This design comes from an exercise in tuning for small area, a short achievable clock period and few clock cycles per item on the open sky130 flow, not from production work. At most, simulation tests tie the RTL to the original design; equivalence was not proved. Some runs may be left out. An edit can pass the tests and still lose a function that they never use. No functional check of the RTL was part of runs 1 to 6, 11 and 12.

### Cell placement, run 1

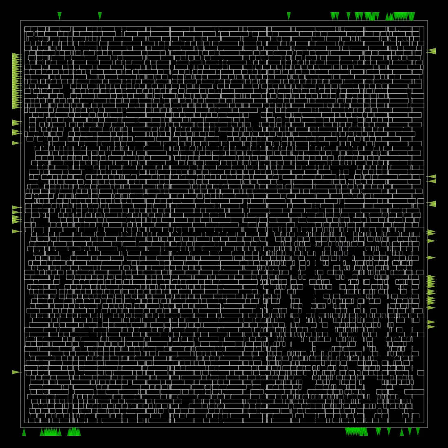
### Met2 routing, run 1

(2 px per µm) Cells faint in the background.
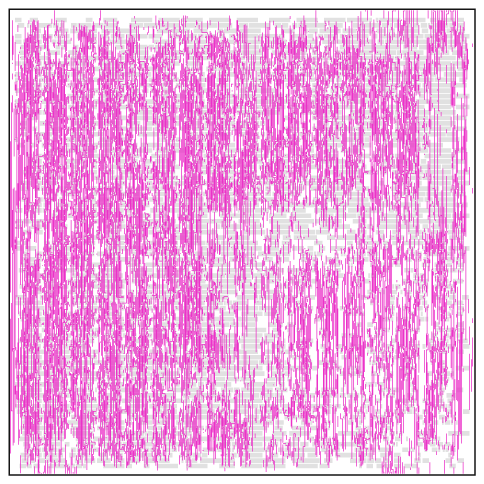
### Register map, names as in the netlist, run 1

(2 px per µm) Other sequential cells in the stronger gray, the rest of the logic in the fainter gray.
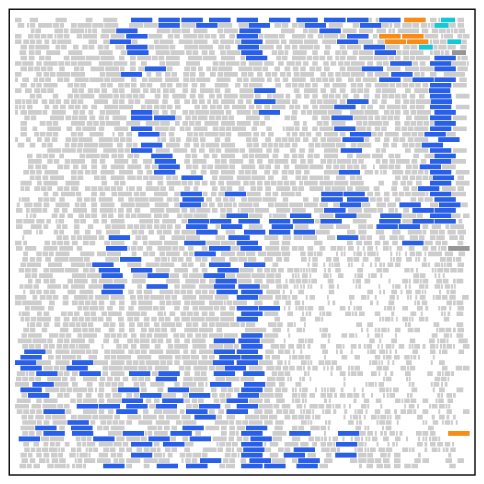
--- flow/design.v: outline only ---
// module mult_fa: 4 lines
// module mult_ha: 4 lines
// module mult_xnor: 3 lines
// module mult_fac: 4 lines
// module mult_ao22: 3 lines
// module mult_bsel: 5 lines
// module mult_bseln: 5 lines
// module mult_benc: 4 lines
// module mult_gpn: 4 lines
// module mult_gn: 3 lines
// module mult_gpi: 4 lines
// module mult_gi: 3 lines
// module mult_pre: 2169 lines
// module mult_post: 1622 lines
// module mult_top: 39 lines
module mult_top (
    input  logic        clock,
    input  logic        reset,
    input  logic        in_valid,
    input  logic [31:0] in_rs1,
    input  logic [31:0] in_rs2,
    input  logic [5:0]  in_dest,
    input  logic [3:0]  in_bm,
    input  logic [2:0]  in_func,
    output logic        fu_free,
    input  logic [3:0]  b_mm_resolve,
    input  logic        b_mm_mispred,
    input  logic        cdb_gnt,
    output logic        out_valid,
    output logic [31:0] out_result,
    output logic [5:0]  out_dest
);
  // ...
==> flow/run.sh <==
#!/bin/bash
# synth_recipe.tcl (not shown) runs the flow's synth.tcl, then flattens the netlist and writes it again
# the make line also repeats each setting of config.mk as NAME=value (left out here)
make -C /OpenROAD-flow-scripts/flow DESIGN_CONFIG=/design/flow/config.mk WORK_HOME=/design/flow/orfs CLKGATE_MAP_FILE= SYNTH_SCRIPT=/design/flow/synth_recipe.tcl finish
==> flow/config.mk <==
export PLATFORM = sky130hd
export DESIGN_NAME = mult_top
export DESIGN_NICKNAME = mult_top
export VERILOG_FILES = /design/flow/design.v
export SDC_FILE = /design/flow/constraint.sdc
export NUM_CORES = 4
export LEC_CHECK = 0
export CAP_MARGIN = 20
export CORE_MARGIN = 2
export CORE_UTILIZATION = 65
export CTS_BUF_LIST = sky130_fd_sc_hd__clkbuf_4 sky130_fd_sc_hd__clkbuf_8
export PLACE_DENSITY = 0.75
export SLEW_MARGIN = 20
export SYNTH_HIERARCHICAL = 1
export SYNTH_MINIMUM_KEEP_SIZE = 0
==> flow/constraint.sdc <==
create_clock -name core_clock -period 6.5 [get_ports {clock}]
set_input_delay 1.3000 -clock core_clock [delete_from_list [all_inputs] [get_ports {clock}]]
set_output_delay 1.3000 -clock core_clock [all_outputs]
set_load 0.01 [all_outputs]
==> flow_summary.yaml, run 1 <==
outcome:
  status: "no timing/DRC/antenna violations"
grt:
  grt_use_total: 0.456
  antenna_found_initial: 4
  overflow: 0
cts:
  cts.sinks: 254
  hold_buffers: 0
  clk_path_buf_depth: 3
min_path:
  hold_depth: 2
logic_synthesis:
  synthCells: 2828
  synth_seq_cells: 254
  ys.warnings.count: 7
finish:
  largest_reg_flops: 242
  layout_common_cells: "a22o_1, xor2_1, fa_1, edfxtp_1, nand2_1"
  finish.net_count: 3794
floorplan:
  dieArea_um2: 53900
  ios: 126
timing:
  rsz0062_at_grt: "no"
  tightest_slew_ns: 1.23
  slew_viol_final: 0
  slew_headroom: 0.175
  hold_viol_final: 0
worst_setup_path:
  worst-r2r-setup-slack_ns: 4.42
  crit_path_max_fanout: 4
  worstPathRequired_ns: 5.20
  arrival_ns: 5.00
flow_run:
  cap_violations: 0
detailed_routing:
  drcViolationCount: 0
## Picture notes: 'Cell placement'
std cell rows: 83
Fill cells: 3491
sequential cell area share: 0.200
Finished Layout Cells: 3849

## Picture notes: 'Met2 routing'
The longest straight run is 81.3 µm. 3383 nets have wire on it. The layer carries 53.3 mm of wire. The layer holds 44% of the routed length.
Vias: 27929
final WL: 122 mm
met2 Use GR: 0.677

## Picture notes: 'Register map, names as in the netlist'
Key: t_q = blue [sequential cells 242, where spread over the die]; bm_q = cyan [sequential cells 4, where north-east]; out_dest = orange [sequential cells 6]
Another 2 sequential cells are not colored.
utilization after layout: 0.738
register area: 7580 µm²

[run 1: critical path, stage by stage, from the launching register on]
cell and delay [ns]:
edfxtp_1 0.40, fa_1 0.60, fa_1 0.54, ha_1 0.61
nand2_1 0.18, nor2_1 0.23, nand2_1 0.15, nor2_1 0.27
nand2_1 0.08, o21ai_1 0.15, xor2_1 0.26, nand2_1 0.08
o21ai_0 0.17, clkdlybuf4s50_1 0.61
[run 1: kinds of logic (layout without fill, tap and decap cells)]
family,after synthesis,count (layout),synth area share
xor+xnor,673,673,0.174
fa+ha+maj,574,574,0.316
simple gates,348,348,0.0417
other cells,1,22,0.000111
compound gates,946,946,0.239
flops,254,254,0.224
mux,1,1,0.000333
buf+inv,31,351,0.00485
[run 1: repair_timing]
item | CTS | global route
endpoints found under the setup margin | 0 | 1
gates resized for setup | 0 | 1
setup buffers | 0 | 0
[run 1: final cells by class]
| type | count | area [µm²] | area share |
|---|---|---|---|
| timing repair buffer | 250 | 2160 | 0.0568 |
| sequential | 254 | 7580 | 0.200 |
| clock inverter | 22 | 208 | 0.00548 |
| inverter | 19 | 78.8 | 0.00208 |
| clock buffer | 60 | 751 | 0.0198 |
| tap | 680 | 851 | 0.0224 |
| antenna | 2 | 5.00 | 0.000132 |
| multi-input combinational | 2562 | 26300 | 0.693 |
[run 1: layer usage]
metal | GRT usage | up-vias | part of all wire
met3 | 0.171 | 623 | 0.15
met1 | 0.569 | 13731 | 0.35
met4 | 0.273 | 6 | 0.069
met2 | 0.677 | 2559 | 0.44
met5 | 0 | - | 0.00034
li1 | - | 11010 | -
[run 1: synth_stat cells (all sizes together)]
| cell | number |
|---|---|
| a21boi | 2 |
| a21oi | 187 |
| a22o | 576 |
| a22oi | 2 |
| a311oi | 1 |
| and2b | 1 |
| buf | 12 |
| conb | 1 |
| dfxtp | 5 |
| edfxtp | 249 |
| fa | 465 |
| ha | 109 |
| inv | 19 |
| mux2 | 1 |
| nand2 | 181 |
| nand2b | 20 |
| nor2 | 127 |
| nor2b | 1 |
| o21ai | 161 |
| o22ai | 17 |
| or2 | 17 |
| or2b | 1 |
| xnor2 | 83 |
| xor2 | 590 |
==> run 2, diff against run 1 <==
--- a/flow/config.mk
+++ b/flow/config.mk
@@ -8,7 +8,8 @@
 export CAP_MARGIN = 20
 export CORE_MARGIN = 2
-export CORE_UTILIZATION = 65
+export CORE_UTILIZATION = 55
 export CTS_BUF_LIST = sky130_fd_sc_hd__clkbuf_4 sky130_fd_sc_hd__clkbuf_8
-export PLACE_DENSITY = 0.75
+export PLACE_DENSITY = 0.7
+export SETUP_SLACK_MARGIN = 1.2
 export SLEW_MARGIN = 20
 export SYNTH_HIERARCHICAL = 1
### Register map, names as in the netlist, run 2

(2 px per µm) Other sequential cells in the stronger gray, the rest of the logic in the fainter gray.
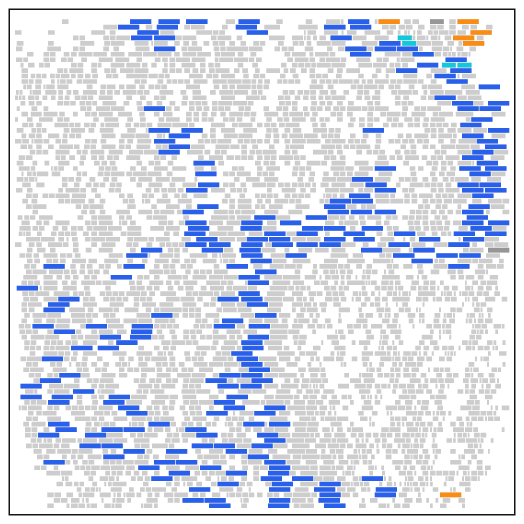
Key: out_dest = orange [sequential cells 6]; bm_q = cyan [sequential cells 4, where north-east]; t_q = blue [sequential cells 242, where spread over the die]

### Track usage over the die, run 2

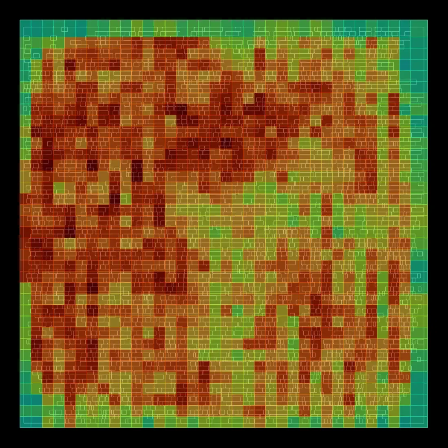
routed len/inst: 32.4 µm
met2 Use GR: 0.614
busiest layer in global routing: met2

==> run 2 against run 1 <==
Compared with the run above:
- worst setup slack gained 0.82 ns
- sequential cell count did not move
- via count down 0.13%
- hold slack gained 0.0091 ns
- die area up 18%
- critical path depth stayed put
- first-iteration DRC count is 2.7% lower
- clock skew is 0.0054 ns lower
- sequential share of layout area decreased by 1.2 points
==> flow_summary.yaml, run 2 <==
outcome:
  status: "no timing/DRC/antenna violations"
finish:
  finish.net_count: 3837
  regArea_um2: 7580
  fillers: 4574
  layout_common_cells: "a22o_1, xor2_1, fa_1, edfxtp_1, buf_4"
  largest_reg_flops: 242
logic_synthesis:
  synthAdderAreaFrac: 0.316
  yosys-top-cells-count: "xor2_1, a22o_1, fa_1"
  synth_compound_area_frac: 0.239
  ys.warnings.count: 7
  synth_top_family_by_area: "adder cells"
  synth_flop_cell: "edfxtp_1"
  synth_seq_cells: 254
  synthSimpleGateAreaFrac: 0.0417
  synth_edf_count: 249
  yosysMostFrequentCell: "xor2_1"
worst_setup_path:
  startpoint_type: "flop"
  crit_chain: "fa_2 -> fa_2 -> ha_4 -> a21oi_4 -> o21ai_4 -> buf_6 -> a21oi_4 -> o21ai_4 -> a21oi_4 -> xnor2_1 -> nor2_1 -> a21oi_1 -> dlygate4sd2_1"
  arrival_ns: 4.18
  worstPathRequired_ns: 5.20
  critPathMaxStageDelay_ns: 0.59
timing:
  slew_headroom: 0.111
  slew_viol_final: 0
  timing.final.crit_period_ns: 5.48
  tightest_slew_ns: 1.33
  hold_viol_final: 0
  rsz0062_at_grt: "yes"
floorplan:
  dieArea_um2: 63500
  ios: 126
detailed_routing:
  wirelength_mm: 130
cts:
  clk_pin_slew_ns: 0.06
  hold_buffers: 0
  clk_path_buf_depth: 3
  cts.sinks: 254
grt:
  grt_use_total: 0.404
  antenna_found_initial: 3
flow_run:
  cap_violations: 0
### Routed clock nets over the placement, run 2

(2 px per µm)
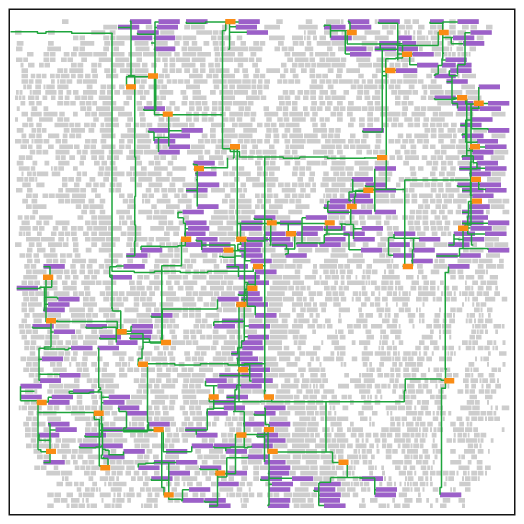
Key: clock-net drivers = orange [count 49]; clock wires = green [length 4430 µm]; flip-flops = purple [count 254]
There are 50 routed clock nets. Position of the flops: spread over the die.

[run 2: cell counts after synthesis]
No cell type changed its count.
[run 2: final cells by class]
cell class	instances	share of cell area
Clock inverter	30	0.00560
Clock buffer	60	0.0187
Timing Repair Buffer	291	0.0586
Multi-Input combinational cell	2562	0.703
Antenna cell	2	0.000124
Tap cell	782	0.0242
Inverter	19	0.00207
Sequential cell	254	0.188
[run 2: cell families after synthesis]
family	count (synthesis)
AO/OA/AOI/OAI	946
XOR/XNOR	673
adder cells (fa/ha/maj)	574
AND/OR/NAND/NOR	348
flip-flops	254
buffers and inverters	31
other	1
multiplexers	1
[run 2: per-layer routing]
metal,global-route usage,routed length [µm],vias to the layer above
met5,0,11,-
li1,-,-,11116
met4,0.214,7950,2
met1,0.525,48000,13997
met2,0.614,57400,2242
met3,0.116,16300,536
[run 2: through the flow]
step / cells / util / hold slack, ns
after floorplan: 2847 / - / 0.459
after global placement: 3857 / 0.611 / 0.474
after detailed placement: 3857 / 0.611 / 0.497
after CTS: 3985 / 0.660 / 0.507
after global routing: 4000 / 0.667 / 0.523
final: 4000 / 0.667 / 0.499
[run 2: worst max-delay path, delay by kind of cell (launching register included)]
| kind | cells | cell delay [ns] |
|---|---|---|
| adder cells (fa/ha/maj) | 3 | 1.44 |
| AO/OA/AOI/OAI | 6 | 1.00 |
| buffers and inverters | 2 | 0.43 |
| flip-flops | 1 | 0.40 |
| XOR/XNOR | 1 | 0.16 |
| AND/OR/NAND/NOR | 1 | 0.07 |
[run 2: what timing repair did]
| action | CTS | global route |
|---|---|---|
| endpoints found under the setup margin | 32 | 32 |
| gates resized for setup | 464 | 111 |
| buffers inserted | 38 | 13 |
| pin swaps | 87 | 57 |
| gates cloned | 0 | 0 |
## Run 3: large edit since run 2, in outline
flow/design.v: 3877 -> 2605 lines; modules unchanged: 5
  mult_fac: edited, 4 -> 4 lines
  mult_bsel: edited, 5 -> 3 lines
  mult_bseln: edited, 5 -> 3 lines
  mult_post: edited, 1622 -> 374 lines
  removed: mult_xnor, mult_ao22, mult_gpn, mult_gn, mult_gpi, mult_gi
==> module mult_fac as of run 3 <==
module mult_fac (input logic a, b, output logic s, co);
    assign s  = ~(a ^ b);
    assign co = a | b;
endmodule
==> module mult_bseln as of run 3 <==
module mult_bseln (input logic one, two, neg, aj, aj1, output logic p);
    assign p = ~(((one & aj) | (two & aj1)) ^ neg);
endmodule
==> module mult_post as of run 3 <==
module mult_post (
    input  logic [241:0] r,
    input  logic        hi,      
    output logic [31:0] res
);
    logic n1389;
    logic n1390;
    logic n1391;
    logic n1392;
    logic n1393;
    logic n1394;
    logic n1395;
    logic n1396;
    logic n1397;
    logic n1398;
    logic n1399;
    logic n1400;
    logic n1401;
    logic n1402;
    logic n1403;
    logic n1404;
    logic n1405;
    logic n1406;
    logic n1407;
    logic n1408;
    logic n1409;
    logic n1410;
    logic n1411;
    logic n1412;
    logic n1413;
    logic n1414;
    logic n1415;
    logic n1416;
    logic n1417;
    logic n1418;
    logic n1419;
    logic n1420;
    logic n1421;
    logic n1422;
    logic n1423;
    logic n1424;
    logic n1425;
    logic n1426;
    logic n1427;
    logic n1428;
    logic n1429;
    logic n1430;
    logic n1431;
    logic n1432;
    logic n1433;
    logic n1434;
    logic n1435;
    logic n1436;
    logic n1437;
    logic n1438;
    logic n1439;
    logic n1440;
    logic n1441;
    logic n1442;
    logic n1443;
    logic n1444;
    logic n1445;
    logic n1446;
    logic n1447;
    logic n1448;
    logic n1449;
    logic n1450;
    logic n1451;
    logic n1452;
    logic n1453;
    logic n1454;
    logic n1455;
    logic n1456;
    logic n1457;
    logic n1458;
    logic n1459;
    logic n1460;
    logic n1461;
    logic n1462;
    logic n1463;
    logic n1464;
    logic n1465;
    logic n1466;
    logic n1467;
    logic n1468;
    logic n1469;
    logic n1470;
    logic n1471;
    logic n1472;
    logic n1473;
    logic n1474;
    logic n1475;
    logic n1476;
    logic n1477;
    logic n1478;
    logic n1479;
    logic n1480;
    logic n1481;
    logic n1482;
    logic n1483;
    logic n1484;
    logic n1485;
    logic n1486;
    logic n1487;
    logic n1488;
    logic n1489;
    logic n1490;
    logic n1491;
    logic n1492;
    logic n1493;
    logic n1494;
    logic n1495;
    logic n1496;
    logic n1497;
    logic n1498;
    logic n1499;
    logic n1500;
    logic n1501;
    logic n1502;
    logic n1503;
    logic n1504;
    logic n1505;
    logic n1506;
    logic n1507;
    logic n1508;
    logic n1509;
    logic n1510;
    logic n1511;
    logic n1512;
    logic n1513;
    logic n1514;
    logic n1515;
    logic n1516;
    logic n1517;
    logic n1518;
    logic n1519;
    logic n1520;
    logic n1521;
    logic n1522;
    logic n1523;
    logic n1524;
    logic n1525;
    logic n1526;
    logic n1527;
    logic n1528;
    logic n1529;
    logic n1530;
    logic n1531;
    logic n1532;
    logic n1533;
    logic n1534;
    logic n1535;
    logic n1536;
    logic n1537;
    logic n1538;
    logic n1539;
    logic n1540;
    logic n1541;
    logic n1542;
    logic n1543;
    logic n1544;
    logic n1545;
    logic n1546;
    logic n1547;
    logic n1548;
    logic n1549;
    logic n1550;
    logic n1551;
    logic n1552;
    logic n1553;
    logic n1554;
    logic n1555;
    logic n1556;
    logic n1557;
    logic n1558;
    logic n1559;
    logic n1560;
    logic n1561;
    logic n1562;
    logic n1563;
    logic n1564;
    logic n1565;
    logic n1566;
    logic n1567;
    logic n1568;
    logic n1569;
    logic n1570;
    logic n1571;
    logic n1572;
    logic n1573;
    logic n1574;
    logic n1575;
    logic n1576;
    logic n1577;
    logic n1578;
    logic n1579;
    logic n1580;
    logic n1581;
    logic n1582;
    logic n1583;
    logic n1584;
    logic n1585;
    logic n1586;
    logic n1587;
    logic n1588;
    logic n1589;
    logic n1590;
    logic n1591;
    logic n1592;
    logic n1593;
    logic n1594;
    logic n1595;
    logic n1596;
    logic n1597;
    logic n1598;
    logic n1599;
    logic n1600;
    logic n1601;
    logic n1602;
    logic n1603;
    logic n1604;
    logic n1605;
    logic n1606;
    logic n1607;
    logic n1608;
    logic n1609;
    logic n1610;
    logic n1611;
    logic n1612;
    logic n1613;
    logic n1614;
    logic n1615;
    logic n1616;
    logic n1617;
    logic n1618;
    logic n1619;
    logic n1620;
    logic n1621;
    logic n1622;
    logic n1623;
    logic n1624;
    logic n1625;
    logic n1626;
    logic n1627;
    logic n1628;
    logic n1629;
    logic n1630;
    mult_ha u982 (.a(r[8]), .b(r[9]), .s(n1389), .co(n1390));
    mult_ha u983 (.a(r[12]), .b(r[13]), .s(n1391), .co(n1392));
    mult_fa u984 (.a(r[15]), .b(r[16]), .ci(r[17]), .s(n1393), .co(n1394));
    mult_fa u985 (.a(r[19]), .b(r[20]), .ci(r[21]), .s(n1395), .co(n1396));
    mult_fa u986 (.a(r[23]), .b(r[24]), .ci(r[25]), .s(n1397), .co(n1398));
    mult_fa u987 (.a(r[27]), .b(r[28]), .ci(r[29]), .s(n1399), .co(n1400));
    mult_fa u988 (.a(r[31]), .b(r[32]), .ci(r[33]), .s(n1401), .co(n1402));
    mult_fa u989 (.a(r[35]), .b(r[36]), .ci(r[37]), .s(n1403), .co(n1404));
    mult_fa u990 (.a(r[39]), .b(r[40]), .ci(r[41]), .s(n1405), .co(n1406));
    mult_fa u991 (.a(r[43]), .b(r[44]), .ci(r[45]), .s(n1407), .co(n1408));
    mult_fa u992 (.a(r[47]), .b(r[48]), .ci(r[49]), .s(n1409), .co(n1410));
    mult_fa u993 (.a(r[51]), .b(r[52]), .ci(r[53]), .s(n1411), .co(n1412));
    mult_fa u994 (.a(r[55]), .b(r[56]), .ci(r[57]), .s(n1413), .co(n1414));
    mult_fa u995 (.a(r[59]), .b(r[60]), .ci(r[61]), .s(n1415), .co(n1416));
    mult_fa u996 (.a(r[63]), .b(r[64]), .ci(r[65]), .s(n1417), .co(n1418));
    mult_fa u997 (.a(r[67]), .b(r[68]), .ci(r[69]), .s(n1419), .co(n1420));
    mult_fa u998 (.a(r[71]), .b(r[72]), .ci(r[73]), .s(n1421), .co(n1422));
    mult_fa u999 (.a(r[75]), .b(r[76]), .ci(r[77]), .s(n1423), .co(n1424));
    mult_fa u1000 (.a(r[79]), .b(r[80]), .ci(r[81]), .s(n1425), .co(n1426));
    mult_fa u1001 (.a(r[83]), .b(r[84]), .ci(r[85]), .s(n1427), .co(n1428));
    mult_fa u1002 (.a(r[87]), .b(r[88]), .ci(r[89]), .s(n1429), .co(n1430));
    mult_fa u1003 (.a(r[91]), .b(r[92]), .ci(r[93]), .s(n1431), .co(n1432));
    mult_fa u1004 (.a(r[95]), .b(r[96]), .ci(r[97]), .s(n1433), .co(n1434));
    mult_fa u1005 (.a(r[99]), .b(r[100]), .ci(r[101]), .s(n1435), .co(n1436));
    mult_fa u1006 (.a(r[103]), .b(r[104]), .ci(r[105]), .s(n1437), .co(n1438));
    mult_fa u1007 (.a(r[107]), .b(r[108]), .ci(r[109]), .s(n1439), .co(n1440));
    mult_fa u1008 (.a(r[111]), .b(r[112]), .ci(r[113]), .s(n1441), .co(n1442));
    mult_fa u1009 (.a(r[115]), .b(r[116]), .ci(r[117]), .s(n1443), .co(n1444));
    mult_fa u1010 (.a(r[119]), .b(r[120]), .ci(r[121]), .s(n1445), .co(n1446));
    mult_fa u1011 (.a(r[123]), .b(r[124]), .ci(r[125]), .s(n1447), .co(n1448));
    mult_fa u1012 (.a(r[127]), .b(r[128]), .ci(r[129]), .s(n1449), .co(n1450));
    mult_fa u1013 (.a(r[131]), .b(r[132]), .ci(r[133]), .s(n1451), .co(n1452));
    mult_fa u1014 (.a(r[135]), .b(r[136]), .ci(r[137]), .s(n1453), .co(n1454));
    mult_fa u1015 (.a(r[139]), .b(r[140]), .ci(r[141]), .s(n1455), .co(n1456));
    mult_fa u1016 (.a(r[143]), .b(r[144]), .ci(r[145]), .s(n1457), .co(n1458));
    mult_fa u1017 (.a(r[147]), .b(r[148]), .ci(r[149]), .s(n1459), .co(n1460));
    mult_fa u1018 (.a(r[151]), .b(r[152]), .ci(r[153]), .s(n1461), .co(n1462));
    mult_fa u1019 (.a(r[155]), .b(r[156]), .ci(r[157]), .s(n1463), .co(n1464));
    mult_fa u1020 (.a(r[159]), .b(r[160]), .ci(r[161]), .s(n1465), .co(n1466));
    mult_fa u1021 (.a(r[163]), .b(r[164]), .ci(r[165]), .s(n1467), .co(n1468));
    mult_fa u1022 (.a(r[167]), .b(r[168]), .ci(r[169]), .s(n1469), .co(n1470));
    mult_fa u1023 (.a(r[171]), .b(r[172]), .ci(r[173]), .s(n1471), .co(n1472));
    mult_fa u1024 (.a(r[175]), .b(r[176]), .ci(r[177]), .s(n1473), .co(n1474));
    mult_fa u1025 (.a(r[179]), .b(r[180]), .ci(r[181]), .s(n1475), .co(n1476));
    mult_fa u1026 (.a(r[183]), .b(r[184]), .ci(r[185]), .s(n1477), .co(n1478));
    mult_fa u1027 (.a(r[187]), .b(r[188]), .ci(r[189]), .s(n1479), .co(n1480));
    mult_fa u1028 (.a(r[191]), .b(r[192]), .ci(r[193]), .s(n1481), .co(n1482));
    mult_fa u1029 (.a(r[195]), .b(r[196]), .ci(r[197]), .s(n1483), .co(n1484));
    mult_fa u1030 (.a(r[199]), .b(r[200]), .ci(r[201]), .s(n1485), .co(n1486));
    mult_fa u1031 (.a(r[203]), .b(r[204]), .ci(r[205]), .s(n1487), .co(n1488));
    mult_fa u1032 (.a(r[207]), .b(r[208]), .ci(r[209]), .s(n1489), .co(n1490));
    mult_fa u1033 (.a(r[211]), .b(r[212]), .ci(r[213]), .s(n1491), .co(n1492));
    mult_fa u1034 (.a(r[215]), .b(r[216]), .ci(r[217]), .s(n1493), .co(n1494));
    mult_fa u1035 (.a(r[219]), .b(r[220]), .ci(r[221]), .s(n1495), .co(n1496));
    mult_fa u1036 (.a(r[223]), .b(r[224]), .ci(r[225]), .s(n1497), .co(n1498));
    mult_fa u1037 (.a(r[227]), .b(r[228]), .ci(r[229]), .s(n1499), .co(n1500));
    mult_fac u1038 (.a(r[231]), .b(r[232]), .s(n1501), .co(n1502));
    mult_fa u1039 (.a(r[234]), .b(r[235]), .ci(r[236]), .s(n1503), .co(n1504));
    mult_ha u1040 (.a(r[238]), .b(r[239]), .s(n1505), .co(n1506));
    mult_ha u1041 (.a(r[3]), .b(r[4]), .s(n1507), .co(n1508));
    mult_ha u1042 (.a(r[6]), .b(r[7]), .s(n1509), .co(n1510));
    mult_fa u1043 (.a(r[10]), .b(r[11]), .ci(n1389), .s(n1511), .co(n1512));
    mult_fa u1044 (.a(r[14]), .b(n1391), .ci(n1390), .s(n1513), .co(n1514));
    mult_fa u1045 (.a(r[18]), .b(n1393), .ci(n1392), .s(n1515), .co(n1516));
    mult_fa u1046 (.a(r[22]), .b(n1395), .ci(n1394), .s(n1517), .co(n1518));
    mult_fa u1047 (.a(r[26]), .b(n1397), .ci(n1396), .s(n1519), .co(n1520));
    mult_fa u1048 (.a(r[30]), .b(n1399), .ci(n1398), .s(n1521), .co(n1522));
    mult_fa u1049 (.a(r[34]), .b(n1401), .ci(n1400), .s(n1523), .co(n1524));
    mult_fa u1050 (.a(r[38]), .b(n1403), .ci(n1402), .s(n1525), .co(n1526));
    mult_fa u1051 (.a(r[42]), .b(n1405), .ci(n1404), .s(n1527), .co(n1528));
    mult_fa u1052 (.a(r[46]), .b(n1407), .ci(n1406), .s(n1529), .co(n1530));
    mult_fa u1053 (.a(r[50]), .b(n1409), .ci(n1408), .s(n1531), .co(n1532));
    mult_fa u1054 (.a(r[54]), .b(n1411), .ci(n1410), .s(n1533), .co(n1534));
    mult_fa u1055 (.a(r[58]), .b(n1413), .ci(n1412), .s(n1535), .co(n1536));
    mult_fa u1056 (.a(r[62]), .b(n1415), .ci(n1414), .s(n1537), .co(n1538));
    mult_fa u1057 (.a(r[66]), .b(n1417), .ci(n1416), .s(n1539), .co(n1540));
    mult_fa u1058 (.a(r[70]), .b(n1419), .ci(n1418), .s(n1541), .co(n1542));
    mult_fa u1059 (.a(r[74]), .b(n1421), .ci(n1420), .s(n1543), .co(n1544));
    mult_fa u1060 (.a(r[78]), .b(n1423), .ci(n1422), .s(n1545), .co(n1546));
    mult_fa u1061 (.a(r[82]), .b(n1425), .ci(n1424), .s(n1547), .co(n1548));
    mult_fa u1062 (.a(r[86]), .b(n1427), .ci(n1426), .s(n1549), .co(n1550));
    mult_fa u1063 (.a(r[90]), .b(n1429), .ci(n1428), .s(n1551), .co(n1552));
    mult_fa u1064 (.a(r[94]), .b(n1431), .ci(n1430), .s(n1553), .co(n1554));
    mult_fa u1065 (.a(r[98]), .b(n1433), .ci(n1432), .s(n1555), .co(n1556));
    mult_fa u1066 (.a(r[102]), .b(n1435), .ci(n1434), .s(n1557), .co(n1558));
    mult_fa u1067 (.a(r[106]), .b(n1437), .ci(n1436), .s(n1559), .co(n1560));
    mult_fa u1068 (.a(r[110]), .b(n1439), .ci(n1438), .s(n1561), .co(n1562));
    mult_fa u1069 (.a(r[114]), .b(n1441), .ci(n1440), .s(n1563), .co(n1564));
    mult_fa u1070 (.a(r[118]), .b(n1443), .ci(n1442), .s(n1565), .co(n1566));
    mult_fa u1071 (.a(r[122]), .b(n1445), .ci(n1444), .s(n1567), .co(n1568));
    mult_fa u1072 (.a(r[126]), .b(n1447), .ci(n1446), .s(n1569), .co(n1570));
    mult_fa u1073 (.a(r[130]), .b(n1449), .ci(n1448), .s(n1571), .co(n1572));
    mult_fa u1074 (.a(r[134]), .b(n1451), .ci(n1450), .s(n1573), .co(n1574));
    mult_fa u1075 (.a(r[138]), .b(n1453), .ci(n1452), .s(n1575), .co(n1576));
    mult_fa u1076 (.a(r[142]), .b(n1455), .ci(n1454), .s(n1577), .co(n1578));
    mult_fa u1077 (.a(r[146]), .b(n1457), .ci(n1456), .s(n1579), .co(n1580));
    mult_fa u1078 (.a(r[150]), .b(n1459), .ci(n1458), .s(n1581), .co(n1582));
    mult_fa u1079 (.a(r[154]), .b(n1461), .ci(n1460), .s(n1583), .co(n1584));
    mult_fa u1080 (.a(r[158]), .b(n1463), .ci(n1462), .s(n1585), .co(n1586));
    mult_fa u1081 (.a(r[162]), .b(n1465), .ci(n1464), .s(n1587), .co(n1588));
    mult_fa u1082 (.a(r[166]), .b(n1467), .ci(n1466), .s(n1589), .co(n1590));
    mult_fa u1083 (.a(r[170]), .b(n1469), .ci(n1468), .s(n1591), .co(n1592));
    mult_fa u1084 (.a(r[174]), .b(n1471), .ci(n1470), .s(n1593), .co(n1594));
    mult_fa u1085 (.a(r[178]), .b(n1473), .ci(n1472), .s(n1595), .co(n1596));
    mult_fa u1086 (.a(r[182]), .b(n1475), .ci(n1474), .s(n1597), .co(n1598));
    mult_fa u1087 (.a(r[186]), .b(n1477), .ci(n1476), .s(n1599), .co(n1600));
    mult_fa u1088 (.a(r[190]), .b(n1479), .ci(n1478), .s(n1601), .co(n1602));
    mult_fa u1089 (.a(r[194]), .b(n1481), .ci(n1480), .s(n1603), .co(n1604));
    mult_fa u1090 (.a(r[198]), .b(n1483), .ci(n1482), .s(n1605), .co(n1606));
    mult_fa u1091 (.a(r[202]), .b(n1485), .ci(n1484), .s(n1607), .co(n1608));
    mult_fa u1092 (.a(r[206]), .b(n1487), .ci(n1486), .s(n1609), .co(n1610));
    mult_fa u1093 (.a(r[210]), .b(n1489), .ci(n1488), .s(n1611), .co(n1612));
    mult_fa u1094 (.a(r[214]), .b(n1491), .ci(n1490), .s(n1613), .co(n1614));
    mult_fa u1095 (.a(r[218]), .b(n1493), .ci(n1492), .s(n1615), .co(n1616));
    mult_fa u1096 (.a(r[222]), .b(n1495), .ci(n1494), .s(n1617), .co(n1618));
    mult_fa u1097 (.a(r[226]), .b(n1497), .ci(n1496), .s(n1619), .co(n1620));
    mult_fa u1098 (.a(r[230]), .b(n1499), .ci(n1498), .s(n1621), .co(n1622));
    mult_fa u1099 (.a(r[233]), .b(n1501), .ci(n1500), .s(n1623), .co(n1624));
    mult_fa u1100 (.a(r[237]), .b(n1503), .ci(n1502), .s(n1625), .co(n1626));
    mult_fac u1101 (.a(n1505), .b(n1504), .s(n1627), .co(n1628));
    mult_fa u1102 (.a(r[240]), .b(r[241]), .ci(n1506), .s(n1629), .co(n1630));
    logic [63:0] ra, rb, p;
    assign ra = {n1629, n1627, n1625, n1623, n1621, n1619, n1617, n1615, n1613, n1611, n1609, n1607, n1605, n1603, n1601, n1599, n1597, n1595, n1593, n1591, n1589, n1587, n1585, n1583, n1581, n1579, n1577, n1575, n1573, n1571, n1569, n1567, n1565, n1563, n1561, n1559, n1557, n1555, n1553, n1551, n1549, n1547, n1545, n1543, n1541, n1539, n1537, n1535, n1533, n1531, n1529, n1527, n1525, n1523, n1521, n1519, n1517, n1515, n1513, n1511, n1509, r[5], r[2], r[0]};
    assign rb = {n1628, n1626, n1624, n1622, n1620, n1618, n1616, n1614, n1612, n1610, n1608, n1606, n1604, n1602, n1600, n1598, n1596, n1594, n1592, n1590, n1588, n1586, n1584, n1582, n1580, n1578, n1576, n1574, n1572, n1570, n1568, n1566, n1564, n1562, n1560, n1558, n1556, n1554, n1552, n1550, n1548, n1546, n1544, n1542, n1540, n1538, n1536, n1534, n1532, n1530, n1528, n1526, n1524, n1522, n1520, n1518, n1516, n1514, n1512, n1510, n1508, n1507, 1'b0, r[1]};
    assign p = ra + rb;
    assign res = hi ? p[63:32] : p[31:0];
endmodule
==> module mult_bsel as of run 3 <==
module mult_bsel (input logic one, two, neg, aj, aj1, output logic p);
    assign p = ((one & aj) | (two & aj1)) ^ neg;
endmodule
--- a/flow/config.mk
+++ b/flow/config.mk
@@ -8,8 +8,6 @@
 export CAP_MARGIN = 20
 export CORE_MARGIN = 2
-export CORE_UTILIZATION = 55
-export CTS_BUF_LIST = sky130_fd_sc_hd__clkbuf_4 sky130_fd_sc_hd__clkbuf_8
-export PLACE_DENSITY = 0.7
-export SETUP_SLACK_MARGIN = 1.2
+export CORE_UTILIZATION = 40
+export PLACE_DENSITY = 0.6
 export SLEW_MARGIN = 20
 export SYNTH_HIERARCHICAL = 1
### Met2 routing, run 3

(1.5 px per µm) Cells faint in the background.
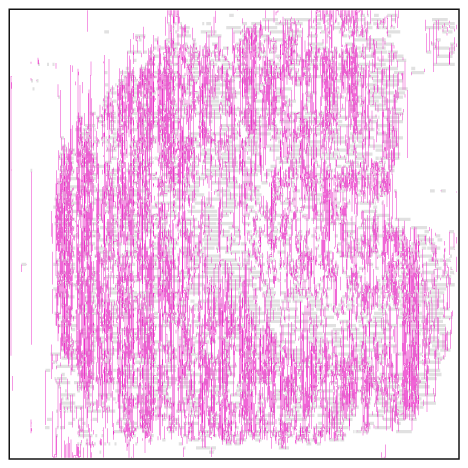
The longest straight run is 186 µm. The layer holds 47% of the routed length. The layer carries 57.8 mm of wire. The wires run mostly vertical. 3261 nets have wire on it.

### Cell placement, run 3

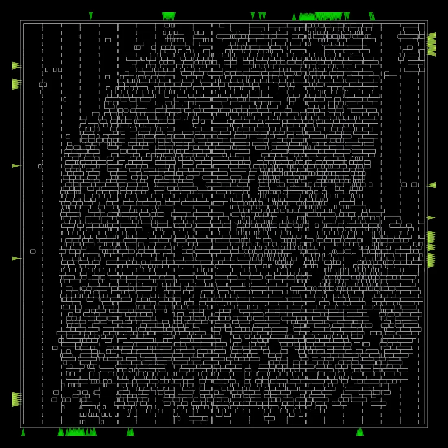
Taps Inserted: 1155
sequential cell area share: 0.187
Core Area: 86500 µm²
Fill cells: 7800
utilization after layout: 0.469

==> run 3 against run 2 <==
Compared with the run above:
- now fails the layout checks on negative setup slack
- sequential cell count unchanged
- non-clock buffer count up 17
- core utilization shrank 20 points
- hold slack worse by 0.0037 ns
- clock-buffer cell count is 27 lower
- die area rose by 41%
- sequential share of layout area decreased by 0.076 points
- via count down 8.5%
==> flow_summary.yaml, run 3 <==
outcome:
  status: "complete, but fails checks"
  violatedChecks: "negative setup slack"
worst_setup_path:
  path_depth: 17
  crit_chain: "fa_1 -> fa_1 -> ha_4 -> nand2_4 -> a221oi_4 -> a21oi_2 -> o31ai_4 -> a41oi_4 -> nor3_4 -> a41oi_2 -> o21a_2 -> buf_6 -> o41ai_4 -> buf_4 -> a211oi_2 -> a211o_1 -> buf_2"
  cp_top_family: "compound AO/OA/AOI/OAI gates"
  critPathMaxStageDelay_ns: 0.57
  crit_path_frequent_cell: "fa_1"
  worstPathRequired_ns: 5.20
  worst-r2r-setup-slack_ns: 3.63
  path_buf_inv: 3
  arrival_ns: 5.26
  crit_path_max_fanout: 3
  startpoint_type: "flop"
floorplan:
  ios: 126
  dieArea_um2: 89300
timing:
  slew_headroom: 0.197
  tightest_slew_ns: 1.20
  holdWs_ns: 0.495
  timing.final.crit_period_ns: 6.56
  setup_viol: 1
  slew_viol_final: 0
  setup_slack_ns: -0.0596
  rsz0062_at_grt: "yes"
logic_synthesis:
  synth_flop_cell: "edfxtp_1"
  yosys-top-cells-count: "xnor2_1, a22oi_2, fa_1"
  synthCells: 2662
  synth_edf_count: 249
  ys.warnings.count: 7
  yosysMostFrequentCell: "xnor2_1"
detailed_routing:
  vias: 25525
  wirelength_mm: 124
cts:
  cts.sinks: 254
  clk_path_buf_depth: 3
  hold_buffers: 0
finish:
  final-instance-count-excl-fill: 4176
  regArea_um2: 7580
  finish.net_count: 3672
placement:
  place_inst: 4100
### Track usage over the die, run 3

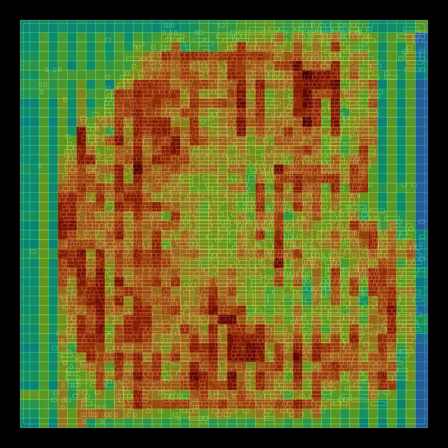
routed len/inst: 29.7 µm
GR Layer Usage met3: 0.0406
gr usage total: 0.274
met2 Use GR: 0.440
met1 Use GR: 0.371

## run 3: cell count changes after synthesis, moves of 42 or more
cell | previous run | this run
a21oi_2 | 168 | 1
o21ai_1 | 45 | 3
a21oi_1 | 19 | 82
o21ai_0 | 10 | 54
a22o_1 | 576 | 0
o21ai_2 | 106 | 0
xor2_1 | 590 | 58
xnor2_1 | 83 | 593
inv_1 | 18 | 82
nand2_1 | 181 | 68
nor2_1 | 127 | 43
a22oi_2 | 2 | 578
## run 3: logic make-up (layout without fill, tap and decap cells)
kind of cell,after synthesis,in the layout,share of synthesized area
DFF,254,254,0.218
AOI/OAI and AO/OA,834,834,0.258
muxes,13,13,0.00392
and+or+nand+nor,211,211,0.0302
xor gates and xnor gates,651,651,0.164
other,1,21,0.000108
buffers and inverters,108,447,0.0123
adders and majority gates,590,590,0.313
## run 3: per-stage QoR
stage               setup TNS [ns]  instance area [µm²]  worst slack, ns
global placement           -0.0181                38900          -0.0181
detailed placement         -0.0447                38900          -0.0447
finish                     -0.0596                40600          -0.0596
global route                -0.662                40600           -0.182
CTS                         -0.321                40300           -0.212
floorplan                        0                34800            0.237
## run 3: cell type report
type	count	area share
Timing Repair Buffer	308	0.0579
Clock buffer	33	0.0193
Inverter	83	0.00786
Sequential cell	254	0.187
Clock inverter	23	0.00626
Multi-Input combinational cell	2319	0.686
Tap cell	1155	0.0356
Antenna cell	1	0.0000617
## run 3: timing repair
| item | CTS | global route |
|---|---|---|
| endpoints found under the setup margin | 26 | 24 |
| buffers inserted | 15 | 4 |
| resized for setup | 93 | 65 |
| pin swaps | 38 | 37 |
## run 3: routing by layer
metal	share of wire	track usage	wire length (µm)
met1	0.42	0.371	51800
met2	0.47	0.440	57800
met3	0.071	0.0406	8830
met4	0.045	0.115	5580
met5	0	0	0
==> run 4, diff against run 3 <==
--- a/flow/config.mk
+++ b/flow/config.mk
@@ -8,6 +8,7 @@
 export CAP_MARGIN = 20
 export CORE_MARGIN = 2
-export CORE_UTILIZATION = 40
-export PLACE_DENSITY = 0.6
+export CORE_UTILIZATION = 65
+export PLACE_DENSITY = 0.75
+export SETUP_SLACK_MARGIN = 2.0
 export SLEW_MARGIN = 20
 export SYNTH_HIERARCHICAL = 1
### Routed clock nets over the placement, run 4

(2 px per µm)
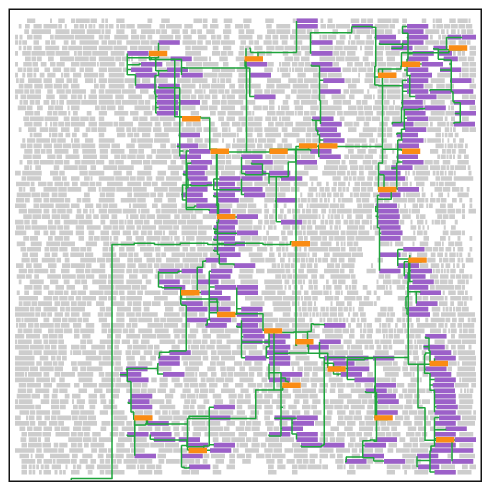
Key: clock-net drivers = orange [count 26]; flip-flops = purple [count 254]; clock wires = green [length 3220 µm]
There are 27 routed clock nets.

### Register map, names as in the netlist, run 4

(2 px per µm) Other sequential cells in the stronger gray, the rest of the logic in the fainter gray.
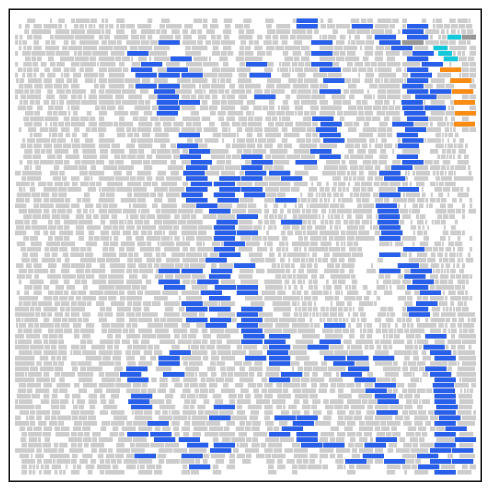
Key: bm_q = cyan [sequential cells 4, where north-east]; out_dest = orange [sequential cells 6, where north-east]; t_q = blue [sequential cells 242]
Another 2 sequential cells are not colored.

### Met2 routing, run 4

(2 px per µm) Cells faint in the background.
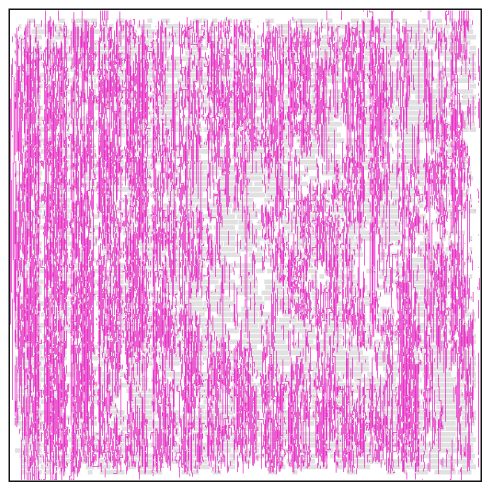
The longest straight run is 113 µm. The wires run mostly vertical. The layer carries 53.5 mm of wire. The layer holds 45% of the routed length.

==> run 4 against run 3 <==
Compared with the run above:
- the run now finishes clean
- clock-buffer cell count shrank 4
- sequential cell count unchanged
- first-iteration DRC count increased by 25%
- critical path type unchanged
- largest cell class unchanged
- highest routed layer is now met5
==> flow_summary.yaml, run 4 <==
timing:
  slew_viol_final: 0
  tightest_slew_ns: 1.02
  setup-tns-final_ns: 0
  setup_viol: 0
  timing.final.crit_period_ns: 6.21
  slew_headroom: 0.317
  hold_viol_final: 0
outcome:
  status: "no timing/DRC/antenna violations"
logic_synthesis:
  synth-xor-area-share: 0.164
  synth_top_family_by_area: "adder cells"
  synth_edf_count: 249
  synthSimpleGateAreaFrac: 0.0302
  synth_seq_cells: 254
  yosys-mux-area-fraction: 0.00392
  yosysMostFrequentCell: "xnor2_1"
  yosys-top-cells-count: "xnor2_1, a22oi_2, fa_1"
  synth_compound_area_frac: 0.258
  ys.warnings.count: 7
  synthCells: 2662
flow_run:
  cap_violations: 0
floorplan:
  ios: 126
  dieArea_um2: 55300
  core-area_um2: 52800
grt:
  overflow: 0
  grt_use_total: 0.427
  antenna_found_initial: 8
worst_setup_path:
  crit_path_max_fanout: 3
  worstPathRequired_ns: 5.20
  startpoint_type: "flop"
  arrival_ns: 4.91
cts:
  cts.sinks: 254
  hold_buffers: 0
  clk_path_buf_depth: 3
  clk_pin_slew_ns: 0.06
finish:
  finish.net_count: 3780
  fillers: 3127
  finalInstanceArea_um2: 42200
  layout_common_cells: "a22oi_2, xnor2_1, fa_1, edfxtp_1, buf_4"
detailed_routing:
  wirelength_mm: 119
  vias: 26996
  drcViolationCount: 0
run 4: cell type report:
type                    count  share of cell area
diodes                      4            0.000237
clock buffers              29              0.0162
clock inverters            17             0.00380
inverters                  83             0.00756
multi-input cells        2319               0.685
flip-flops and latches    254               0.180
well taps                 688              0.0204
repair buffers            420              0.0875
run 4: worst max-delay path, cell delays in order, from the launching register on:
cell and delay [ns]:
edfxtp_1 0.42, fa_2 0.64, fa_1 0.47, ha_4 0.32, nand2_4 0.06, nor2_4 0.13
nand3_2 0.09, o211ai_1 0.38, a221oi_4 0.13, a2111oi_4 0.46, o21ai_2 0.11, buf_4 0.15
o41a_1 0.36, o21ai_2 0.18, xnor2_2 0.15, mux2i_1 0.11, buf_2 0.18
run 4: repair_timing:
item | in CTS | in global routing
pin swaps | 97 | 86
buffers inserted | 131 | 42
gates resized for setup | 241 | 115
endpoints found under the setup margin | 173 | 53
run 4: metrics by stage:
stage | cells | utilization | setup WS [ns]
floorplan | 2681 | - | 1.22
global route | 3813 | 0.800 | 0.164
CTS | 3768 | 0.785 | 0.187
detailed placement | 3591 | 0.734 | 0.296
global placement | 3591 | 0.734 | 0.339
finish | 3814 | 0.800 | 0.294
run 4: cells by family after synthesis:
logic type               Yosys count
other                              1
XOR/XNOR                         651
flip-flops                       254
AO/OA/AOI/OAI                    834
AND/OR/NAND/NOR                  211
adder cells (fa/ha/maj)          590
buffers and inverters            108
multiplexers                      13
run 4: routing by layer:
| layer | wire length (µm) | vias up | part of all wire | GRT usage |
|---|---|---|---|---|
| li1 | - | 10777 | - | - |
| met1 | 45000 | 13669 | 0.38 | 0.566 |
| met2 | 53500 | 2089 | 0.45 | 0.656 |
| met3 | 14800 | 457 | 0.12 | 0.116 |
| met4 | 5820 | 4 | 0.049 | 0.202 |
| met5 | 23 | - | 0.00019 | 0 |
==> run 5, diff against run 4 <==
--- a/flow/config.mk
+++ b/flow/config.mk
@@ -6,4 +6,5 @@
 export NUM_CORES = 4
 export LEC_CHECK = 0
+export ABC_CLOCK_PERIOD_IN_PS = 3000
 export CAP_MARGIN = 20
 export CORE_MARGIN = 2
### Pin placement, run 5

(2 px per µm) Pins as bars across the die edge, other pins in gray.
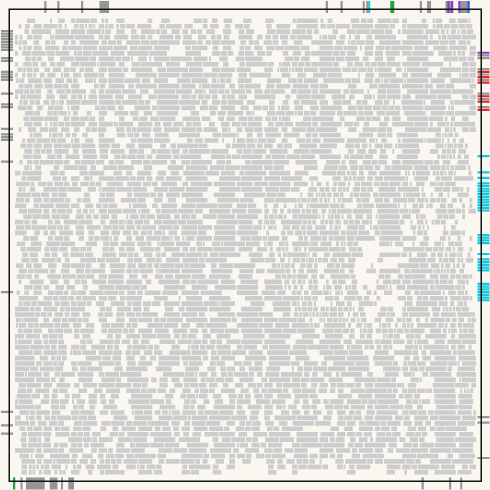
Key: out_result = cyan [pins 32, direction output, edge 31 east, 1 north]; reset = blue [pins 1, direction input, edge north]; b_mm_resolve = purple [pins 4, direction input, edge 3 north, 1 east]; in_dest = red [pins 6, direction input, edge east]; in_func = green [pins 3, direction input, edge 2 north, 1 south]
All pins by edge: 49 east, 28 north, 26 west, 23 south.
Die X: 235 µm
IO buf count: 124
Die Y: 235 µm

### Cell placement, run 5

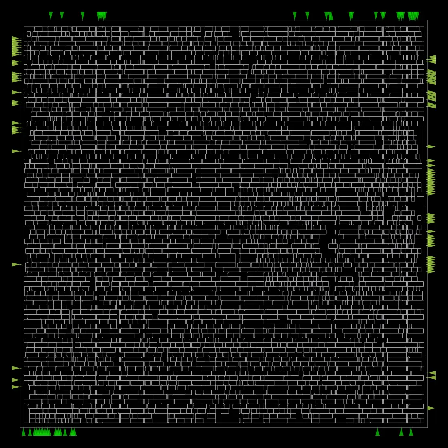
Seq cells: 254
Finished Layout Cells: 3814

### Track usage over the die, run 5

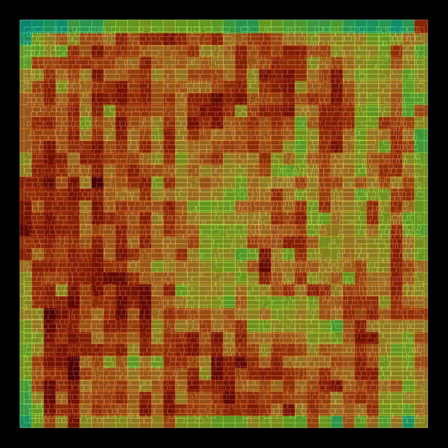
gr usage total: 0.427
utilization after layout: 0.800

==> run 5 against run 4 <==
Compared with the run above:
- still clean
- critical endpoint unchanged
- core utilization is the same
- worst setup slack is the same
- sequential cell count is the same
- hold slack is the same
- highest routed layer unchanged
- die area is the same
- cell count is the same
- sequential share of layout area is the same
==> flow_summary.yaml, run 5 <==
outcome:
  status: "no timing/DRC/antenna violations"
worst_setup_path:
  crit_chain: "fa_2 -> fa_1 -> ha_4 -> nand2_4 -> nor2_4 -> nand3_2 -> o211ai_1 -> a221oi_4 -> a2111oi_4 -> o21ai_2 -> buf_4 -> o41a_1 -> o21ai_2 -> xnor2_2 -> mux2i_1 -> buf_2"
  critical_path.slowest_cell: "fa_2"
  path_buf_inv: 2
  arrival_ns: 4.91
  worst-r2r-setup-slack_ns: 3.77
  critPathMaxStageDelay_ns: 0.64
timing:
  slew_headroom: 0.317
  setup_viol: 0
  hold_viol_final: 0
  holdWs_ns: 0.508
  timing.final.crit_period_ns: 6.21
  slew_viol_final: 0
  setup-tns-final_ns: 0
finish:
  fillers: 3127
  regArea_um2: 7580
  layout_common_cells: "a22oi_2, xnor2_1, fa_1, edfxtp_1, buf_4"
  multi_input_area_um2: 28900
  finish.net_count: 3780
logic_synthesis:
  async_reset_ff_frac: 0
  synth_flop_cell: "edfxtp_1"
  synthCells: 2662
  synth_seq_cells: 254
  synth_edf_count: 249
grt:
  overflow: 0
  antenna_found_initial: 8
min_path:
  hold_depth: 2
cts:
  cts.sinks: 254
  clk_pin_slew_ns: 0.06
  clk_path_buf_depth: 3
detailed_routing:
  wire_per_inst_um: 31.2
  drcViolationCount: 0
flow_run:
  cap_violations: 0
floorplan:
  dieArea_um2: 55300
  ios: 126
  core-area_um2: 52800
placement:
  dpl_cell_area_um2: 38700
  place_inst: 3591
## run 5: cell families (layout without fill, tap and decap cells)
| family | after synthesis | count (layout) | share of synthesized area |
|---|---|---|---|
| flops | 254 | 254 | 0.218 |
| simple gates | 211 | 211 | 0.0302 |
| mux | 13 | 13 | 0.00392 |
| xor+xnor | 651 | 651 | 0.164 |
| buf+inv | 108 | 549 | 0.0123 |
| compound gates | 834 | 834 | 0.258 |
| fa+ha+maj | 590 | 590 | 0.313 |
| other cells | 1 | 24 | 0.000108 |
## run 5: layout make-up
| class | count | share of cell area |
|---|---|---|
| timing repair buffer | 420 | 0.0875 |
| inverter | 83 | 0.00756 |
| multi-input combinational | 2319 | 0.685 |
| antenna | 4 | 0.000237 |
| tap | 688 | 0.0204 |
| clock buffer | 29 | 0.0162 |
| clock inverter | 17 | 0.00380 |
| sequential | 254 | 0.180 |
## run 5: worst register-to-register path: cells and delay by family, from the launching register on
family | cells | cell delay [ns]
and+or+nand+nor | 1 | 0.24
buffers and inverters | 3 | 1.74
DFF | 1 | 0.31
## run 5: layer usage
metal	share of wire	global-route usage	up-vias
met5	0.00019	0	-
met4	0.049	0.202	4
met3	0.12	0.116	457
met2	0.45	0.656	2089
met1	0.38	0.566	13669
li1	-	-	10777
## run 5: repair_timing
item,CTS,global route
cloned,0,0
setup endpoints to repair,173,53
setup buffers,131,42
gates resized for setup,241,115
hold buffers,0,0
pin swaps,97,86
## run 5: stage by stage
stage | util
after floorplan | -
after global placement | 0.734
after detailed placement | 0.734
after CTS | 0.785
after global routing | 0.800
final | 0.800
## Run 6: large edit since run 5, in outline
flow/design.v: 2605 -> 2656 lines; modules unchanged: 6
  mult_pre: edited, 2169 -> 2397 lines
  mult_post: edited, 374 -> 197 lines
  mult_top: edited, 39 -> 39 lines
==> module mult_post as of run 6 <==
module mult_post (
    input  logic [186:0] r,
    input  logic        hi,      
    output logic [31:0] res
);
    logic n1507;
    logic n1508;
    logic n1509;
    logic n1510;
    logic n1511;
    logic n1512;
    logic n1513;
    logic n1514;
    logic n1515;
    logic n1516;
    logic n1517;
    logic n1518;
    logic n1519;
    logic n1520;
    logic n1521;
    logic n1522;
    logic n1523;
    logic n1524;
    logic n1525;
    logic n1526;
    logic n1527;
    logic n1528;
    logic n1529;
    logic n1530;
    logic n1531;
    logic n1532;
    logic n1533;
    logic n1534;
    logic n1535;
    logic n1536;
    logic n1537;
    logic n1538;
    logic n1539;
    logic n1540;
    logic n1541;
    logic n1542;
    logic n1543;
    logic n1544;
    logic n1545;
    logic n1546;
    logic n1547;
    logic n1548;
    logic n1549;
    logic n1550;
    logic n1551;
    logic n1552;
    logic n1553;
    logic n1554;
    logic n1555;
    logic n1556;
    logic n1557;
    logic n1558;
    logic n1559;
    logic n1560;
    logic n1561;
    logic n1562;
    logic n1563;
    logic n1564;
    logic n1565;
    logic n1566;
    logic n1567;
    logic n1568;
    logic n1569;
    logic n1570;
    logic n1571;
    logic n1572;
    logic n1573;
    logic n1574;
    logic n1575;
    logic n1576;
    logic n1577;
    logic n1578;
    logic n1579;
    logic n1580;
    logic n1581;
    logic n1582;
    logic n1583;
    logic n1584;
    logic n1585;
    logic n1586;
    logic n1587;
    logic n1588;
    logic n1589;
    logic n1590;
    logic n1591;
    logic n1592;
    logic n1593;
    logic n1594;
    logic n1595;
    logic n1596;
    logic n1597;
    logic n1598;
    logic n1599;
    logic n1600;
    logic n1601;
    logic n1602;
    logic n1603;
    logic n1604;
    logic n1605;
    logic n1606;
    logic n1607;
    logic n1608;
    logic n1609;
    logic n1610;
    logic n1611;
    logic n1612;
    logic n1613;
    logic n1614;
    logic n1615;
    logic n1616;
    logic n1617;
    logic n1618;
    logic n1619;
    logic n1620;
    logic n1621;
    logic n1622;
    logic n1623;
    logic n1624;
    logic n1625;
    logic n1626;
    logic n1627;
    logic n1628;
    logic n1629;
    logic n1630;
    mult_ha u1041 (.a(r[3]), .b(r[4]), .s(n1507), .co(n1508));
    mult_ha u1042 (.a(r[6]), .b(r[7]), .s(n1509), .co(n1510));
    mult_fa u1043 (.a(r[8]), .b(r[9]), .ci(r[10]), .s(n1511), .co(n1512));
    mult_fa u1044 (.a(r[11]), .b(r[12]), .ci(r[13]), .s(n1513), .co(n1514));
    mult_fa u1045 (.a(r[14]), .b(r[15]), .ci(r[16]), .s(n1515), .co(n1516));
    mult_fa u1046 (.a(r[17]), .b(r[18]), .ci(r[19]), .s(n1517), .co(n1518));
    mult_fa u1047 (.a(r[20]), .b(r[21]), .ci(r[22]), .s(n1519), .co(n1520));
    mult_fa u1048 (.a(r[23]), .b(r[24]), .ci(r[25]), .s(n1521), .co(n1522));
    mult_fa u1049 (.a(r[26]), .b(r[27]), .ci(r[28]), .s(n1523), .co(n1524));
    mult_fa u1050 (.a(r[29]), .b(r[30]), .ci(r[31]), .s(n1525), .co(n1526));
    mult_fa u1051 (.a(r[32]), .b(r[33]), .ci(r[34]), .s(n1527), .co(n1528));
    mult_fa u1052 (.a(r[35]), .b(r[36]), .ci(r[37]), .s(n1529), .co(n1530));
    mult_fa u1053 (.a(r[38]), .b(r[39]), .ci(r[40]), .s(n1531), .co(n1532));
    mult_fa u1054 (.a(r[41]), .b(r[42]), .ci(r[43]), .s(n1533), .co(n1534));
    mult_fa u1055 (.a(r[44]), .b(r[45]), .ci(r[46]), .s(n1535), .co(n1536));
    mult_fa u1056 (.a(r[47]), .b(r[48]), .ci(r[49]), .s(n1537), .co(n1538));
    mult_fa u1057 (.a(r[50]), .b(r[51]), .ci(r[52]), .s(n1539), .co(n1540));
    mult_fa u1058 (.a(r[53]), .b(r[54]), .ci(r[55]), .s(n1541), .co(n1542));
    mult_fa u1059 (.a(r[56]), .b(r[57]), .ci(r[58]), .s(n1543), .co(n1544));
    mult_fa u1060 (.a(r[59]), .b(r[60]), .ci(r[61]), .s(n1545), .co(n1546));
    mult_fa u1061 (.a(r[62]), .b(r[63]), .ci(r[64]), .s(n1547), .co(n1548));
    mult_fa u1062 (.a(r[65]), .b(r[66]), .ci(r[67]), .s(n1549), .co(n1550));
    mult_fa u1063 (.a(r[68]), .b(r[69]), .ci(r[70]), .s(n1551), .co(n1552));
    mult_fa u1064 (.a(r[71]), .b(r[72]), .ci(r[73]), .s(n1553), .co(n1554));
    mult_fa u1065 (.a(r[74]), .b(r[75]), .ci(r[76]), .s(n1555), .co(n1556));
    mult_fa u1066 (.a(r[77]), .b(r[78]), .ci(r[79]), .s(n1557), .co(n1558));
    mult_fa u1067 (.a(r[80]), .b(r[81]), .ci(r[82]), .s(n1559), .co(n1560));
    mult_fa u1068 (.a(r[83]), .b(r[84]), .ci(r[85]), .s(n1561), .co(n1562));
    mult_fa u1069 (.a(r[86]), .b(r[87]), .ci(r[88]), .s(n1563), .co(n1564));
    mult_fa u1070 (.a(r[89]), .b(r[90]), .ci(r[91]), .s(n1565), .co(n1566));
    mult_fa u1071 (.a(r[92]), .b(r[93]), .ci(r[94]), .s(n1567), .co(n1568));
    mult_fa u1072 (.a(r[95]), .b(r[96]), .ci(r[97]), .s(n1569), .co(n1570));
    mult_fa u1073 (.a(r[98]), .b(r[99]), .ci(r[100]), .s(n1571), .co(n1572));
    mult_fa u1074 (.a(r[101]), .b(r[102]), .ci(r[103]), .s(n1573), .co(n1574));
    mult_fa u1075 (.a(r[104]), .b(r[105]), .ci(r[106]), .s(n1575), .co(n1576));
    mult_fa u1076 (.a(r[107]), .b(r[108]), .ci(r[109]), .s(n1577), .co(n1578));
    mult_fa u1077 (.a(r[110]), .b(r[111]), .ci(r[112]), .s(n1579), .co(n1580));
    mult_fa u1078 (.a(r[113]), .b(r[114]), .ci(r[115]), .s(n1581), .co(n1582));
    mult_fa u1079 (.a(r[116]), .b(r[117]), .ci(r[118]), .s(n1583), .co(n1584));
    mult_fa u1080 (.a(r[119]), .b(r[120]), .ci(r[121]), .s(n1585), .co(n1586));
    mult_fa u1081 (.a(r[122]), .b(r[123]), .ci(r[124]), .s(n1587), .co(n1588));
    mult_fa u1082 (.a(r[125]), .b(r[126]), .ci(r[127]), .s(n1589), .co(n1590));
    mult_fa u1083 (.a(r[128]), .b(r[129]), .ci(r[130]), .s(n1591), .co(n1592));
    mult_fa u1084 (.a(r[131]), .b(r[132]), .ci(r[133]), .s(n1593), .co(n1594));
    mult_fa u1085 (.a(r[134]), .b(r[135]), .ci(r[136]), .s(n1595), .co(n1596));
    mult_fa u1086 (.a(r[137]), .b(r[138]), .ci(r[139]), .s(n1597), .co(n1598));
    mult_fa u1087 (.a(r[140]), .b(r[141]), .ci(r[142]), .s(n1599), .co(n1600));
    mult_fa u1088 (.a(r[143]), .b(r[144]), .ci(r[145]), .s(n1601), .co(n1602));
    mult_fa u1089 (.a(r[146]), .b(r[147]), .ci(r[148]), .s(n1603), .co(n1604));
    mult_fa u1090 (.a(r[149]), .b(r[150]), .ci(r[151]), .s(n1605), .co(n1606));
    mult_fa u1091 (.a(r[152]), .b(r[153]), .ci(r[154]), .s(n1607), .co(n1608));
    mult_fa u1092 (.a(r[155]), .b(r[156]), .ci(r[157]), .s(n1609), .co(n1610));
    mult_fa u1093 (.a(r[158]), .b(r[159]), .ci(r[160]), .s(n1611), .co(n1612));
    mult_fa u1094 (.a(r[161]), .b(r[162]), .ci(r[163]), .s(n1613), .co(n1614));
    mult_fa u1095 (.a(r[164]), .b(r[165]), .ci(r[166]), .s(n1615), .co(n1616));
    mult_fa u1096 (.a(r[167]), .b(r[168]), .ci(r[169]), .s(n1617), .co(n1618));
    mult_fa u1097 (.a(r[170]), .b(r[171]), .ci(r[172]), .s(n1619), .co(n1620));
    mult_fa u1098 (.a(r[173]), .b(r[174]), .ci(r[175]), .s(n1621), .co(n1622));
    mult_fa u1099 (.a(r[176]), .b(r[177]), .ci(r[178]), .s(n1623), .co(n1624));
    mult_fa u1100 (.a(r[179]), .b(r[180]), .ci(r[181]), .s(n1625), .co(n1626));
    mult_fac u1101 (.a(r[182]), .b(r[183]), .s(n1627), .co(n1628));
    mult_fa u1102 (.a(r[184]), .b(r[185]), .ci(r[186]), .s(n1629), .co(n1630));
    logic [63:0] ra, rb, p;
    assign ra = {n1629, n1627, n1625, n1623, n1621, n1619, n1617, n1615, n1613, n1611, n1609, n1607, n1605, n1603, n1601, n1599, n1597, n1595, n1593, n1591, n1589, n1587, n1585, n1583, n1581, n1579, n1577, n1575, n1573, n1571, n1569, n1567, n1565, n1563, n1561, n1559, n1557, n1555, n1553, n1551, n1549, n1547, n1545, n1543, n1541, n1539, n1537, n1535, n1533, n1531, n1529, n1527, n1525, n1523, n1521, n1519, n1517, n1515, n1513, n1511, n1509, r[5], r[2], r[0]};
    assign rb = {n1628, n1626, n1624, n1622, n1620, n1618, n1616, n1614, n1612, n1610, n1608, n1606, n1604, n1602, n1600, n1598, n1596, n1594, n1592, n1590, n1588, n1586, n1584, n1582, n1580, n1578, n1576, n1574, n1572, n1570, n1568, n1566, n1564, n1562, n1560, n1558, n1556, n1554, n1552, n1550, n1548, n1546, n1544, n1542, n1540, n1538, n1536, n1534, n1532, n1530, n1528, n1526, n1524, n1522, n1520, n1518, n1516, n1514, n1512, n1510, n1508, n1507, 1'b0, r[1]};
    assign p = ra + rb;
    assign res = hi ? p[63:32] : p[31:0];
endmodule
==> module mult_top as of run 6 <==
module mult_top (
    input  logic        clock,
    input  logic        reset,
    input  logic        in_valid,
    input  logic [31:0] in_rs1,
    input  logic [31:0] in_rs2,
    input  logic [5:0]  in_dest,
    input  logic [3:0]  in_bm,
    input  logic [2:0]  in_func,
    output logic        fu_free,
    input  logic [3:0]  b_mm_resolve,
    input  logic        b_mm_mispred,
    input  logic        cdb_gnt,
    output logic        out_valid,
    output logic [31:0] out_result,
    output logic [5:0]  out_dest
);
    logic [187-1:0] t_in, t_q;
    logic                v_q, hi_q, kill;
    logic [3:0]          bm_q;
    mult_pre  u_pre  (.rs1(in_rs1), .rs2(in_rs2), .func(in_func[1:0]), .t(t_in));
    mult_post u_post (.r(t_q), .hi(hi_q), .res(out_result));
    assign kill      = b_mm_mispred & |(b_mm_resolve & bm_q);
    assign fu_free   = ~v_q | cdb_gnt;
    assign out_valid = v_q & ~kill;
    always_ff @(posedge clock) begin
        if (reset)        v_q <= 1'b0;
        else if (fu_free) v_q <= in_valid;
        else if (kill)    v_q <= 1'b0;
        if (fu_free) begin
            bm_q     <= in_bm;
            out_dest <= in_dest;
            hi_q     <= |in_func[1:0];
            t_q      <= t_in;
        end else begin
            bm_q     <= bm_q & ~b_mm_resolve;
        end
    end
endmodule
==> run 6 against run 5 <==
Compared with the run above:
- core utilization up 5.4 points
- first-iteration DRC count up 52%
- worst setup slack better by 0.50 ns
- routed wire length up 13%
==> flow_summary.yaml, run 6 <==
worst_setup_path:
  crit_chain: "fa_2 -> ha_4 -> a21oi_1 -> o21ai_2 -> a21o_1 -> a21oi_1 -> o21ai_1 -> a221o_1 -> a41oi_2 -> buf_4 -> o211ai_1 -> a31oi_1 -> mux2_2 -> o211ai_1 -> buf_2"
  startpoint_type: "flop"
  arrival_ns: 4.41
  cp_top_family: "compound AO/OA/AOI/OAI gates"
  critical_path.slowest_cell: "fa_2"
  critPathMaxStageDelay_ns: 0.66
  path_depth: 15
  crit_path_max_fanout: 4
  worst-r2r-setup-slack_ns: 4.31
  worstPathRequired_ns: 5.20
cts:
  clk_pin_slew_ns: 0.08
  clk_path_buf_depth: 2
  hold_buffers: 0
timing:
  timing.final.crit_period_ns: 5.71
  slew_viol_final: 0
  skew_ns: 0.0201
  hold_viol_final: 0
  setup_viol: 0
  slew_headroom: 0.339
  rsz0062_at_grt: "yes"
  setup-tns-final_ns: 0
  tightest_slew_ns: 0.991
grt:
  grt_use_total: 0.468
  antenna_found_initial: 9
  overflow: 0
floorplan:
  die_h_um: 230
  num_rows: 82
  dieArea_um2: 52700
  fp.dieW_um: 230
  core-area_um2: 50200
  ios: 126
logic_synthesis:
  yosys-top-cells-count: "xnor2_1, a22oi_2, fa_1"
  synthCells: 2605
  ys.warnings.count: 7
  synth_flop_cell: "edfxtp_1"
  synth_seq_area_share: 0.179
  yosys.area.top_type: "fa_1"
  synth_edf_count: 194
  yosysMostFrequentCell: "xnor2_1"
  synth_seq_cells: 199
outcome:
  status: "no timing/DRC/antenna violations"
min_path:
  hold_depth: 2
detailed_routing:
  drtAntennaViolNets: 0
  drcViolationCount: 0
  wirelength_mm: 134
  dr.pass1.iters: 10
  vias: 28858
finish:
  largest_reg_flops: 187
  drive_gt1_frac: 0.495
  finalInstanceArea_um2: 42800
  finish.net_count: 3805
placement:
  dpl_cell_area_um2: 36800
  io_buffers: 124
flow_run:
  cap_violations: 0
[run 6: changes by cell type after synthesis, sizes merged]
cell / delta
buf: -2
edfxtp: -55
[run 6: layout make-up]
type | count | area (µm²)
diodes | 3 | 7.51
clock buffers | 19 | 443
clock inverters | 13 | 115
fillers | 2298 | 7340
inverters | 83 | 319
multi-input cells | 2319 | 29600
flip-flops and latches | 199 | 5930
well taps | 672 | 841
repair buffers | 509 | 5560
[run 6: logic make-up (layout without fill, tap and decap cells)]
family	count (synthesis)	count (layout)	share of synthesized area
other	1	23	0.000113
adders and majority gates	590	590	0.329
muxes	13	13	0.00412
and+or+nand+nor	211	211	0.0317
xor gates and xnor gates	651	651	0.172
DFF	199	199	0.179
AOI/OAI and AO/OA	834	834	0.272
buffers and inverters	106	624	0.0125
[run 6: worst register-to-register path, cell delays in order (launching register included)]
cell,delay (ns)
dfxtp_1,0.31
and2b_1,0.24
inv_8,0.34
buf_4,0.84
[run 6: stage by stage]
stage	hold WS (ns)	instances	util	setup WS (ns)
6_report	0.500	3817	0.854	0.795
5_1_grt	0.530	3815	0.854	0.703
3_3_place_gp	0.471	3519	0.733	0.515
4_1_cts	0.497	3755	0.819	0.737
2_1_floorplan	0.459	2624	-	0.814
3_5_place_dp	0.484	3519	0.733	0.449
[run 6: what timing repair did]
action,in CTS,in global routing
setup endpoints to repair,154,94
cloned,9,3
pin swaps,267,208
buffers inserted,195,56
gates resized for setup,578,251
[run 6: routing by layer]
metal | wire [µm] | part of all wire | track usage | up-vias
met4 | 11700 | 0.087 | 0.282 | 12
met2 | 56800 | 0.42 | 0.702 | 2952
met5 | 296 | 0.0022 | 0 | -
met1 | 46000 | 0.34 | 0.590 | 14220
met3 | 19600 | 0.15 | 0.156 | 936
li1 | - | - | - | 10738
### Register map, names as in the netlist, run 6

(2 px per µm) Other sequential cells in the stronger gray, the rest of the logic in the fainter gray.
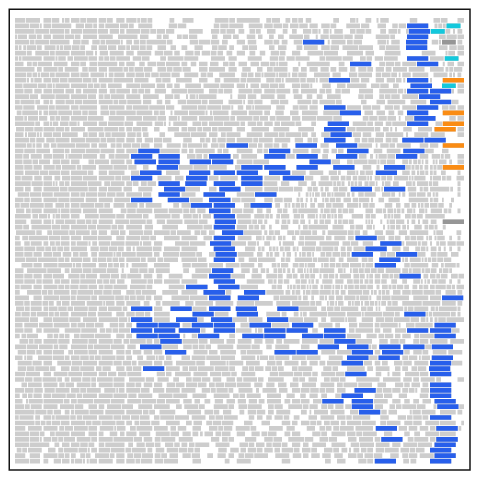
Key: bm_q = cyan [sequential cells 4, where north-east]; out_dest = orange [sequential cells 6, where north-east]; t_q = blue [sequential cells 187]
Another 2 sequential cells are not colored.
register area: 5930 µm²
utilization after layout: 0.854
sequential cell area share: 0.138

### Pin placement, run 6

(2 px per µm) Pins as bars across the die edge, other pins in gray.
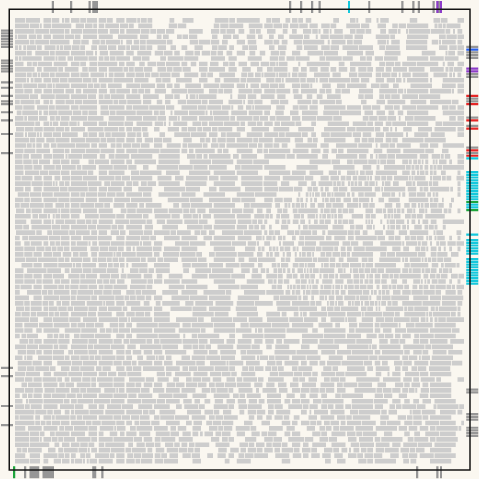
Key: out_result = cyan [pins 32, direction output, edge 31 east, 1 north]; in_dest = red [pins 6, direction input, edge east]; in_func = green [pins 3, direction input, edge 2 east, 1 south]; reset = blue [pins 1, direction input, edge east]; b_mm_resolve = purple [pins 4, direction input, edge 2 east, 2 north]
All pins by edge: 63 east, 25 west, 19 north, 19 south.

### Cell placement, run 6

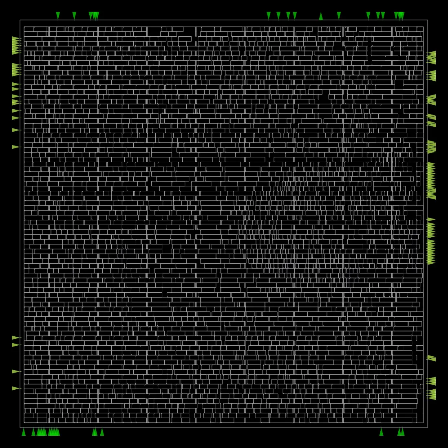
Seq cells: 199
Finished Layout Cells: 3817
Fill cells: 2298

--- run 7: outline of the changes from run 6 ---
flow/design.v: 2656 -> 4065 lines; modules unchanged: 3
  mult_xnor: new, 3 lines
  mult_fac: edited, 4 -> 4 lines
  mult_ao22: new, 3 lines
  mult_bsel: edited, 3 -> 5 lines
  mult_bseln: edited, 3 -> 5 lines
  mult_gpn: new, 4 lines
  mult_gn: new, 3 lines
  mult_gpi: new, 4 lines
  mult_gi: new, 3 lines
  mult_pre: edited, 2397 -> 2513 lines
  mult_post: edited, 197 -> 1466 lines
  mult_top: edited, 39 -> 39 lines
==> module mult_bsel as of run 7 <==
module mult_bsel (input logic one, two, neg, aj, aj1, output logic p);
    logic m;
    mult_ao22 u_m (.a(one), .b(aj), .c(two), .d(aj1), .y(m));
    assign p = m ^ neg;
endmodule
==> module mult_top as of run 7 <==
module mult_top (
    input  logic        clock,
    input  logic        reset,
    input  logic        in_valid,
    input  logic [31:0] in_rs1,
    input  logic [31:0] in_rs2,
    input  logic [5:0]  in_dest,
    input  logic [3:0]  in_bm,
    input  logic [2:0]  in_func,
    output logic        fu_free,
    input  logic [3:0]  b_mm_resolve,
    input  logic        b_mm_mispred,
    input  logic        cdb_gnt,
    output logic        out_valid,
    output logic [31:0] out_result,
    output logic [5:0]  out_dest
);
    logic [124-1:0] t_in, t_q;
    logic                v_q, hi_q, kill;
    logic [3:0]          bm_q;
    mult_pre  u_pre  (.rs1(in_rs1), .rs2(in_rs2), .func(in_func[1:0]), .t(t_in));
    mult_post u_post (.r(t_q), .hi(hi_q), .res(out_result));
    assign kill      = b_mm_mispred & |(b_mm_resolve & bm_q);
    assign fu_free   = ~v_q | cdb_gnt;
    assign out_valid = v_q & ~kill;
    always_ff @(posedge clock) begin
        if (reset)        v_q <= 1'b0;
        else if (fu_free) v_q <= in_valid;
        else if (kill)    v_q <= 1'b0;
        if (fu_free) begin
            bm_q     <= in_bm;
            out_dest <= in_dest;
            hi_q     <= |in_func[1:0];
            t_q      <= t_in;
        end else begin
            bm_q     <= bm_q & ~b_mm_resolve;
        end
    end
endmodule
==> module mult_ao22 as of run 7 <==
module mult_ao22 (input logic a, b, c, d, output logic y);
    assign y = (a & b) | (c & d);
endmodule
==> module mult_gpi as of run 7 <==
module mult_gpi (input logic g1, p1, g0, p0, output logic g, p);
    assign g = ~(g1 & (p1 | g0));
    assign p = ~(p1 | p0);
endmodule
==> module mult_gpn as of run 7 <==
module mult_gpn (input logic g1, p1, g0, p0, output logic g, p);
    assign g = ~(g1 | (p1 & g0));
    assign p = ~(p1 & p0);
endmodule
==> module mult_gi as of run 7 <==
module mult_gi (input logic g1, p1, g0, output logic g);
    assign g = ~(g1 & (p1 | g0));
endmodule
==> module mult_xnor as of run 7 <==
module mult_xnor (input logic a, b, output logic y);
    assign y = ~(a ^ b);
endmodule
==> module mult_bseln as of run 7 <==
module mult_bseln (input logic one, two, neg, aj, aj1, output logic p);
    logic m;
    mult_ao22 u_m (.a(one), .b(aj), .c(two), .d(aj1), .y(m));
    mult_xnor u_x (.a(m), .b(neg), .y(p));
endmodule
==> module mult_gn as of run 7 <==
module mult_gn (input logic g1, p1, g0, output logic g);
    assign g = ~(g1 | (p1 & g0));
endmodule
==> module mult_fac as of run 7 <==
module mult_fac (input logic a, b, output logic s, co);
    mult_xnor u_x (.a(a), .b(b), .y(s));
    assign co = a | b;
endmodule
==> flow/flow/run.sh (new file) <==
#!/bin/bash
# The standard layout (standard.sh) with two changes to how it is made:
# the input and output ports get plain buf_2 buffers (buffer_ports would
# otherwise pick a delay cell), and clock-tree synthesis inserts no dummy
# loads.  The full make output goes to standard.log in the work folder.
set -euo pipefail
export BUFFER_PORTS_ARGS="-buffer_cell sky130_fd_sc_hd__buf_2"
export CTS_ARGS="-sink_clustering_enable -repair_clock_nets -dont_use_dummy_load -buf_list {sky130_fd_sc_hd__clkbuf_4 sky130_fd_sc_hd__clkbuf_8}"
bash standard.sh > standard.log 2>&1
==> flow/standard.sh (new file) <==
#!/bin/bash
# synth_recipe.tcl (not shown) runs the flow's synth.tcl, then flattens the netlist and writes it again
# the make line also repeats each setting of config.mk as NAME=value (left out here)
make -C /OpenROAD-flow-scripts/flow DESIGN_CONFIG=/design/flow/config.mk WORK_HOME=/design/flow/orfs CLKGATE_MAP_FILE= SYNTH_SCRIPT=/design/flow/synth_recipe.tcl "${@:-finish}"
--- a/flow/config.mk
+++ b/flow/config.mk
@@ -6,10 +6,10 @@
 export NUM_CORES = 4
 export LEC_CHECK = 0
-export ABC_CLOCK_PERIOD_IN_PS = 3000
 export CAP_MARGIN = 20
 export CORE_MARGIN = 2
-export CORE_UTILIZATION = 65
-export PLACE_DENSITY = 0.75
-export SETUP_SLACK_MARGIN = 2.0
+export CORE_UTILIZATION = 50
+export CTS_BUF_LIST = sky130_fd_sc_hd__clkbuf_4 sky130_fd_sc_hd__clkbuf_8
+export PLACE_DENSITY = 0.65
+export SETUP_SLACK_MARGIN = 1.2
 export SLEW_MARGIN = 20
 export SYNTH_HIERARCHICAL = 1
removed: flow/run.sh
### Track usage over the die, run 7

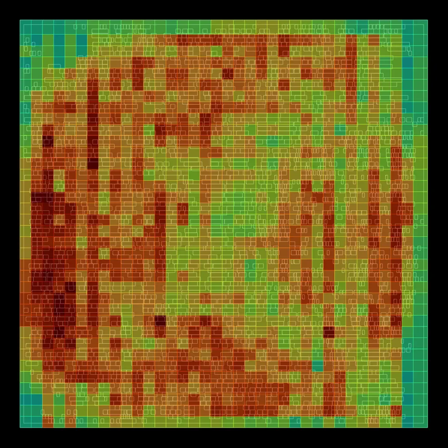
met1 Use GR: 0.476
GR Layer Usage met3: 0.0656
met2 Use GR: 0.558
utilization after layout: 0.569
gr usage total: 0.348

### Register map, names as in the netlist, run 7

(2 px per µm) Other sequential cells in the stronger gray, the rest of the logic in the fainter gray.
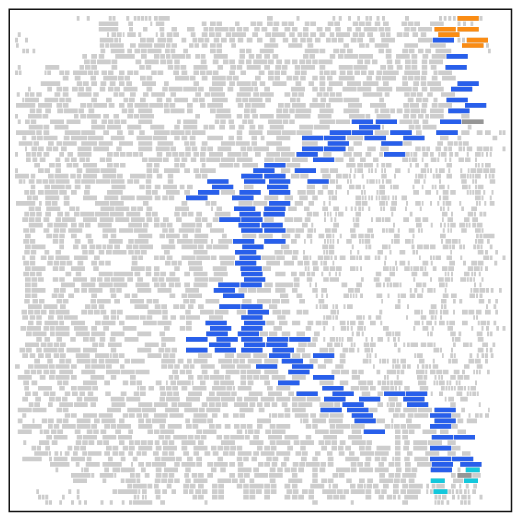
Key: bm_q = cyan [sequential cells 4, where south-east]; t_q = blue [sequential cells 124]; out_dest = orange [sequential cells 6, where north-east]
register area: 4030 µm²
sequential cell area share: 0.118

==> run 7 against run 6 <==
Compared with the run above:
- still clean
- register-to-register slack got worse by 0.14 ns
- clock-buffer cell count decreased by 2
- core utilization decreased by 28 points
- via count fell by 13%
- hold slack got worse by 0.0089 ns
- design area decreased by 20%
- area after synthesis shrank 8.3%
- global-route usage down 12 points
- critical path type is now input port to flop
==> flow_summary.yaml, run 7 <==
grt:
  antenna_found_initial: 9
  overflow: 0
timing:
  timing.final.crit_period_ns: 5.30
  tightest_slew_ns: 0.899
  slew_viol_final: 0
  rsz0062_at_grt: "yes"
  setup_viol: 0
  setup_slack_ns: 1.20
  hold_viol_final: 0
  skew_ns: 0.0321
logic_synthesis:
  synthCells: 2746
  yosysMostFrequentCell: "xor2_1"
  synth_seq_area_share: 0.133
  yosys-top-cells-count: "xor2_1, a22o_1, fa_1"
  async_reset_ff_frac: 0
floorplan:
  core-area_um2: 60100
  num_rows: 90
min_path:
  hold_depth: 2
detailed_routing:
  drcViolationCount: 0
  dr.pass1.iters: 5
  wirelength_mm: 110
worst_setup_path:
  crit_path_max_fanout: 8
  worst-r2r-setup-slack_ns: 4.17
outcome:
  status: "no timing/DRC/antenna violations"
finish:
  fillers: 5260
Testbench counts for the RTL of run 7, summed over its fixed seeds: cycles 6,414, items 4,800.
### Pin placement, run 7

(2 px per µm) Pins as bars across the die edge, other pins in gray.
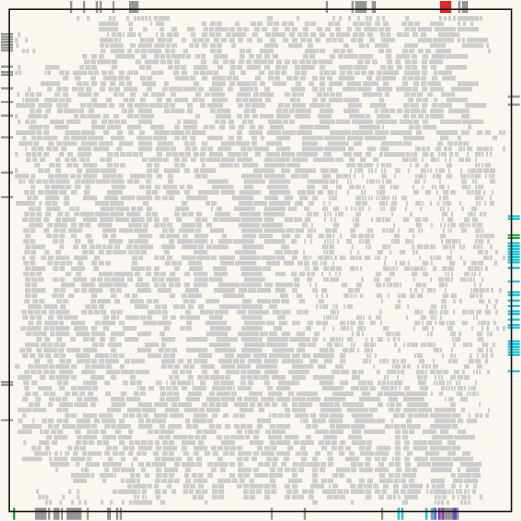
Key: b_mm_resolve = purple [pins 4, direction input, edge south]; out_result = cyan [pins 32, direction output, edge 28 east, 4 south]; in_func = green [pins 3, direction input, edge 2 east, 1 south]; in_dest = red [pins 6, direction input, edge north]; reset = blue [pins 1, direction input, edge south]
Die X: 250 µm
Die Y: 250 µm

## run 7: cell types whose count changed in the layout (fill, tap and decap cells not counted), moves of 118 or more
cell	change
xnor2_1	-443
fa_1	+118
a22oi_2	-576
a22o_1	+576
a21oi_2	+130
xor2_1	+566
## run 7: cells by family (layout without fill, tap and decap cells)
logic type                 Yosys count  after routing  share of synthesized area
muxes                                1              1                   0.000371
buffers and inverters               95            387                     0.0122
xor gates and xnor gates           668            669                      0.193
DFF                                136            136                      0.133
adders and majority gates          563            563                      0.350
other                                1             21                   0.000124
and+or+nand+nor                    366            366                     0.0516
AOI/OAI and AO/OA                  916            917                      0.260
## run 7: critical path: stages
cell,delay (ns)
buf_2,0.32
nand2_1,0.29
o22ai_4,0.25
buf_12,0.17
a22o_1,0.15
xor2_1,0.21
fa_1,0.48
fa_1,0.46
fa_1,0.44
fa_1,0.39
fa_1,0.52
fa_2,0.48
## run 7: layout make-up
cell class                      count  area (µm²)  share of cell area
Sequential cell                   136        4030               0.118
Clock buffer                       17         234             0.00684
Inverter                           86         328             0.00958
Tap cell                          782         978              0.0286
Multi-Input combinational cell   2536       26700               0.779
Antenna cell                        1        2.50           0.0000731
Timing Repair Buffer              284        2000              0.0586
## run 7: per-layer routing
layer | vias up | part of all wire
met4 | 2 | 0.038
li1 | 10556 | -
met3 | 278 | 0.088
met1 | 12731 | 0.41
met5 | - | 0.00014
met2 | 1547 | 0.47
## run 7: per-stage QoR
step | instances | hold slack [ns] | area (µm²) | util
6_report | 3842 | 0.492 | 34200 | 0.569
3_3_place_gp | 3792 | 0.476 | 33500 | 0.557
2_1_floorplan | 2765 | 0.459 | 30900 | -
5_1_grt | 3842 | 0.526 | 34200 | 0.569
3_5_place_dp | 3792 | 0.486 | 33500 | 0.557
4_1_cts | 3816 | 0.497 | 33900 | 0.563
## run 7: repair_timing
| action | 4_1_cts | 5_1_grt |
|---|---|---|
| gates resized for setup | 7 | 19 |
| gates cloned | 0 | 2 |
| buffers inserted | 7 | 23 |
| setup endpoints to repair | 6 | 19 |
| pin swaps | 2 | 10 |
==> run 8, diff against run 7 <==
--- a/flow/config.mk
+++ b/flow/config.mk
@@ -11,5 +11,5 @@
 export CTS_BUF_LIST = sky130_fd_sc_hd__clkbuf_4 sky130_fd_sc_hd__clkbuf_8
 export PLACE_DENSITY = 0.65
-export SETUP_SLACK_MARGIN = 1.2
+export SETUP_SLACK_MARGIN = 1.7
 export SLEW_MARGIN = 20
 export SYNTH_HIERARCHICAL = 1
==> run 8 against run 7 <==
Compared with the run above:
- still clean
- maximum frequency grew 7.5%
- die area did not move
- synthesized cell count is the same
- worst setup slack better by 0.37 ns
- clock-buffer cell count did not move
- non-clock buffer count is 109 higher
- first-iteration DRC count fell by 0.95%
- design area is 9.7% higher
- hold slack better by 0.0012 ns
- sequential cell count unchanged
- area after synthesis unchanged
- critical path type unchanged
==> flow_summary.yaml, run 8 <==
floorplan:
  core-area_um2: 60100
  ios: 126
placement:
  place_inst: 3771
  dpl_cell_area_um2: 33600
  io_buffers: 124
grt:
  antenna_found_initial: 4
  overflow: 0
logic_synthesis:
  yosysMostFrequentCell: "xor2_1"
  synth_seq_area_share: 0.133
  async_reset_ff_frac: 0
  yosys-top-cells-count: "xor2_1, a22o_1, fa_1"
  synth_edf_count: 131
  yosys.area.top_type: "fa_1"
  ys.warnings.count: 7
finish:
  largest_reg_flops: 124
  multi_input_area_um2: 28100
  fillers: 4953
  final-instance-count-excl-fill: 3952
worst_setup_path:
  arrival_ns: 5.11
  critical_path.slowest_cell: "fa_1"
  worst-r2r-setup-slack_ns: 4.36
  crit_path_frequent_cell: "fa_2"
  crit_path_max_fanout: 5
timing:
  hold_viol_final: 0
  slew_viol_final: 0
  tightest_slew_ns: 0.958
  rsz0062_at_grt: "yes"
  setup_viol: 0
detailed_routing:
  vias: 26010
  dr.pass1.iters: 5
  drtAntennaViolNets: 0
  wirelength_mm: 115
outcome:
  status: "no timing/DRC/antenna violations"
cts:
  clk_path_buf_depth: 2
  clk_pin_slew_ns: 0.10
min_path:
  hold_depth: 2
==> run 8: cell type report <==
cell class	instances	area share
antenna	2	0.000133
clock buffer	17	0.00623
inverter	86	0.00873
multi-input combinational	2536	0.749
sequential	136	0.107
tap	782	0.0261
timing repair buffer	393	0.102
==> run 8: repair_timing <==
item                                   4_1_cts  5_1_grt
setup endpoints to repair                  103       64
endpoints found under the hold margin        0        0
pin swaps                                   68      114
gates resized for setup                    192      281
buffers inserted                           106       46
gates cloned                                 2        8
==> run 8: through the flow <==
stage                     setup WS, ns
after floorplan                  0.533
after global placement           0.581
after detailed placement         0.550
after CTS                         1.65
after global routing              1.52
final                             1.57
==> run 8: logic make-up (layout without fill, tap and decap cells) <==
family          count (synthesis)  count (layout)  share of synthesized area
xor+xnor                      668             670                      0.193
other cells                     1              22                   0.000124
fa+ha+maj                     563             563                      0.350
flops                         136             136                      0.133
mux                             1               1                   0.000371
buf+inv                        95             496                     0.0122
compound gates                916             916                      0.260
simple gates                  366             366                     0.0516
==> run 8: routing by layer <==
layer,track usage,share of wire
met1,0.468,0.40
met2,0.576,0.46
met3,0.0730,0.094
met4,0.162,0.051
met5,0,0
==> run 8: critical path, delay by kind of cell <==
kind	cells	cell delay, ns
fa+ha+maj	6	2.65
buf+inv	3	0.42
compound gates	2	0.37
xor+xnor	1	0.19
simple gates	1	0.15
### Pin placement, run 8

(2 px per µm) Pins as bars across the die edge, other pins in gray.
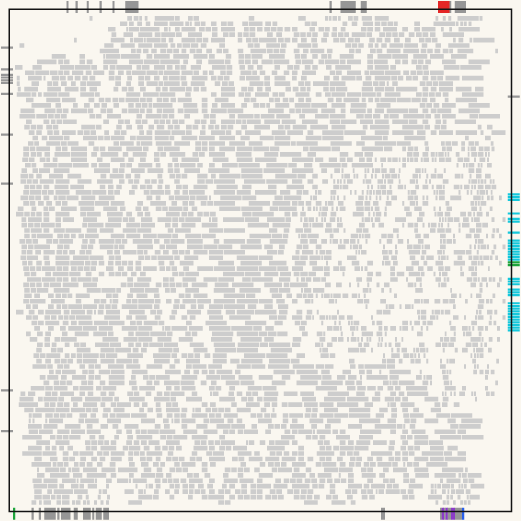
Key: in_func = green [pins 3, direction input, edge 2 east, 1 south]; in_dest = red [pins 6, direction input, edge north]; out_result = cyan [pins 32, direction output, edge east]; b_mm_resolve = purple [pins 4, direction input, edge south]; reset = blue [pins 1, direction input, edge south]

### Register map, names as in the netlist, run 8

(2 px per µm) Other sequential cells in the stronger gray, the rest of the logic in the fainter gray.
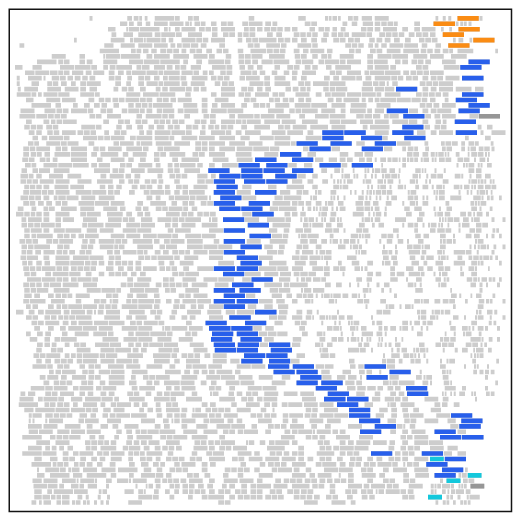
Key: t_q = blue [sequential cells 124]; bm_q = cyan [sequential cells 4, where south-east]; out_dest = orange [sequential cells 6, where north-east]
Another 2 sequential cells are not colored.
sequential cell area share: 0.107
utilization after layout: 0.625

### Routed clock nets over the placement, run 8

(2 px per µm)
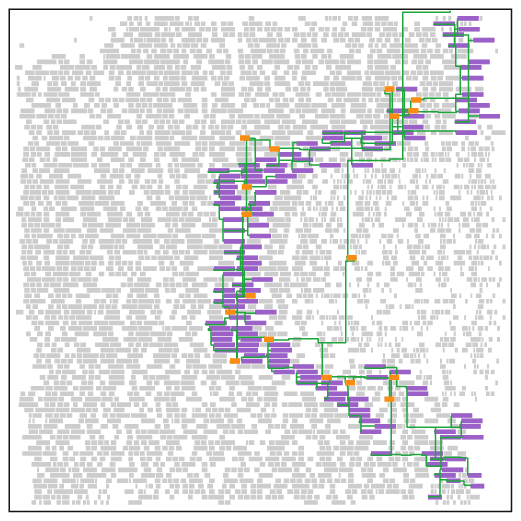
Key: flip-flops = purple [count 136]; clock-net drivers = orange [count 17]; clock wires = green [length 1890 µm]
There are 18 routed clock nets.

==> run 9, diff against run 8 <==
--- a/flow/config.mk
+++ b/flow/config.mk
@@ -11,5 +11,5 @@
 export CTS_BUF_LIST = sky130_fd_sc_hd__clkbuf_4 sky130_fd_sc_hd__clkbuf_8
 export PLACE_DENSITY = 0.65
-export SETUP_SLACK_MARGIN = 1.7
+export SETUP_SLACK_MARGIN = 1.5
 export SLEW_MARGIN = 20
 export SYNTH_HIERARCHICAL = 1
### Track usage over the die, run 9

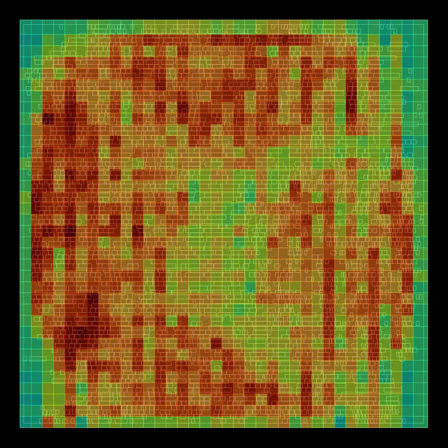
gr usage total: 0.355
routed len/inst: 28.8 µm
utilization after layout: 0.591
met2 Use GR: 0.554
GR Layer Usage met3: 0.0724

### Register map, names as in the netlist, run 9

(2 px per µm) Other sequential cells in the stronger gray, the rest of the logic in the fainter gray.
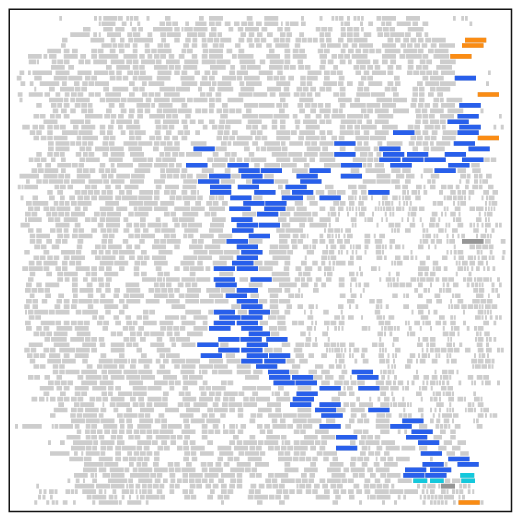
Key: bm_q = cyan [sequential cells 4, where south-east]; out_dest = orange [sequential cells 6]; t_q = blue [sequential cells 124]
Another 2 sequential cells are not colored.

### Met2 routing, run 9

(2 px per µm) Cells faint in the background.
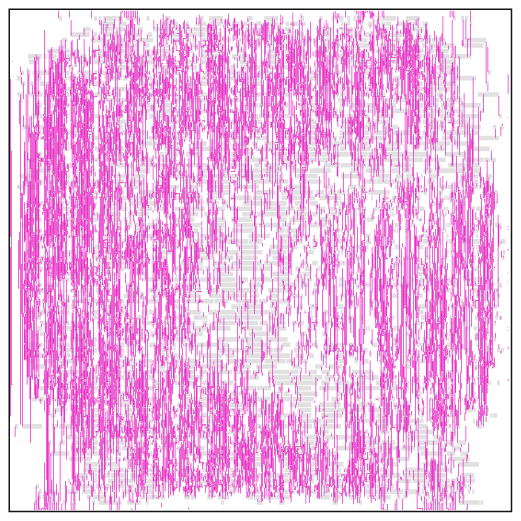
The longest straight run is 117 µm. The layer carries 51.4 mm of wire. 3255 nets have wire on it.
final WL: 112 mm
Vias: 25652

==> run 9 against run 8 <==
Compared with the run above:
- synthesized cell count stayed put
- critical path depth is 1 lower
- first-iteration DRC count is 4.7% higher
- area after synthesis stayed put
==> flow_summary.yaml, run 9 <==
outcome:
  status: "no timing/DRC/antenna violations"
logic_synthesis:
  synth_edf_count: 131
  yosys.area.top_type: "fa_1"
  synthCells: 2746
  synth_seq_cells: 136
  synth_flop_cell: "edfxtp_1"
  synth_seq_area_share: 0.133
floorplan:
  core-area_um2: 60100
  fp.dieW_um: 250
  ios: 126
  die_h_um: 250
detailed_routing:
  drtAntennaViolNets: 0
worst_setup_path:
  cp_top_family: "adder cells"
  critPathMaxStageDelay_ns: 0.55
  crit_chain: "clkbuf_4 -> nand2b_1 -> o22ai_4 -> buf_12 -> a22o_1 -> xor2_2 -> fa_1 -> fa_1 -> fa_2 -> fa_2 -> fa_2 -> fa_2"
  crit_path_frequent_cell: "fa_2"
  path_depth: 12
  worstPathRequired_ns: 6.68
  worst-r2r-setup-slack_ns: 4.18
  arrival_ns: 5.19
  crit_path_max_fanout: 6
timing:
  holdWs_ns: 0.494
  setup_slack_ns: 1.50
  rsz0062_at_grt: "yes"
  tightest_slew_ns: 0.956
  setup_viol: 0
  skew_ns: 0.0231
  setup-tns-final_ns: 0
  hold_viol_final: 0
placement:
  pre_cts_ws_ns: 0.649
  io_buffers: 124
finish:
  layout_common_cells: "xor2_1, a22o_1, fa_1, buf_4"
  drive_gt1_frac: 0.260
  finalInstanceArea_um2: 35500
cts:
  cts.sinks: 136
  hold_buffers: 0
grt:
  overflow: 0
-- run 9: cell counts after synthesis --
No cell type changed its count.
-- run 9: logic make-up (layout without fill, tap and decap cells) --
kind of cell,Yosys count,after routing,synth area share
and+or+nand+nor,366,366,0.0516
buffers and inverters,95,439,0.0122
other,1,22,0.000124
AOI/OAI and AO/OA,916,918,0.260
muxes,1,1,0.000371
adders and majority gates,563,563,0.350
xor gates and xnor gates,668,670,0.193
DFF,136,136,0.133
-- run 9: worst register-to-register path: stages, from the launching register on --
cell     delay, ns
dfxtp_1       0.31
and2b_1       0.22
inv_6         0.44
buf_4         0.92
-- run 9: final cells by class --
type                       count  area (µm²)
multi-input combinational   2538       27100
fill                        5116       24600
sequential                   136        4030
timing repair buffer         336        2790
tap                          782         978
inverter                      86         328
clock buffer                  17         234
antenna                        2        5.00
-- run 9: timing repair --
action	4_1_cts	5_1_grt
pin swaps	24	13
buffers inserted	73	17
cloned	4	1
setup endpoints to repair	78	59
gates resized for setup	49	121
-- run 9: through the flow --
step	utilization	std cells
6_report	0.591	3897
5_1_grt	0.591	3896
4_1_cts	0.579	3877
3_5_place_dp	0.557	3783
3_3_place_gp	0.557	3783
2_1_floorplan	-	2765
-- run 9: routing by layer --
layer,wire length (µm),GRT usage,up-vias
met1,45400,0.486,12965
met2,51400,0.554,1687
met4,4140,0.140,0
li1,-,-,10696
met3,11200,0.0724,304
met5,0,0,-
==> run 10, diff against run 9 <==
--- a/flow/config.mk
+++ b/flow/config.mk
@@ -8,7 +8,7 @@
 export CAP_MARGIN = 20
 export CORE_MARGIN = 2
-export CORE_UTILIZATION = 50
+export CORE_UTILIZATION = 58
 export CTS_BUF_LIST = sky130_fd_sc_hd__clkbuf_4 sky130_fd_sc_hd__clkbuf_8
-export PLACE_DENSITY = 0.65
+export PLACE_DENSITY = 0.72
 export SETUP_SLACK_MARGIN = 1.5
 export SLEW_MARGIN = 20
==> run 10 against run 9 <==
Compared with the run above:
- maximum frequency fell by 0.75%
- worst setup slack got worse by 0.038 ns
- core utilization grew 9.5 points
- via count is 2.1% higher
- die area decreased by 14%
- sequential cell count unchanged
- critical path type unchanged
- design area decreased by 0.55%
- largest cell class unchanged
- hold slack got worse by 0.0028 ns
- non-clock buffer count up 2
- synthesized cell count did not move
- critical endpoint is now t_q[106]
- cell count is 2.5% lower
==> flow_summary.yaml, run 10 <==
outcome:
  status: "no timing/DRC/antenna violations"
timing:
  timing.final.crit_period_ns: 5.04
  hold_viol_final: 0
  holdWs_ns: 0.491
  setup_viol: 0
  tightest_slew_ns: 0.936
  slew_viol_final: 0
  setup_slack_ns: 1.46
  rsz0062_at_grt: "yes"
logic_synthesis:
  synth_seq_area_share: 0.133
  yosysMostFrequentCell: "xor2_1"
  synthAdderAreaFrac: 0.350
  async_reset_ff_frac: 0
  synth_top_family_by_area: "adder cells"
  yosys.area.top_type: "fa_1"
  synth_flop_cell: "edfxtp_1"
  ys.warnings.count: 7
  synth_seq_cells: 136
detailed_routing:
  drtAntennaViolNets: 0
  top_layer: "met5"
  wl_met1_mm: 42.7
  wire_per_inst_um: 29.4
  met3WireLength_mm: 13.4
  vias: 26180
cts:
  hold_buffers: 0
  clk_path_buf_depth: 2
  cts.sinks: 136
  clk_pin_slew_ns: 0.07
worst_setup_path:
  arrival_ns: 5.24
  crit_chain: "clkbuf_4 -> buf_12 -> o22ai_4 -> buf_4 -> buf_4 -> a22o_1 -> xor2_1 -> fa_1 -> fa_1 -> fa_2 -> fa_1 -> fa_2 -> fa_2"
  worst-r2r-setup-slack_ns: 3.93
  worstPathRequired_ns: 6.70
  crit_path_max_fanout: 20
  critPathMaxStageDelay_ns: 0.49
  startpoint_type: "input port"
placement:
  place_inst: 3682
  io_buffers: 124
flow_run:
  cap_violations: 0
grt:
  grt_use_total: 0.411
floorplan:
  dieArea_um2: 54200
  ios: 126
min_path:
  hold_depth: 2
finish:
  drive_gt1_frac: 0.259
-- run 10: cell counts after synthesis --
Identical to the previous run, type by type.
-- run 10: through the flow --
step / util / area [µm²]
after global routing: 0.686 / 35300
after CTS: 0.673 / 34700
after detailed placement: 0.648 / 33400
final: 0.686 / 35300
after floorplan: - / 31000
after global placement: 0.648 / 33400
-- run 10: critical path, delay by kind of cell --
family,cells,cell delay [ns]
adders and majority gates,6,2.57
buffers and inverters,4,0.87
AOI/OAI and AO/OA,2,0.35
xor gates and xnor gates,1,0.16
-- run 10: routing by layer --
metal / GRT usage / vias up
li1: - / 10683
met1: 0.546 / 13045
met4: 0.179 / 4
met2: 0.637 / 2017
met5: 0 / -
met3: 0.106 / 431
-- run 10: kinds of logic after synthesis --
logic type	Yosys count
AOI/OAI and AO/OA	916
xor gates and xnor gates	668
adders and majority gates	563
buffers and inverters	95
DFF	136
muxes	1
other	1
and+or+nand+nor	366
-- run 10: area by class of cell --
cell class              instances  area (µm²)
diodes                          5        12.5
clock buffers                  17         234
fillers                      4012       16200
inverters                      86         328
multi-input cells            2537       27100
flip-flops and latches        136        4030
well taps                     680         851
repair buffers                338        2780
-- run 10: repair_timing --
| item | 4_1_cts | 5_1_grt |
|---|---|---|
| gates cloned | 3 | 0 |
| pin swaps | 27 | 21 |
| buffers inserted | 72 | 20 |
| endpoints found under the setup margin | 76 | 55 |
| gates resized for setup | 43 | 113 |
### Pin placement, run 10

(2 px per µm) Pins as bars across the die edge, other pins in gray.
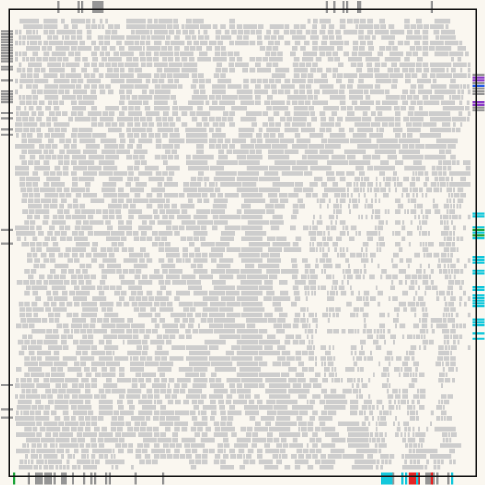
Key: b_mm_resolve = purple [pins 4, direction input, edge east]; in_func = green [pins 3, direction input, edge 2 east, 1 south]; out_result = cyan [pins 32, direction output, edge 22 east, 10 south]; reset = blue [pins 1, direction input, edge east]; in_dest = red [pins 6, direction input, edge south]
All pins by edge: 45 south, 36 east, 29 west, 16 north.
Die X: 233 µm
Die Y: 233 µm

### Cell placement, run 10

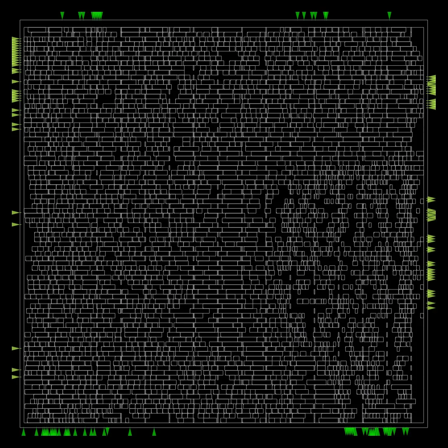
Core Area: 51500 µm²
utilization after layout: 0.686

### Met2 routing, run 10

(2 px per µm) Cells faint in the background.
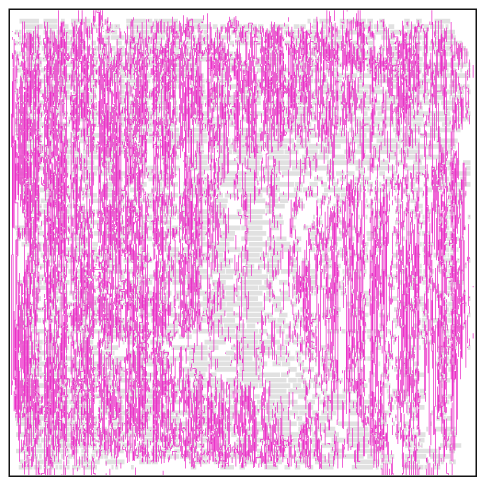
The wires run mostly vertical. The layer carries 49.7 mm of wire. 3284 nets have wire on it. The longest straight run is 73.1 µm. The layer holds 45% of the routed length.

--- run 11: outline of the changes from run 10 ---
flow/design.v: 4065 -> 4083 lines; modules unchanged: 14
  mult_pre: edited, 2513 -> 2531 lines
--- a/flow/config.mk
+++ b/flow/config.mk
@@ -8,7 +8,7 @@
 export CAP_MARGIN = 20
 export CORE_MARGIN = 2
-export CORE_UTILIZATION = 58
+export CORE_UTILIZATION = 50
 export CTS_BUF_LIST = sky130_fd_sc_hd__clkbuf_4 sky130_fd_sc_hd__clkbuf_8
-export PLACE_DENSITY = 0.72
+export PLACE_DENSITY = 0.65
 export SETUP_SLACK_MARGIN = 1.5
 export SLEW_MARGIN = 20
### Track usage over the die, run 11

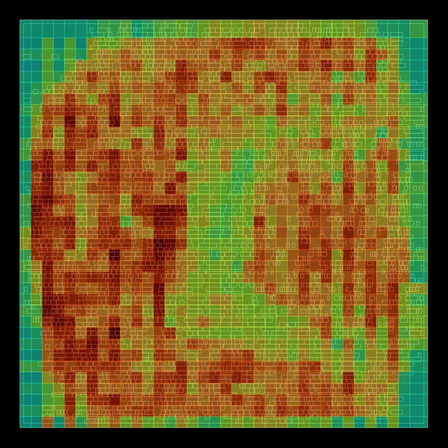
gr usage total: 0.344
utilization after layout: 0.593
met1 Use GR: 0.469

### Cell placement, run 11

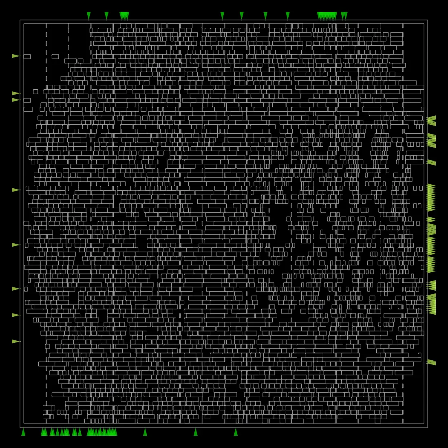
Seq cells: 136
Fill cells: 5212
std cell rows: 91

==> run 11 against run 10 <==
Compared with the run above:
- register-to-register slack gained 0.38 ns
- sequential share of layout area shrank 0.33 points
==> flow_summary.yaml, run 11 <==
logic_synthesis:
  async_reset_ff_frac: 0
  yosysMostFrequentCell: "xor2_1"
  synth_seq_area_share: 0.131
  yosys-top-cells-count: "xor2_1, a22o_1, fa_1"
flow_run:
  cap_violations: 0
worst_setup_path:
  crit_path_max_fanout: 6
  crit_chain: "buf_2 -> nand2b_4 -> o22ai_4 -> buf_4 -> a22o_1 -> xor2_2 -> or2_1 -> fa_1 -> fa_1 -> fa_2 -> fa_2 -> fa_2"
  worstPathRequired_ns: 6.68
  startpoint_type: "input port"
  crit_path_frequent_cell: "fa_2"
timing:
  rsz0062_at_grt: "yes"
  tightest_slew_ns: 0.944
  slew_viol_final: 0
  hold_viol_final: 0
  slew_headroom: 0.370
grt:
  antenna_found_initial: 2
cts:
  clk_pin_slew_ns: 0.08
  hold_buffers: 0
finish:
  drive_gt1_frac: 0.267
  largest_reg_flops: 124
  layout_common_cells: "xor2_1, a22o_1, fa_1, buf_4, nand2_1"
  antennaDiodeCount: 0
floorplan:
  die_h_um: 252
placement:
  io_buffers: 124
detailed_routing:
  vias: 25978
  drtAntennaViolNets: 0
outcome:
  status: "no timing/DRC/antenna violations"
### Routed clock nets over the placement, run 11

(2 px per µm)
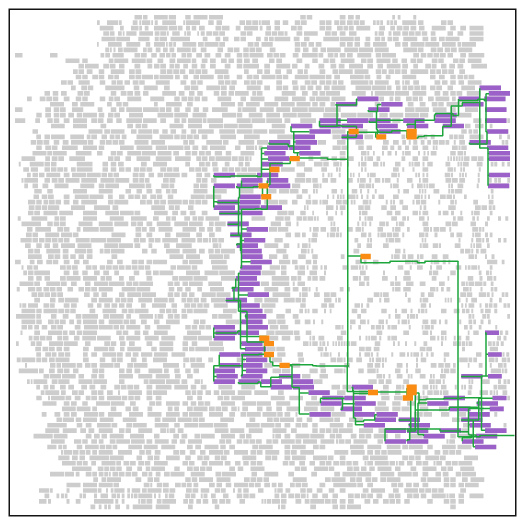
Key: clock-net drivers = orange [count 17]; clock wires = green [length 1790 µm]; flip-flops = purple [count 136]
There are 18 routed clock nets.

run 11: per-stage QoR:
| stage | hold WS [ns] | worst slack, ns | area [µm²] |
|---|---|---|---|
| floorplan | 0.459 | 0.637 | 31400 |
| global placement | 0.471 | 0.581 | 33900 |
| detailed placement | 0.488 | 0.537 | 33900 |
| CTS | 0.501 | 1.47 | 35400 |
| global route | 0.538 | 1.43 | 36400 |
| finish | 0.496 | 1.49 | 36400 |
run 11: critical path, delay by kind of cell:
family                   cells  cell delay [ns]
buffers and inverters        2             0.36
XOR/XNOR                     1             0.10
AND/OR/NAND/NOR              2             0.48
adder cells (fa/ha/maj)      5             2.41
AO/OA/AOI/OAI                2             0.52
run 11: what timing repair did:
item / CTS / global route
endpoints found under the setup margin: 86 / 70
gates resized for setup: 86 / 135
pin swaps: 23 / 26
cloned: 3 / 3
setup buffers: 74 / 39
run 11: logic make-up (layout without fill, tap and decap cells):
group / Yosys count / count (layout) / share of synthesized area
adder cells (fa/ha/maj): 563 / 563 / 0.344
AND/OR/NAND/NOR: 400 / 400 / 0.0563
multiplexers: 1 / 1 / 0.000365
buffers and inverters: 95 / 476 / 0.0120
AO/OA/AOI/OAI: 933 / 935 / 0.262
other: 1 / 23 / 0.000121
XOR/XNOR: 685 / 685 / 0.194
flip-flops: 136 / 136 / 0.131
run 11: metal layers:
layer / wire length (µm) / track usage
met1: 44700 / 0.469
met2: 51700 / 0.553
met3: 10500 / 0.0640
met4: 3670 / 0.116
met5: 13 / 0
run 11: layout make-up:
| class | count | area [µm²] |
|---|---|---|
| Clock buffer | 17 | 234 |
| Fill cell | 5212 | 25000 |
| Inverter | 86 | 328 |
| Multi-Input combinational cell | 2607 | 27700 |
| Sequential cell | 136 | 4030 |
| Tap cell | 790 | 988 |
| Timing Repair Buffer | 373 | 3130 |
## Run 12: large edit since run 11, in outline
flow/design.v: 4083 -> 3551 lines; modules unchanged: 12
  mult_and: new, 3 lines
  mult_pre: edited, 2531 -> 2431 lines
  mult_post: edited, 1466 -> 1031 lines
  mult_top: edited, 39 -> 39 lines
==> module mult_top as of run 12 <==
module mult_top (
    input  logic        clock,
    input  logic        reset,
    input  logic        in_valid,
    input  logic [31:0] in_rs1,
    input  logic [31:0] in_rs2,
    input  logic [5:0]  in_dest,
    input  logic [3:0]  in_bm,
    input  logic [2:0]  in_func,
    output logic        fu_free,
    input  logic [3:0]  b_mm_resolve,
    input  logic        b_mm_mispred,
    input  logic        cdb_gnt,
    output logic        out_valid,
    output logic [31:0] out_result,
    output logic [5:0]  out_dest
);
    logic [136-1:0] t_in, t_q;
    logic                v_q, hi_q, kill;
    logic [3:0]          bm_q;
    mult_pre  u_pre  (.rs1(in_rs1), .rs2(in_rs2), .func(in_func[1:0]), .t(t_in));
    mult_post u_post (.r(t_q), .hi(hi_q), .res(out_result));
    assign kill      = b_mm_mispred & |(b_mm_resolve & bm_q);
    assign fu_free   = ~v_q | cdb_gnt;
    assign out_valid = v_q & ~kill;
    always_ff @(posedge clock) begin
        if (reset)        v_q <= 1'b0;
        else if (fu_free) v_q <= in_valid;
        else if (kill)    v_q <= 1'b0;
        if (fu_free) begin
            bm_q     <= in_bm;
            out_dest <= in_dest;
            hi_q     <= |in_func[1:0];
            t_q      <= t_in;
        end else begin
            bm_q     <= bm_q & ~b_mm_resolve;
        end
    end
endmodule
==> module mult_and as of run 12 <==
module mult_and (input logic a, b, output logic y);
    assign y = a & b;
endmodule
--- a/flow/config.mk
+++ b/flow/config.mk
@@ -15,2 +15,3 @@
 export SYNTH_HIERARCHICAL = 1
 export SYNTH_MINIMUM_KEEP_SIZE = 0
+export TNS_END_PERCENT = 0
### Register map, names as in the netlist, run 12

(2 px per µm) Other sequential cells in the stronger gray, the rest of the logic in the fainter gray.
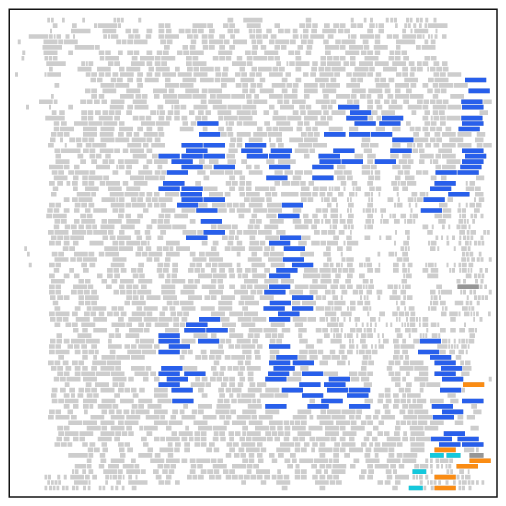
Key: out_dest = orange [sequential cells 6, where south-east]; bm_q = cyan [sequential cells 4, where south-east]; t_q = blue [sequential cells 136]
Another 2 sequential cells are not colored.
sequential cell area share: 0.137
utilization after layout: 0.566
register area: 4390 µm²

### Track usage over the die, run 12

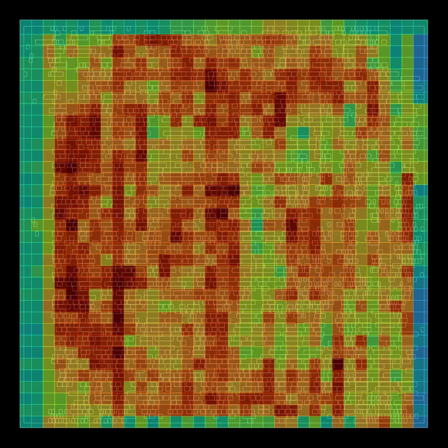
GR Layer Usage met3: 0.0823
gr usage total: 0.349
routed len/inst: 30.3 µm
met1 Use GR: 0.462
met2 Use GR: 0.552

### Pin placement, run 12

(2 px per µm) Pins as bars across the die edge, other pins in gray.
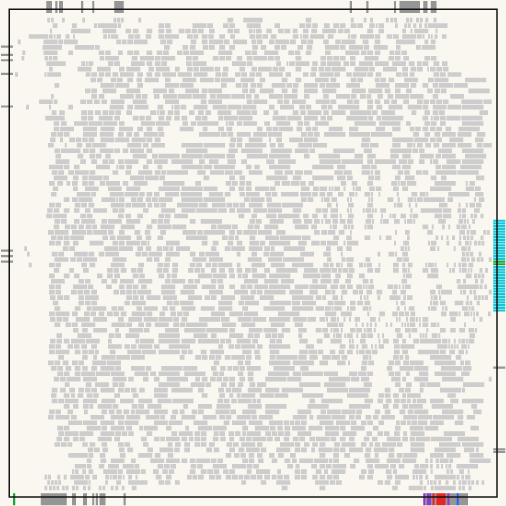
Key: out_result = cyan [pins 32, direction output, edge east]; in_dest = red [pins 6, direction input, edge south]; reset = blue [pins 1, direction input, edge south]; b_mm_resolve = purple [pins 4, direction input, edge south]; in_func = green [pins 3, direction input, edge 2 east, 1 south]
All pins by edge: 49 south, 37 east, 32 north, 8 west.
Die Y: 243 µm
Die X: 243 µm

==> run 12 against run 11 <==
Compared with the run above:
- sequential share of layout area rose by 2.6 points
- clock skew rose by 0.0012 ns
- via count fell by 10%
- first-iteration DRC count fell by 13%
- critical path depth fell by 3
==> flow_summary.yaml, run 12 <==
outcome:
  status: "no timing/DRC/antenna violations"
cts:
  clk_pin_slew_ns: 0.08
  cts.sinks: 148
timing:
  skew_ns: 0.0241
  slew_viol_final: 0
  setup-tns-final_ns: 0
  timing.final.crit_period_ns: 5.32
  holdWs_ns: 0.485
  slew_headroom: 0.191
  setup_viol: 0
detailed_routing:
  dr.pass1.iters: 6
  wirelength_mm: 104
  vias: 23269
  top_layer: "met5"
  wl_met1_mm: 40.8
  drtAntennaViolNets: 0
  met3WireLength_mm: 11.3
finish:
  layout_common_cells: "xor2_1, a22o_1, fa_1, edfxtp_1, buf_2"
  fillers: 4764
  drive_gt1_frac: 0.184
  largest_reg_flops: 136
logic_synthesis:
  ys.warnings.count: 39
  yosys.area.top_type: "fa_1"
  synth_seq_cells: 148
  synth_seq_area_share: 0.154
  yosysMostFrequentCell: "xor2_1"
  synth_flop_cell: "edfxtp_1"
  async_reset_ff_frac: 0
  synth_edf_count: 143
  synthCells: 2420
worst_setup_path:
  crit_chain: "buf_2 -> buf_4 -> and2_1 -> buf_4 -> and2_1 -> fa_1 -> fa_1 -> fa_1 -> fa_1"
  arrival_ns: 5.53
  worst-r2r-setup-slack_ns: 4.09
  startpoint_type: "input port"
  crit_path_frequent_cell: "fa_1"
  critPathMaxStageDelay_ns: 0.82
  worstPathRequired_ns: 6.72
flow_run:
  cap_violations: 0
grt:
  overflow: 0
  antenna_found_initial: 2
floorplan:
  ios: 126
min_path:
  hold_depth: 2
==> run 12: cell types whose count changed in the layout (fill, tap and decap cells not counted), sizes merged, moves of 12 or more <==
cell,previous run,this run
nand2b,37,19
a22o,576,544
inv,85,35
edfxtp,131,143
buf,363,230
o21ai,140,80
o22ai,36,16
nand2,181,101
nor2,127,72
and2,20,37
xor2,630,580
a21oi,174,118
==> run 12: what timing repair did <==
action | CTS | global route
pin swaps | 23 | 6
endpoints found under the setup margin | 71 | 96
hold buffers | 0 | 0
resized for setup | 69 | 1
buffers inserted | 10 | 4
==> run 12: worst max-delay path, delay by kind of cell <==
family	cells	cell delay [ns]
adders and majority gates	4	2.04
and+or+nand+nor	2	1.00
buffers and inverters	3	1.13
==> run 12: per-layer routing <==
metal | track usage | vias up
li1 | - | 9333
met1 | 0.462 | 11945
met2 | 0.552 | 1634
met3 | 0.0823 | 355
met4 | 0.148 | 2
met5 | 0 | -
==> run 12: kinds of logic after synthesis <==
logic type	synth area share
other	0.000131
AO/OA/AOI/OAI	0.231
buffers and inverters	0.00604
multiplexers	0.000788
XOR/XNOR	0.194
AND/OR/NAND/NOR	0.0413
flip-flops	0.154
adder cells (fa/ha/maj)	0.373
==> run 12: final cells by class <==
cell class | instances | area, µm² | share of cell area
diodes | 1 | 2.50 | 0.0000782
clock buffers | 17 | 234 | 0.00731
multi-input cells | 2246 | 24800 | 0.775
flip-flops and latches | 148 | 4390 | 0.137
inverters | 36 | 140 | 0.00438
repair buffers | 230 | 1480 | 0.0463
well taps | 756 | 946 | 0.0296
==> run 12: per-stage QoR <==
stage / instance area (µm²) / cells / worst slack (ns)
6_report: 32000 / 3434 / 1.18
5_1_grt: 32000 / 3434 / 1.16
4_1_cts: 31900 / 3429 / 1.30
3_5_place_dp: 31300 / 3402 / 0.742
3_3_place_gp: 31300 / 3402 / 0.811
2_1_floorplan: 29000 / 2438 / 1.47

==> layout pictures side by side <==
Pin placement.
shot_01.png
(1.5 px per µm) Pins as bars across the die edge, other pins in gray.
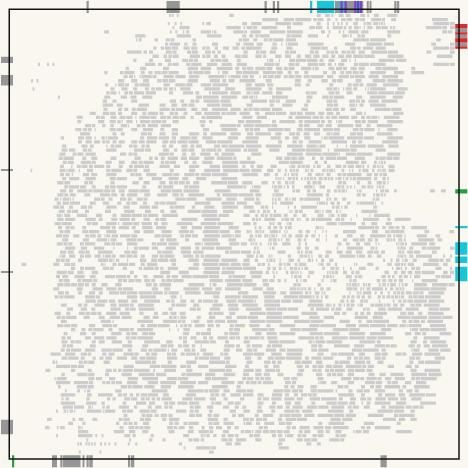
shot_02.png
(2 px per µm) Pins as bars across the die edge, other pins in gray.
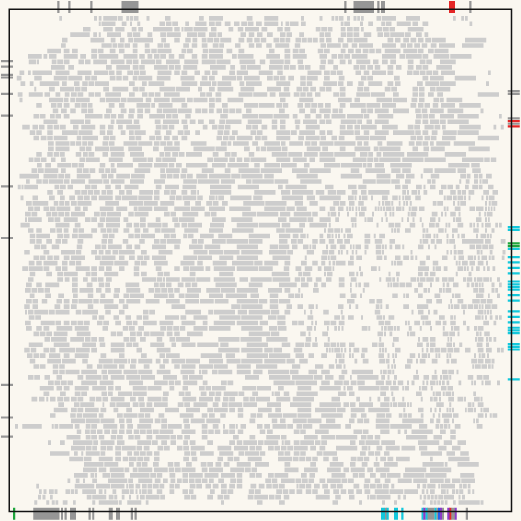
shot_03.png
(2 px per µm) Pins as bars across the die edge, other pins in gray.
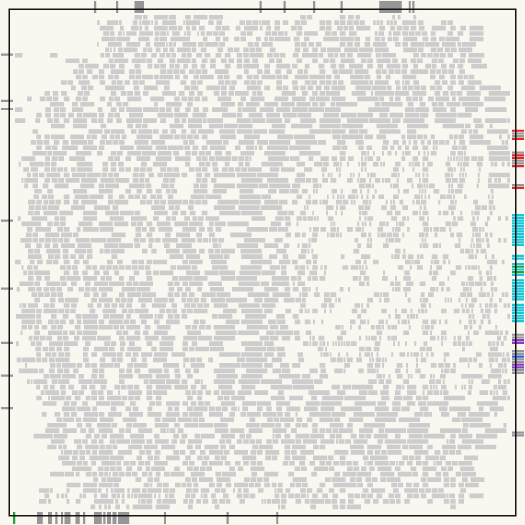
shot_04.png
(2 px per µm) Pins as bars across the die edge, other pins in gray.
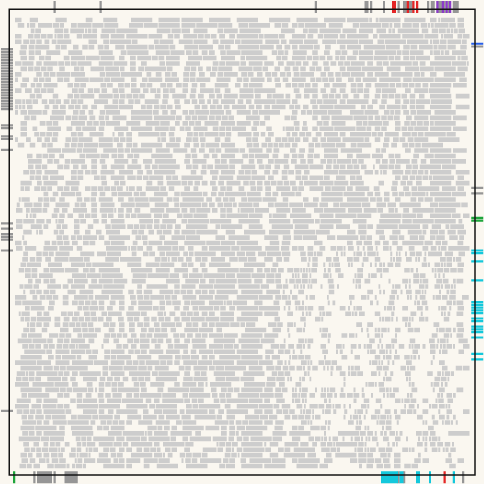
- smallest die: shot_04.png
- largest die: shot_01.png
- run 9 = shot_02.png
- run 11 = shot_03.png
- run 1 = shot_04.png
- run 3 = shot_01.png

Key to shot_02.png:
Key: b_mm_resolve = purple [pins 4, direction input, edge south]; reset = blue [pins 1, direction input, edge south]; in_dest = red [pins 6, direction input, edge 3 north, 2 east, 1 south]; out_result = cyan [pins 32, direction output, edge 23 east, 9 south]; in_func = green [pins 3, direction input, edge 2 east, 1 south]
All pins by edge: 53 south, 31 east, 31 north, 11 west.


==> layout pictures side by side <==
Routed clock nets over the placement.
panel A
(2 px per µm)
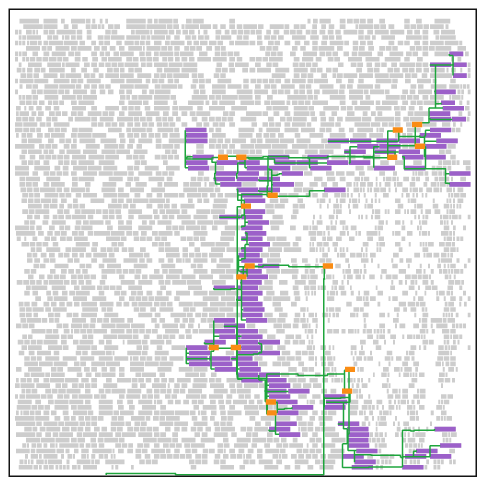
panel B
(2 px per µm)
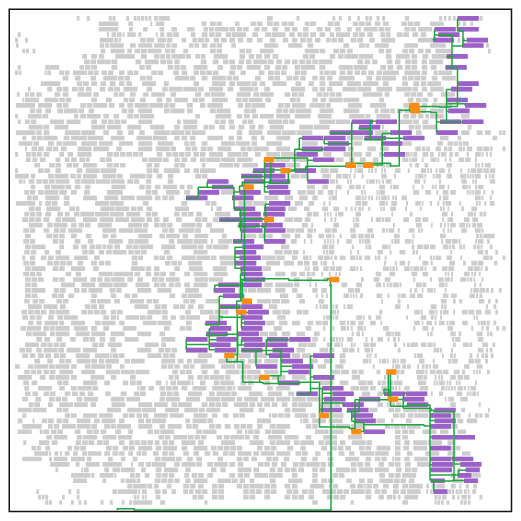
panel C
(2 px per µm)
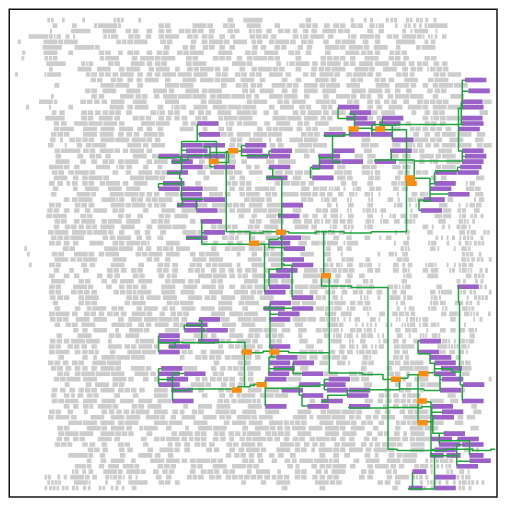
panel D
(2 px per µm)
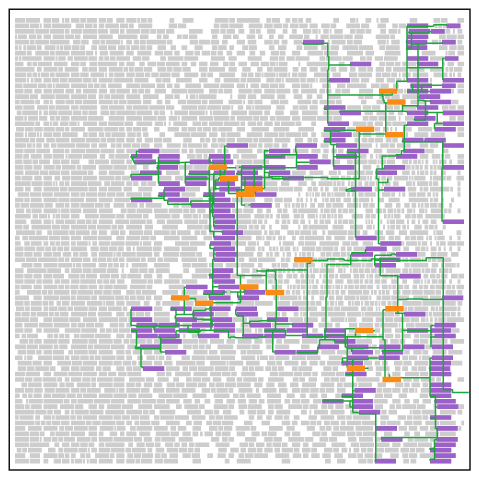
panel E
(1.5 px per µm)
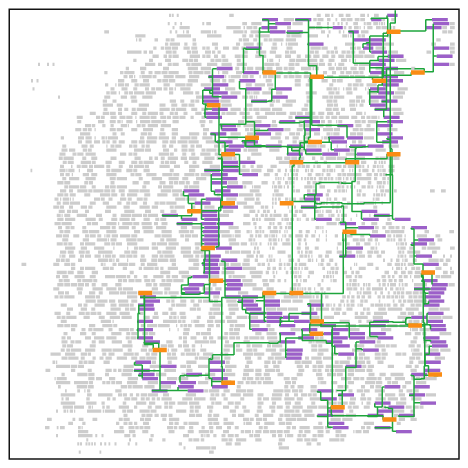
panel F
(2 px per µm)
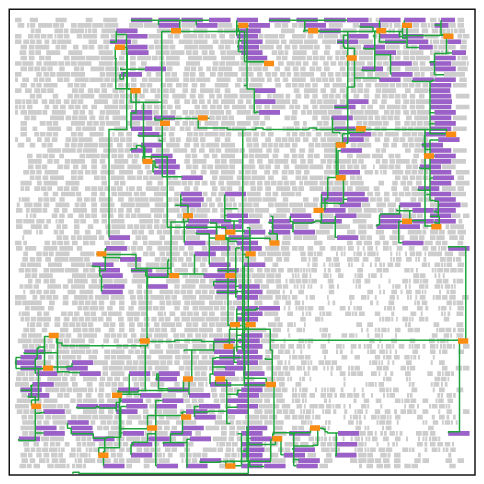
run 7 -> panel B
run 10 -> panel A
run 1 -> panel F
run 3 -> panel E
run 6 -> panel D
run 12 -> panel C

Key to panel A:
Key: flip-flops = purple [count 136]; clock-net drivers = orange [count 17]; clock wires = green [length 1680 µm]
There are 18 routed clock nets.

separate check: timing with driven ports:
No port has a modelled driver above. Below, the same layouts with a new extraction and two added sets of constraints. Step 1 assumes that a clkbuf_16 drives the clock port and a buf_2 every other input. Step 2 moves the port delays by t, midway between the first and last clock arrival at a register: inputs arrive t later, outputs are due t later. That takes back most of the time a late clock gives input paths. Three values: ideal, step 1, step 2; two values: the first two.
| run | t, ns | slack for setup (ns) | latest minus earliest clock arrival (ns) | worst data-port slew with drivers (ns) | cell pins on the clock port's net |
|---|---|---|---|---|---|
| run 1 | 0.694 | 0.200 / 0.147 / 0.641 | 0.044 / 0.044 | 0.10 | 1 |
| run 2 | 0.698 | 1.019 / 0.956 / 0.681 | 0.048 / 0.049 | 0.09 | 1 |
| run 3 | 0.635 | -0.060 / -0.118 / 0.517 | 0.034 / 0.034 | 0.18 | 1 |
| run 4 | 0.617 | 0.294 / 0.228 / 0.845 | 0.015 / 0.014 | 0.14 | 1 |
| run 5 | 0.617 | 0.294 / 0.228 / 0.845 | 0.015 / 0.014 | 0.14 | 1 |
| run 6 | 0.498 | 0.795 / 0.743 / 0.595 | 0.022 / 0.022 | 0.31 | 1 |
| run 7 | 0.514 | 1.202 / 1.189 / 0.675 | 0.032 / 0.032 | 0.14 | 1 |
| run 8 | 0.514 | 1.571 / 1.543 / 1.029 | 0.040 / 0.040 | 0.15 | 1 |
| run 9 | 0.518 | 1.495 / 1.496 / 0.978 | 0.037 / 0.037 | 0.11 | 1 |
| run 10 | 0.501 | 1.457 / 1.396 / 0.895 | 0.028 / 0.028 | 0.15 | 1 |
| run 11 | 0.479 | 1.494 / 1.495 / 1.017 | 0.028 / 0.029 | 0.12 | 1 |
| run 12 | 0.530 | 1.185 / 1.173 / 0.683 | 0.034 / 0.034 | 0.08 | 1 |
The setup slack of run 10, which loses most, moves by -0.061 ns with the drivers and by -0.562 ns with both steps.
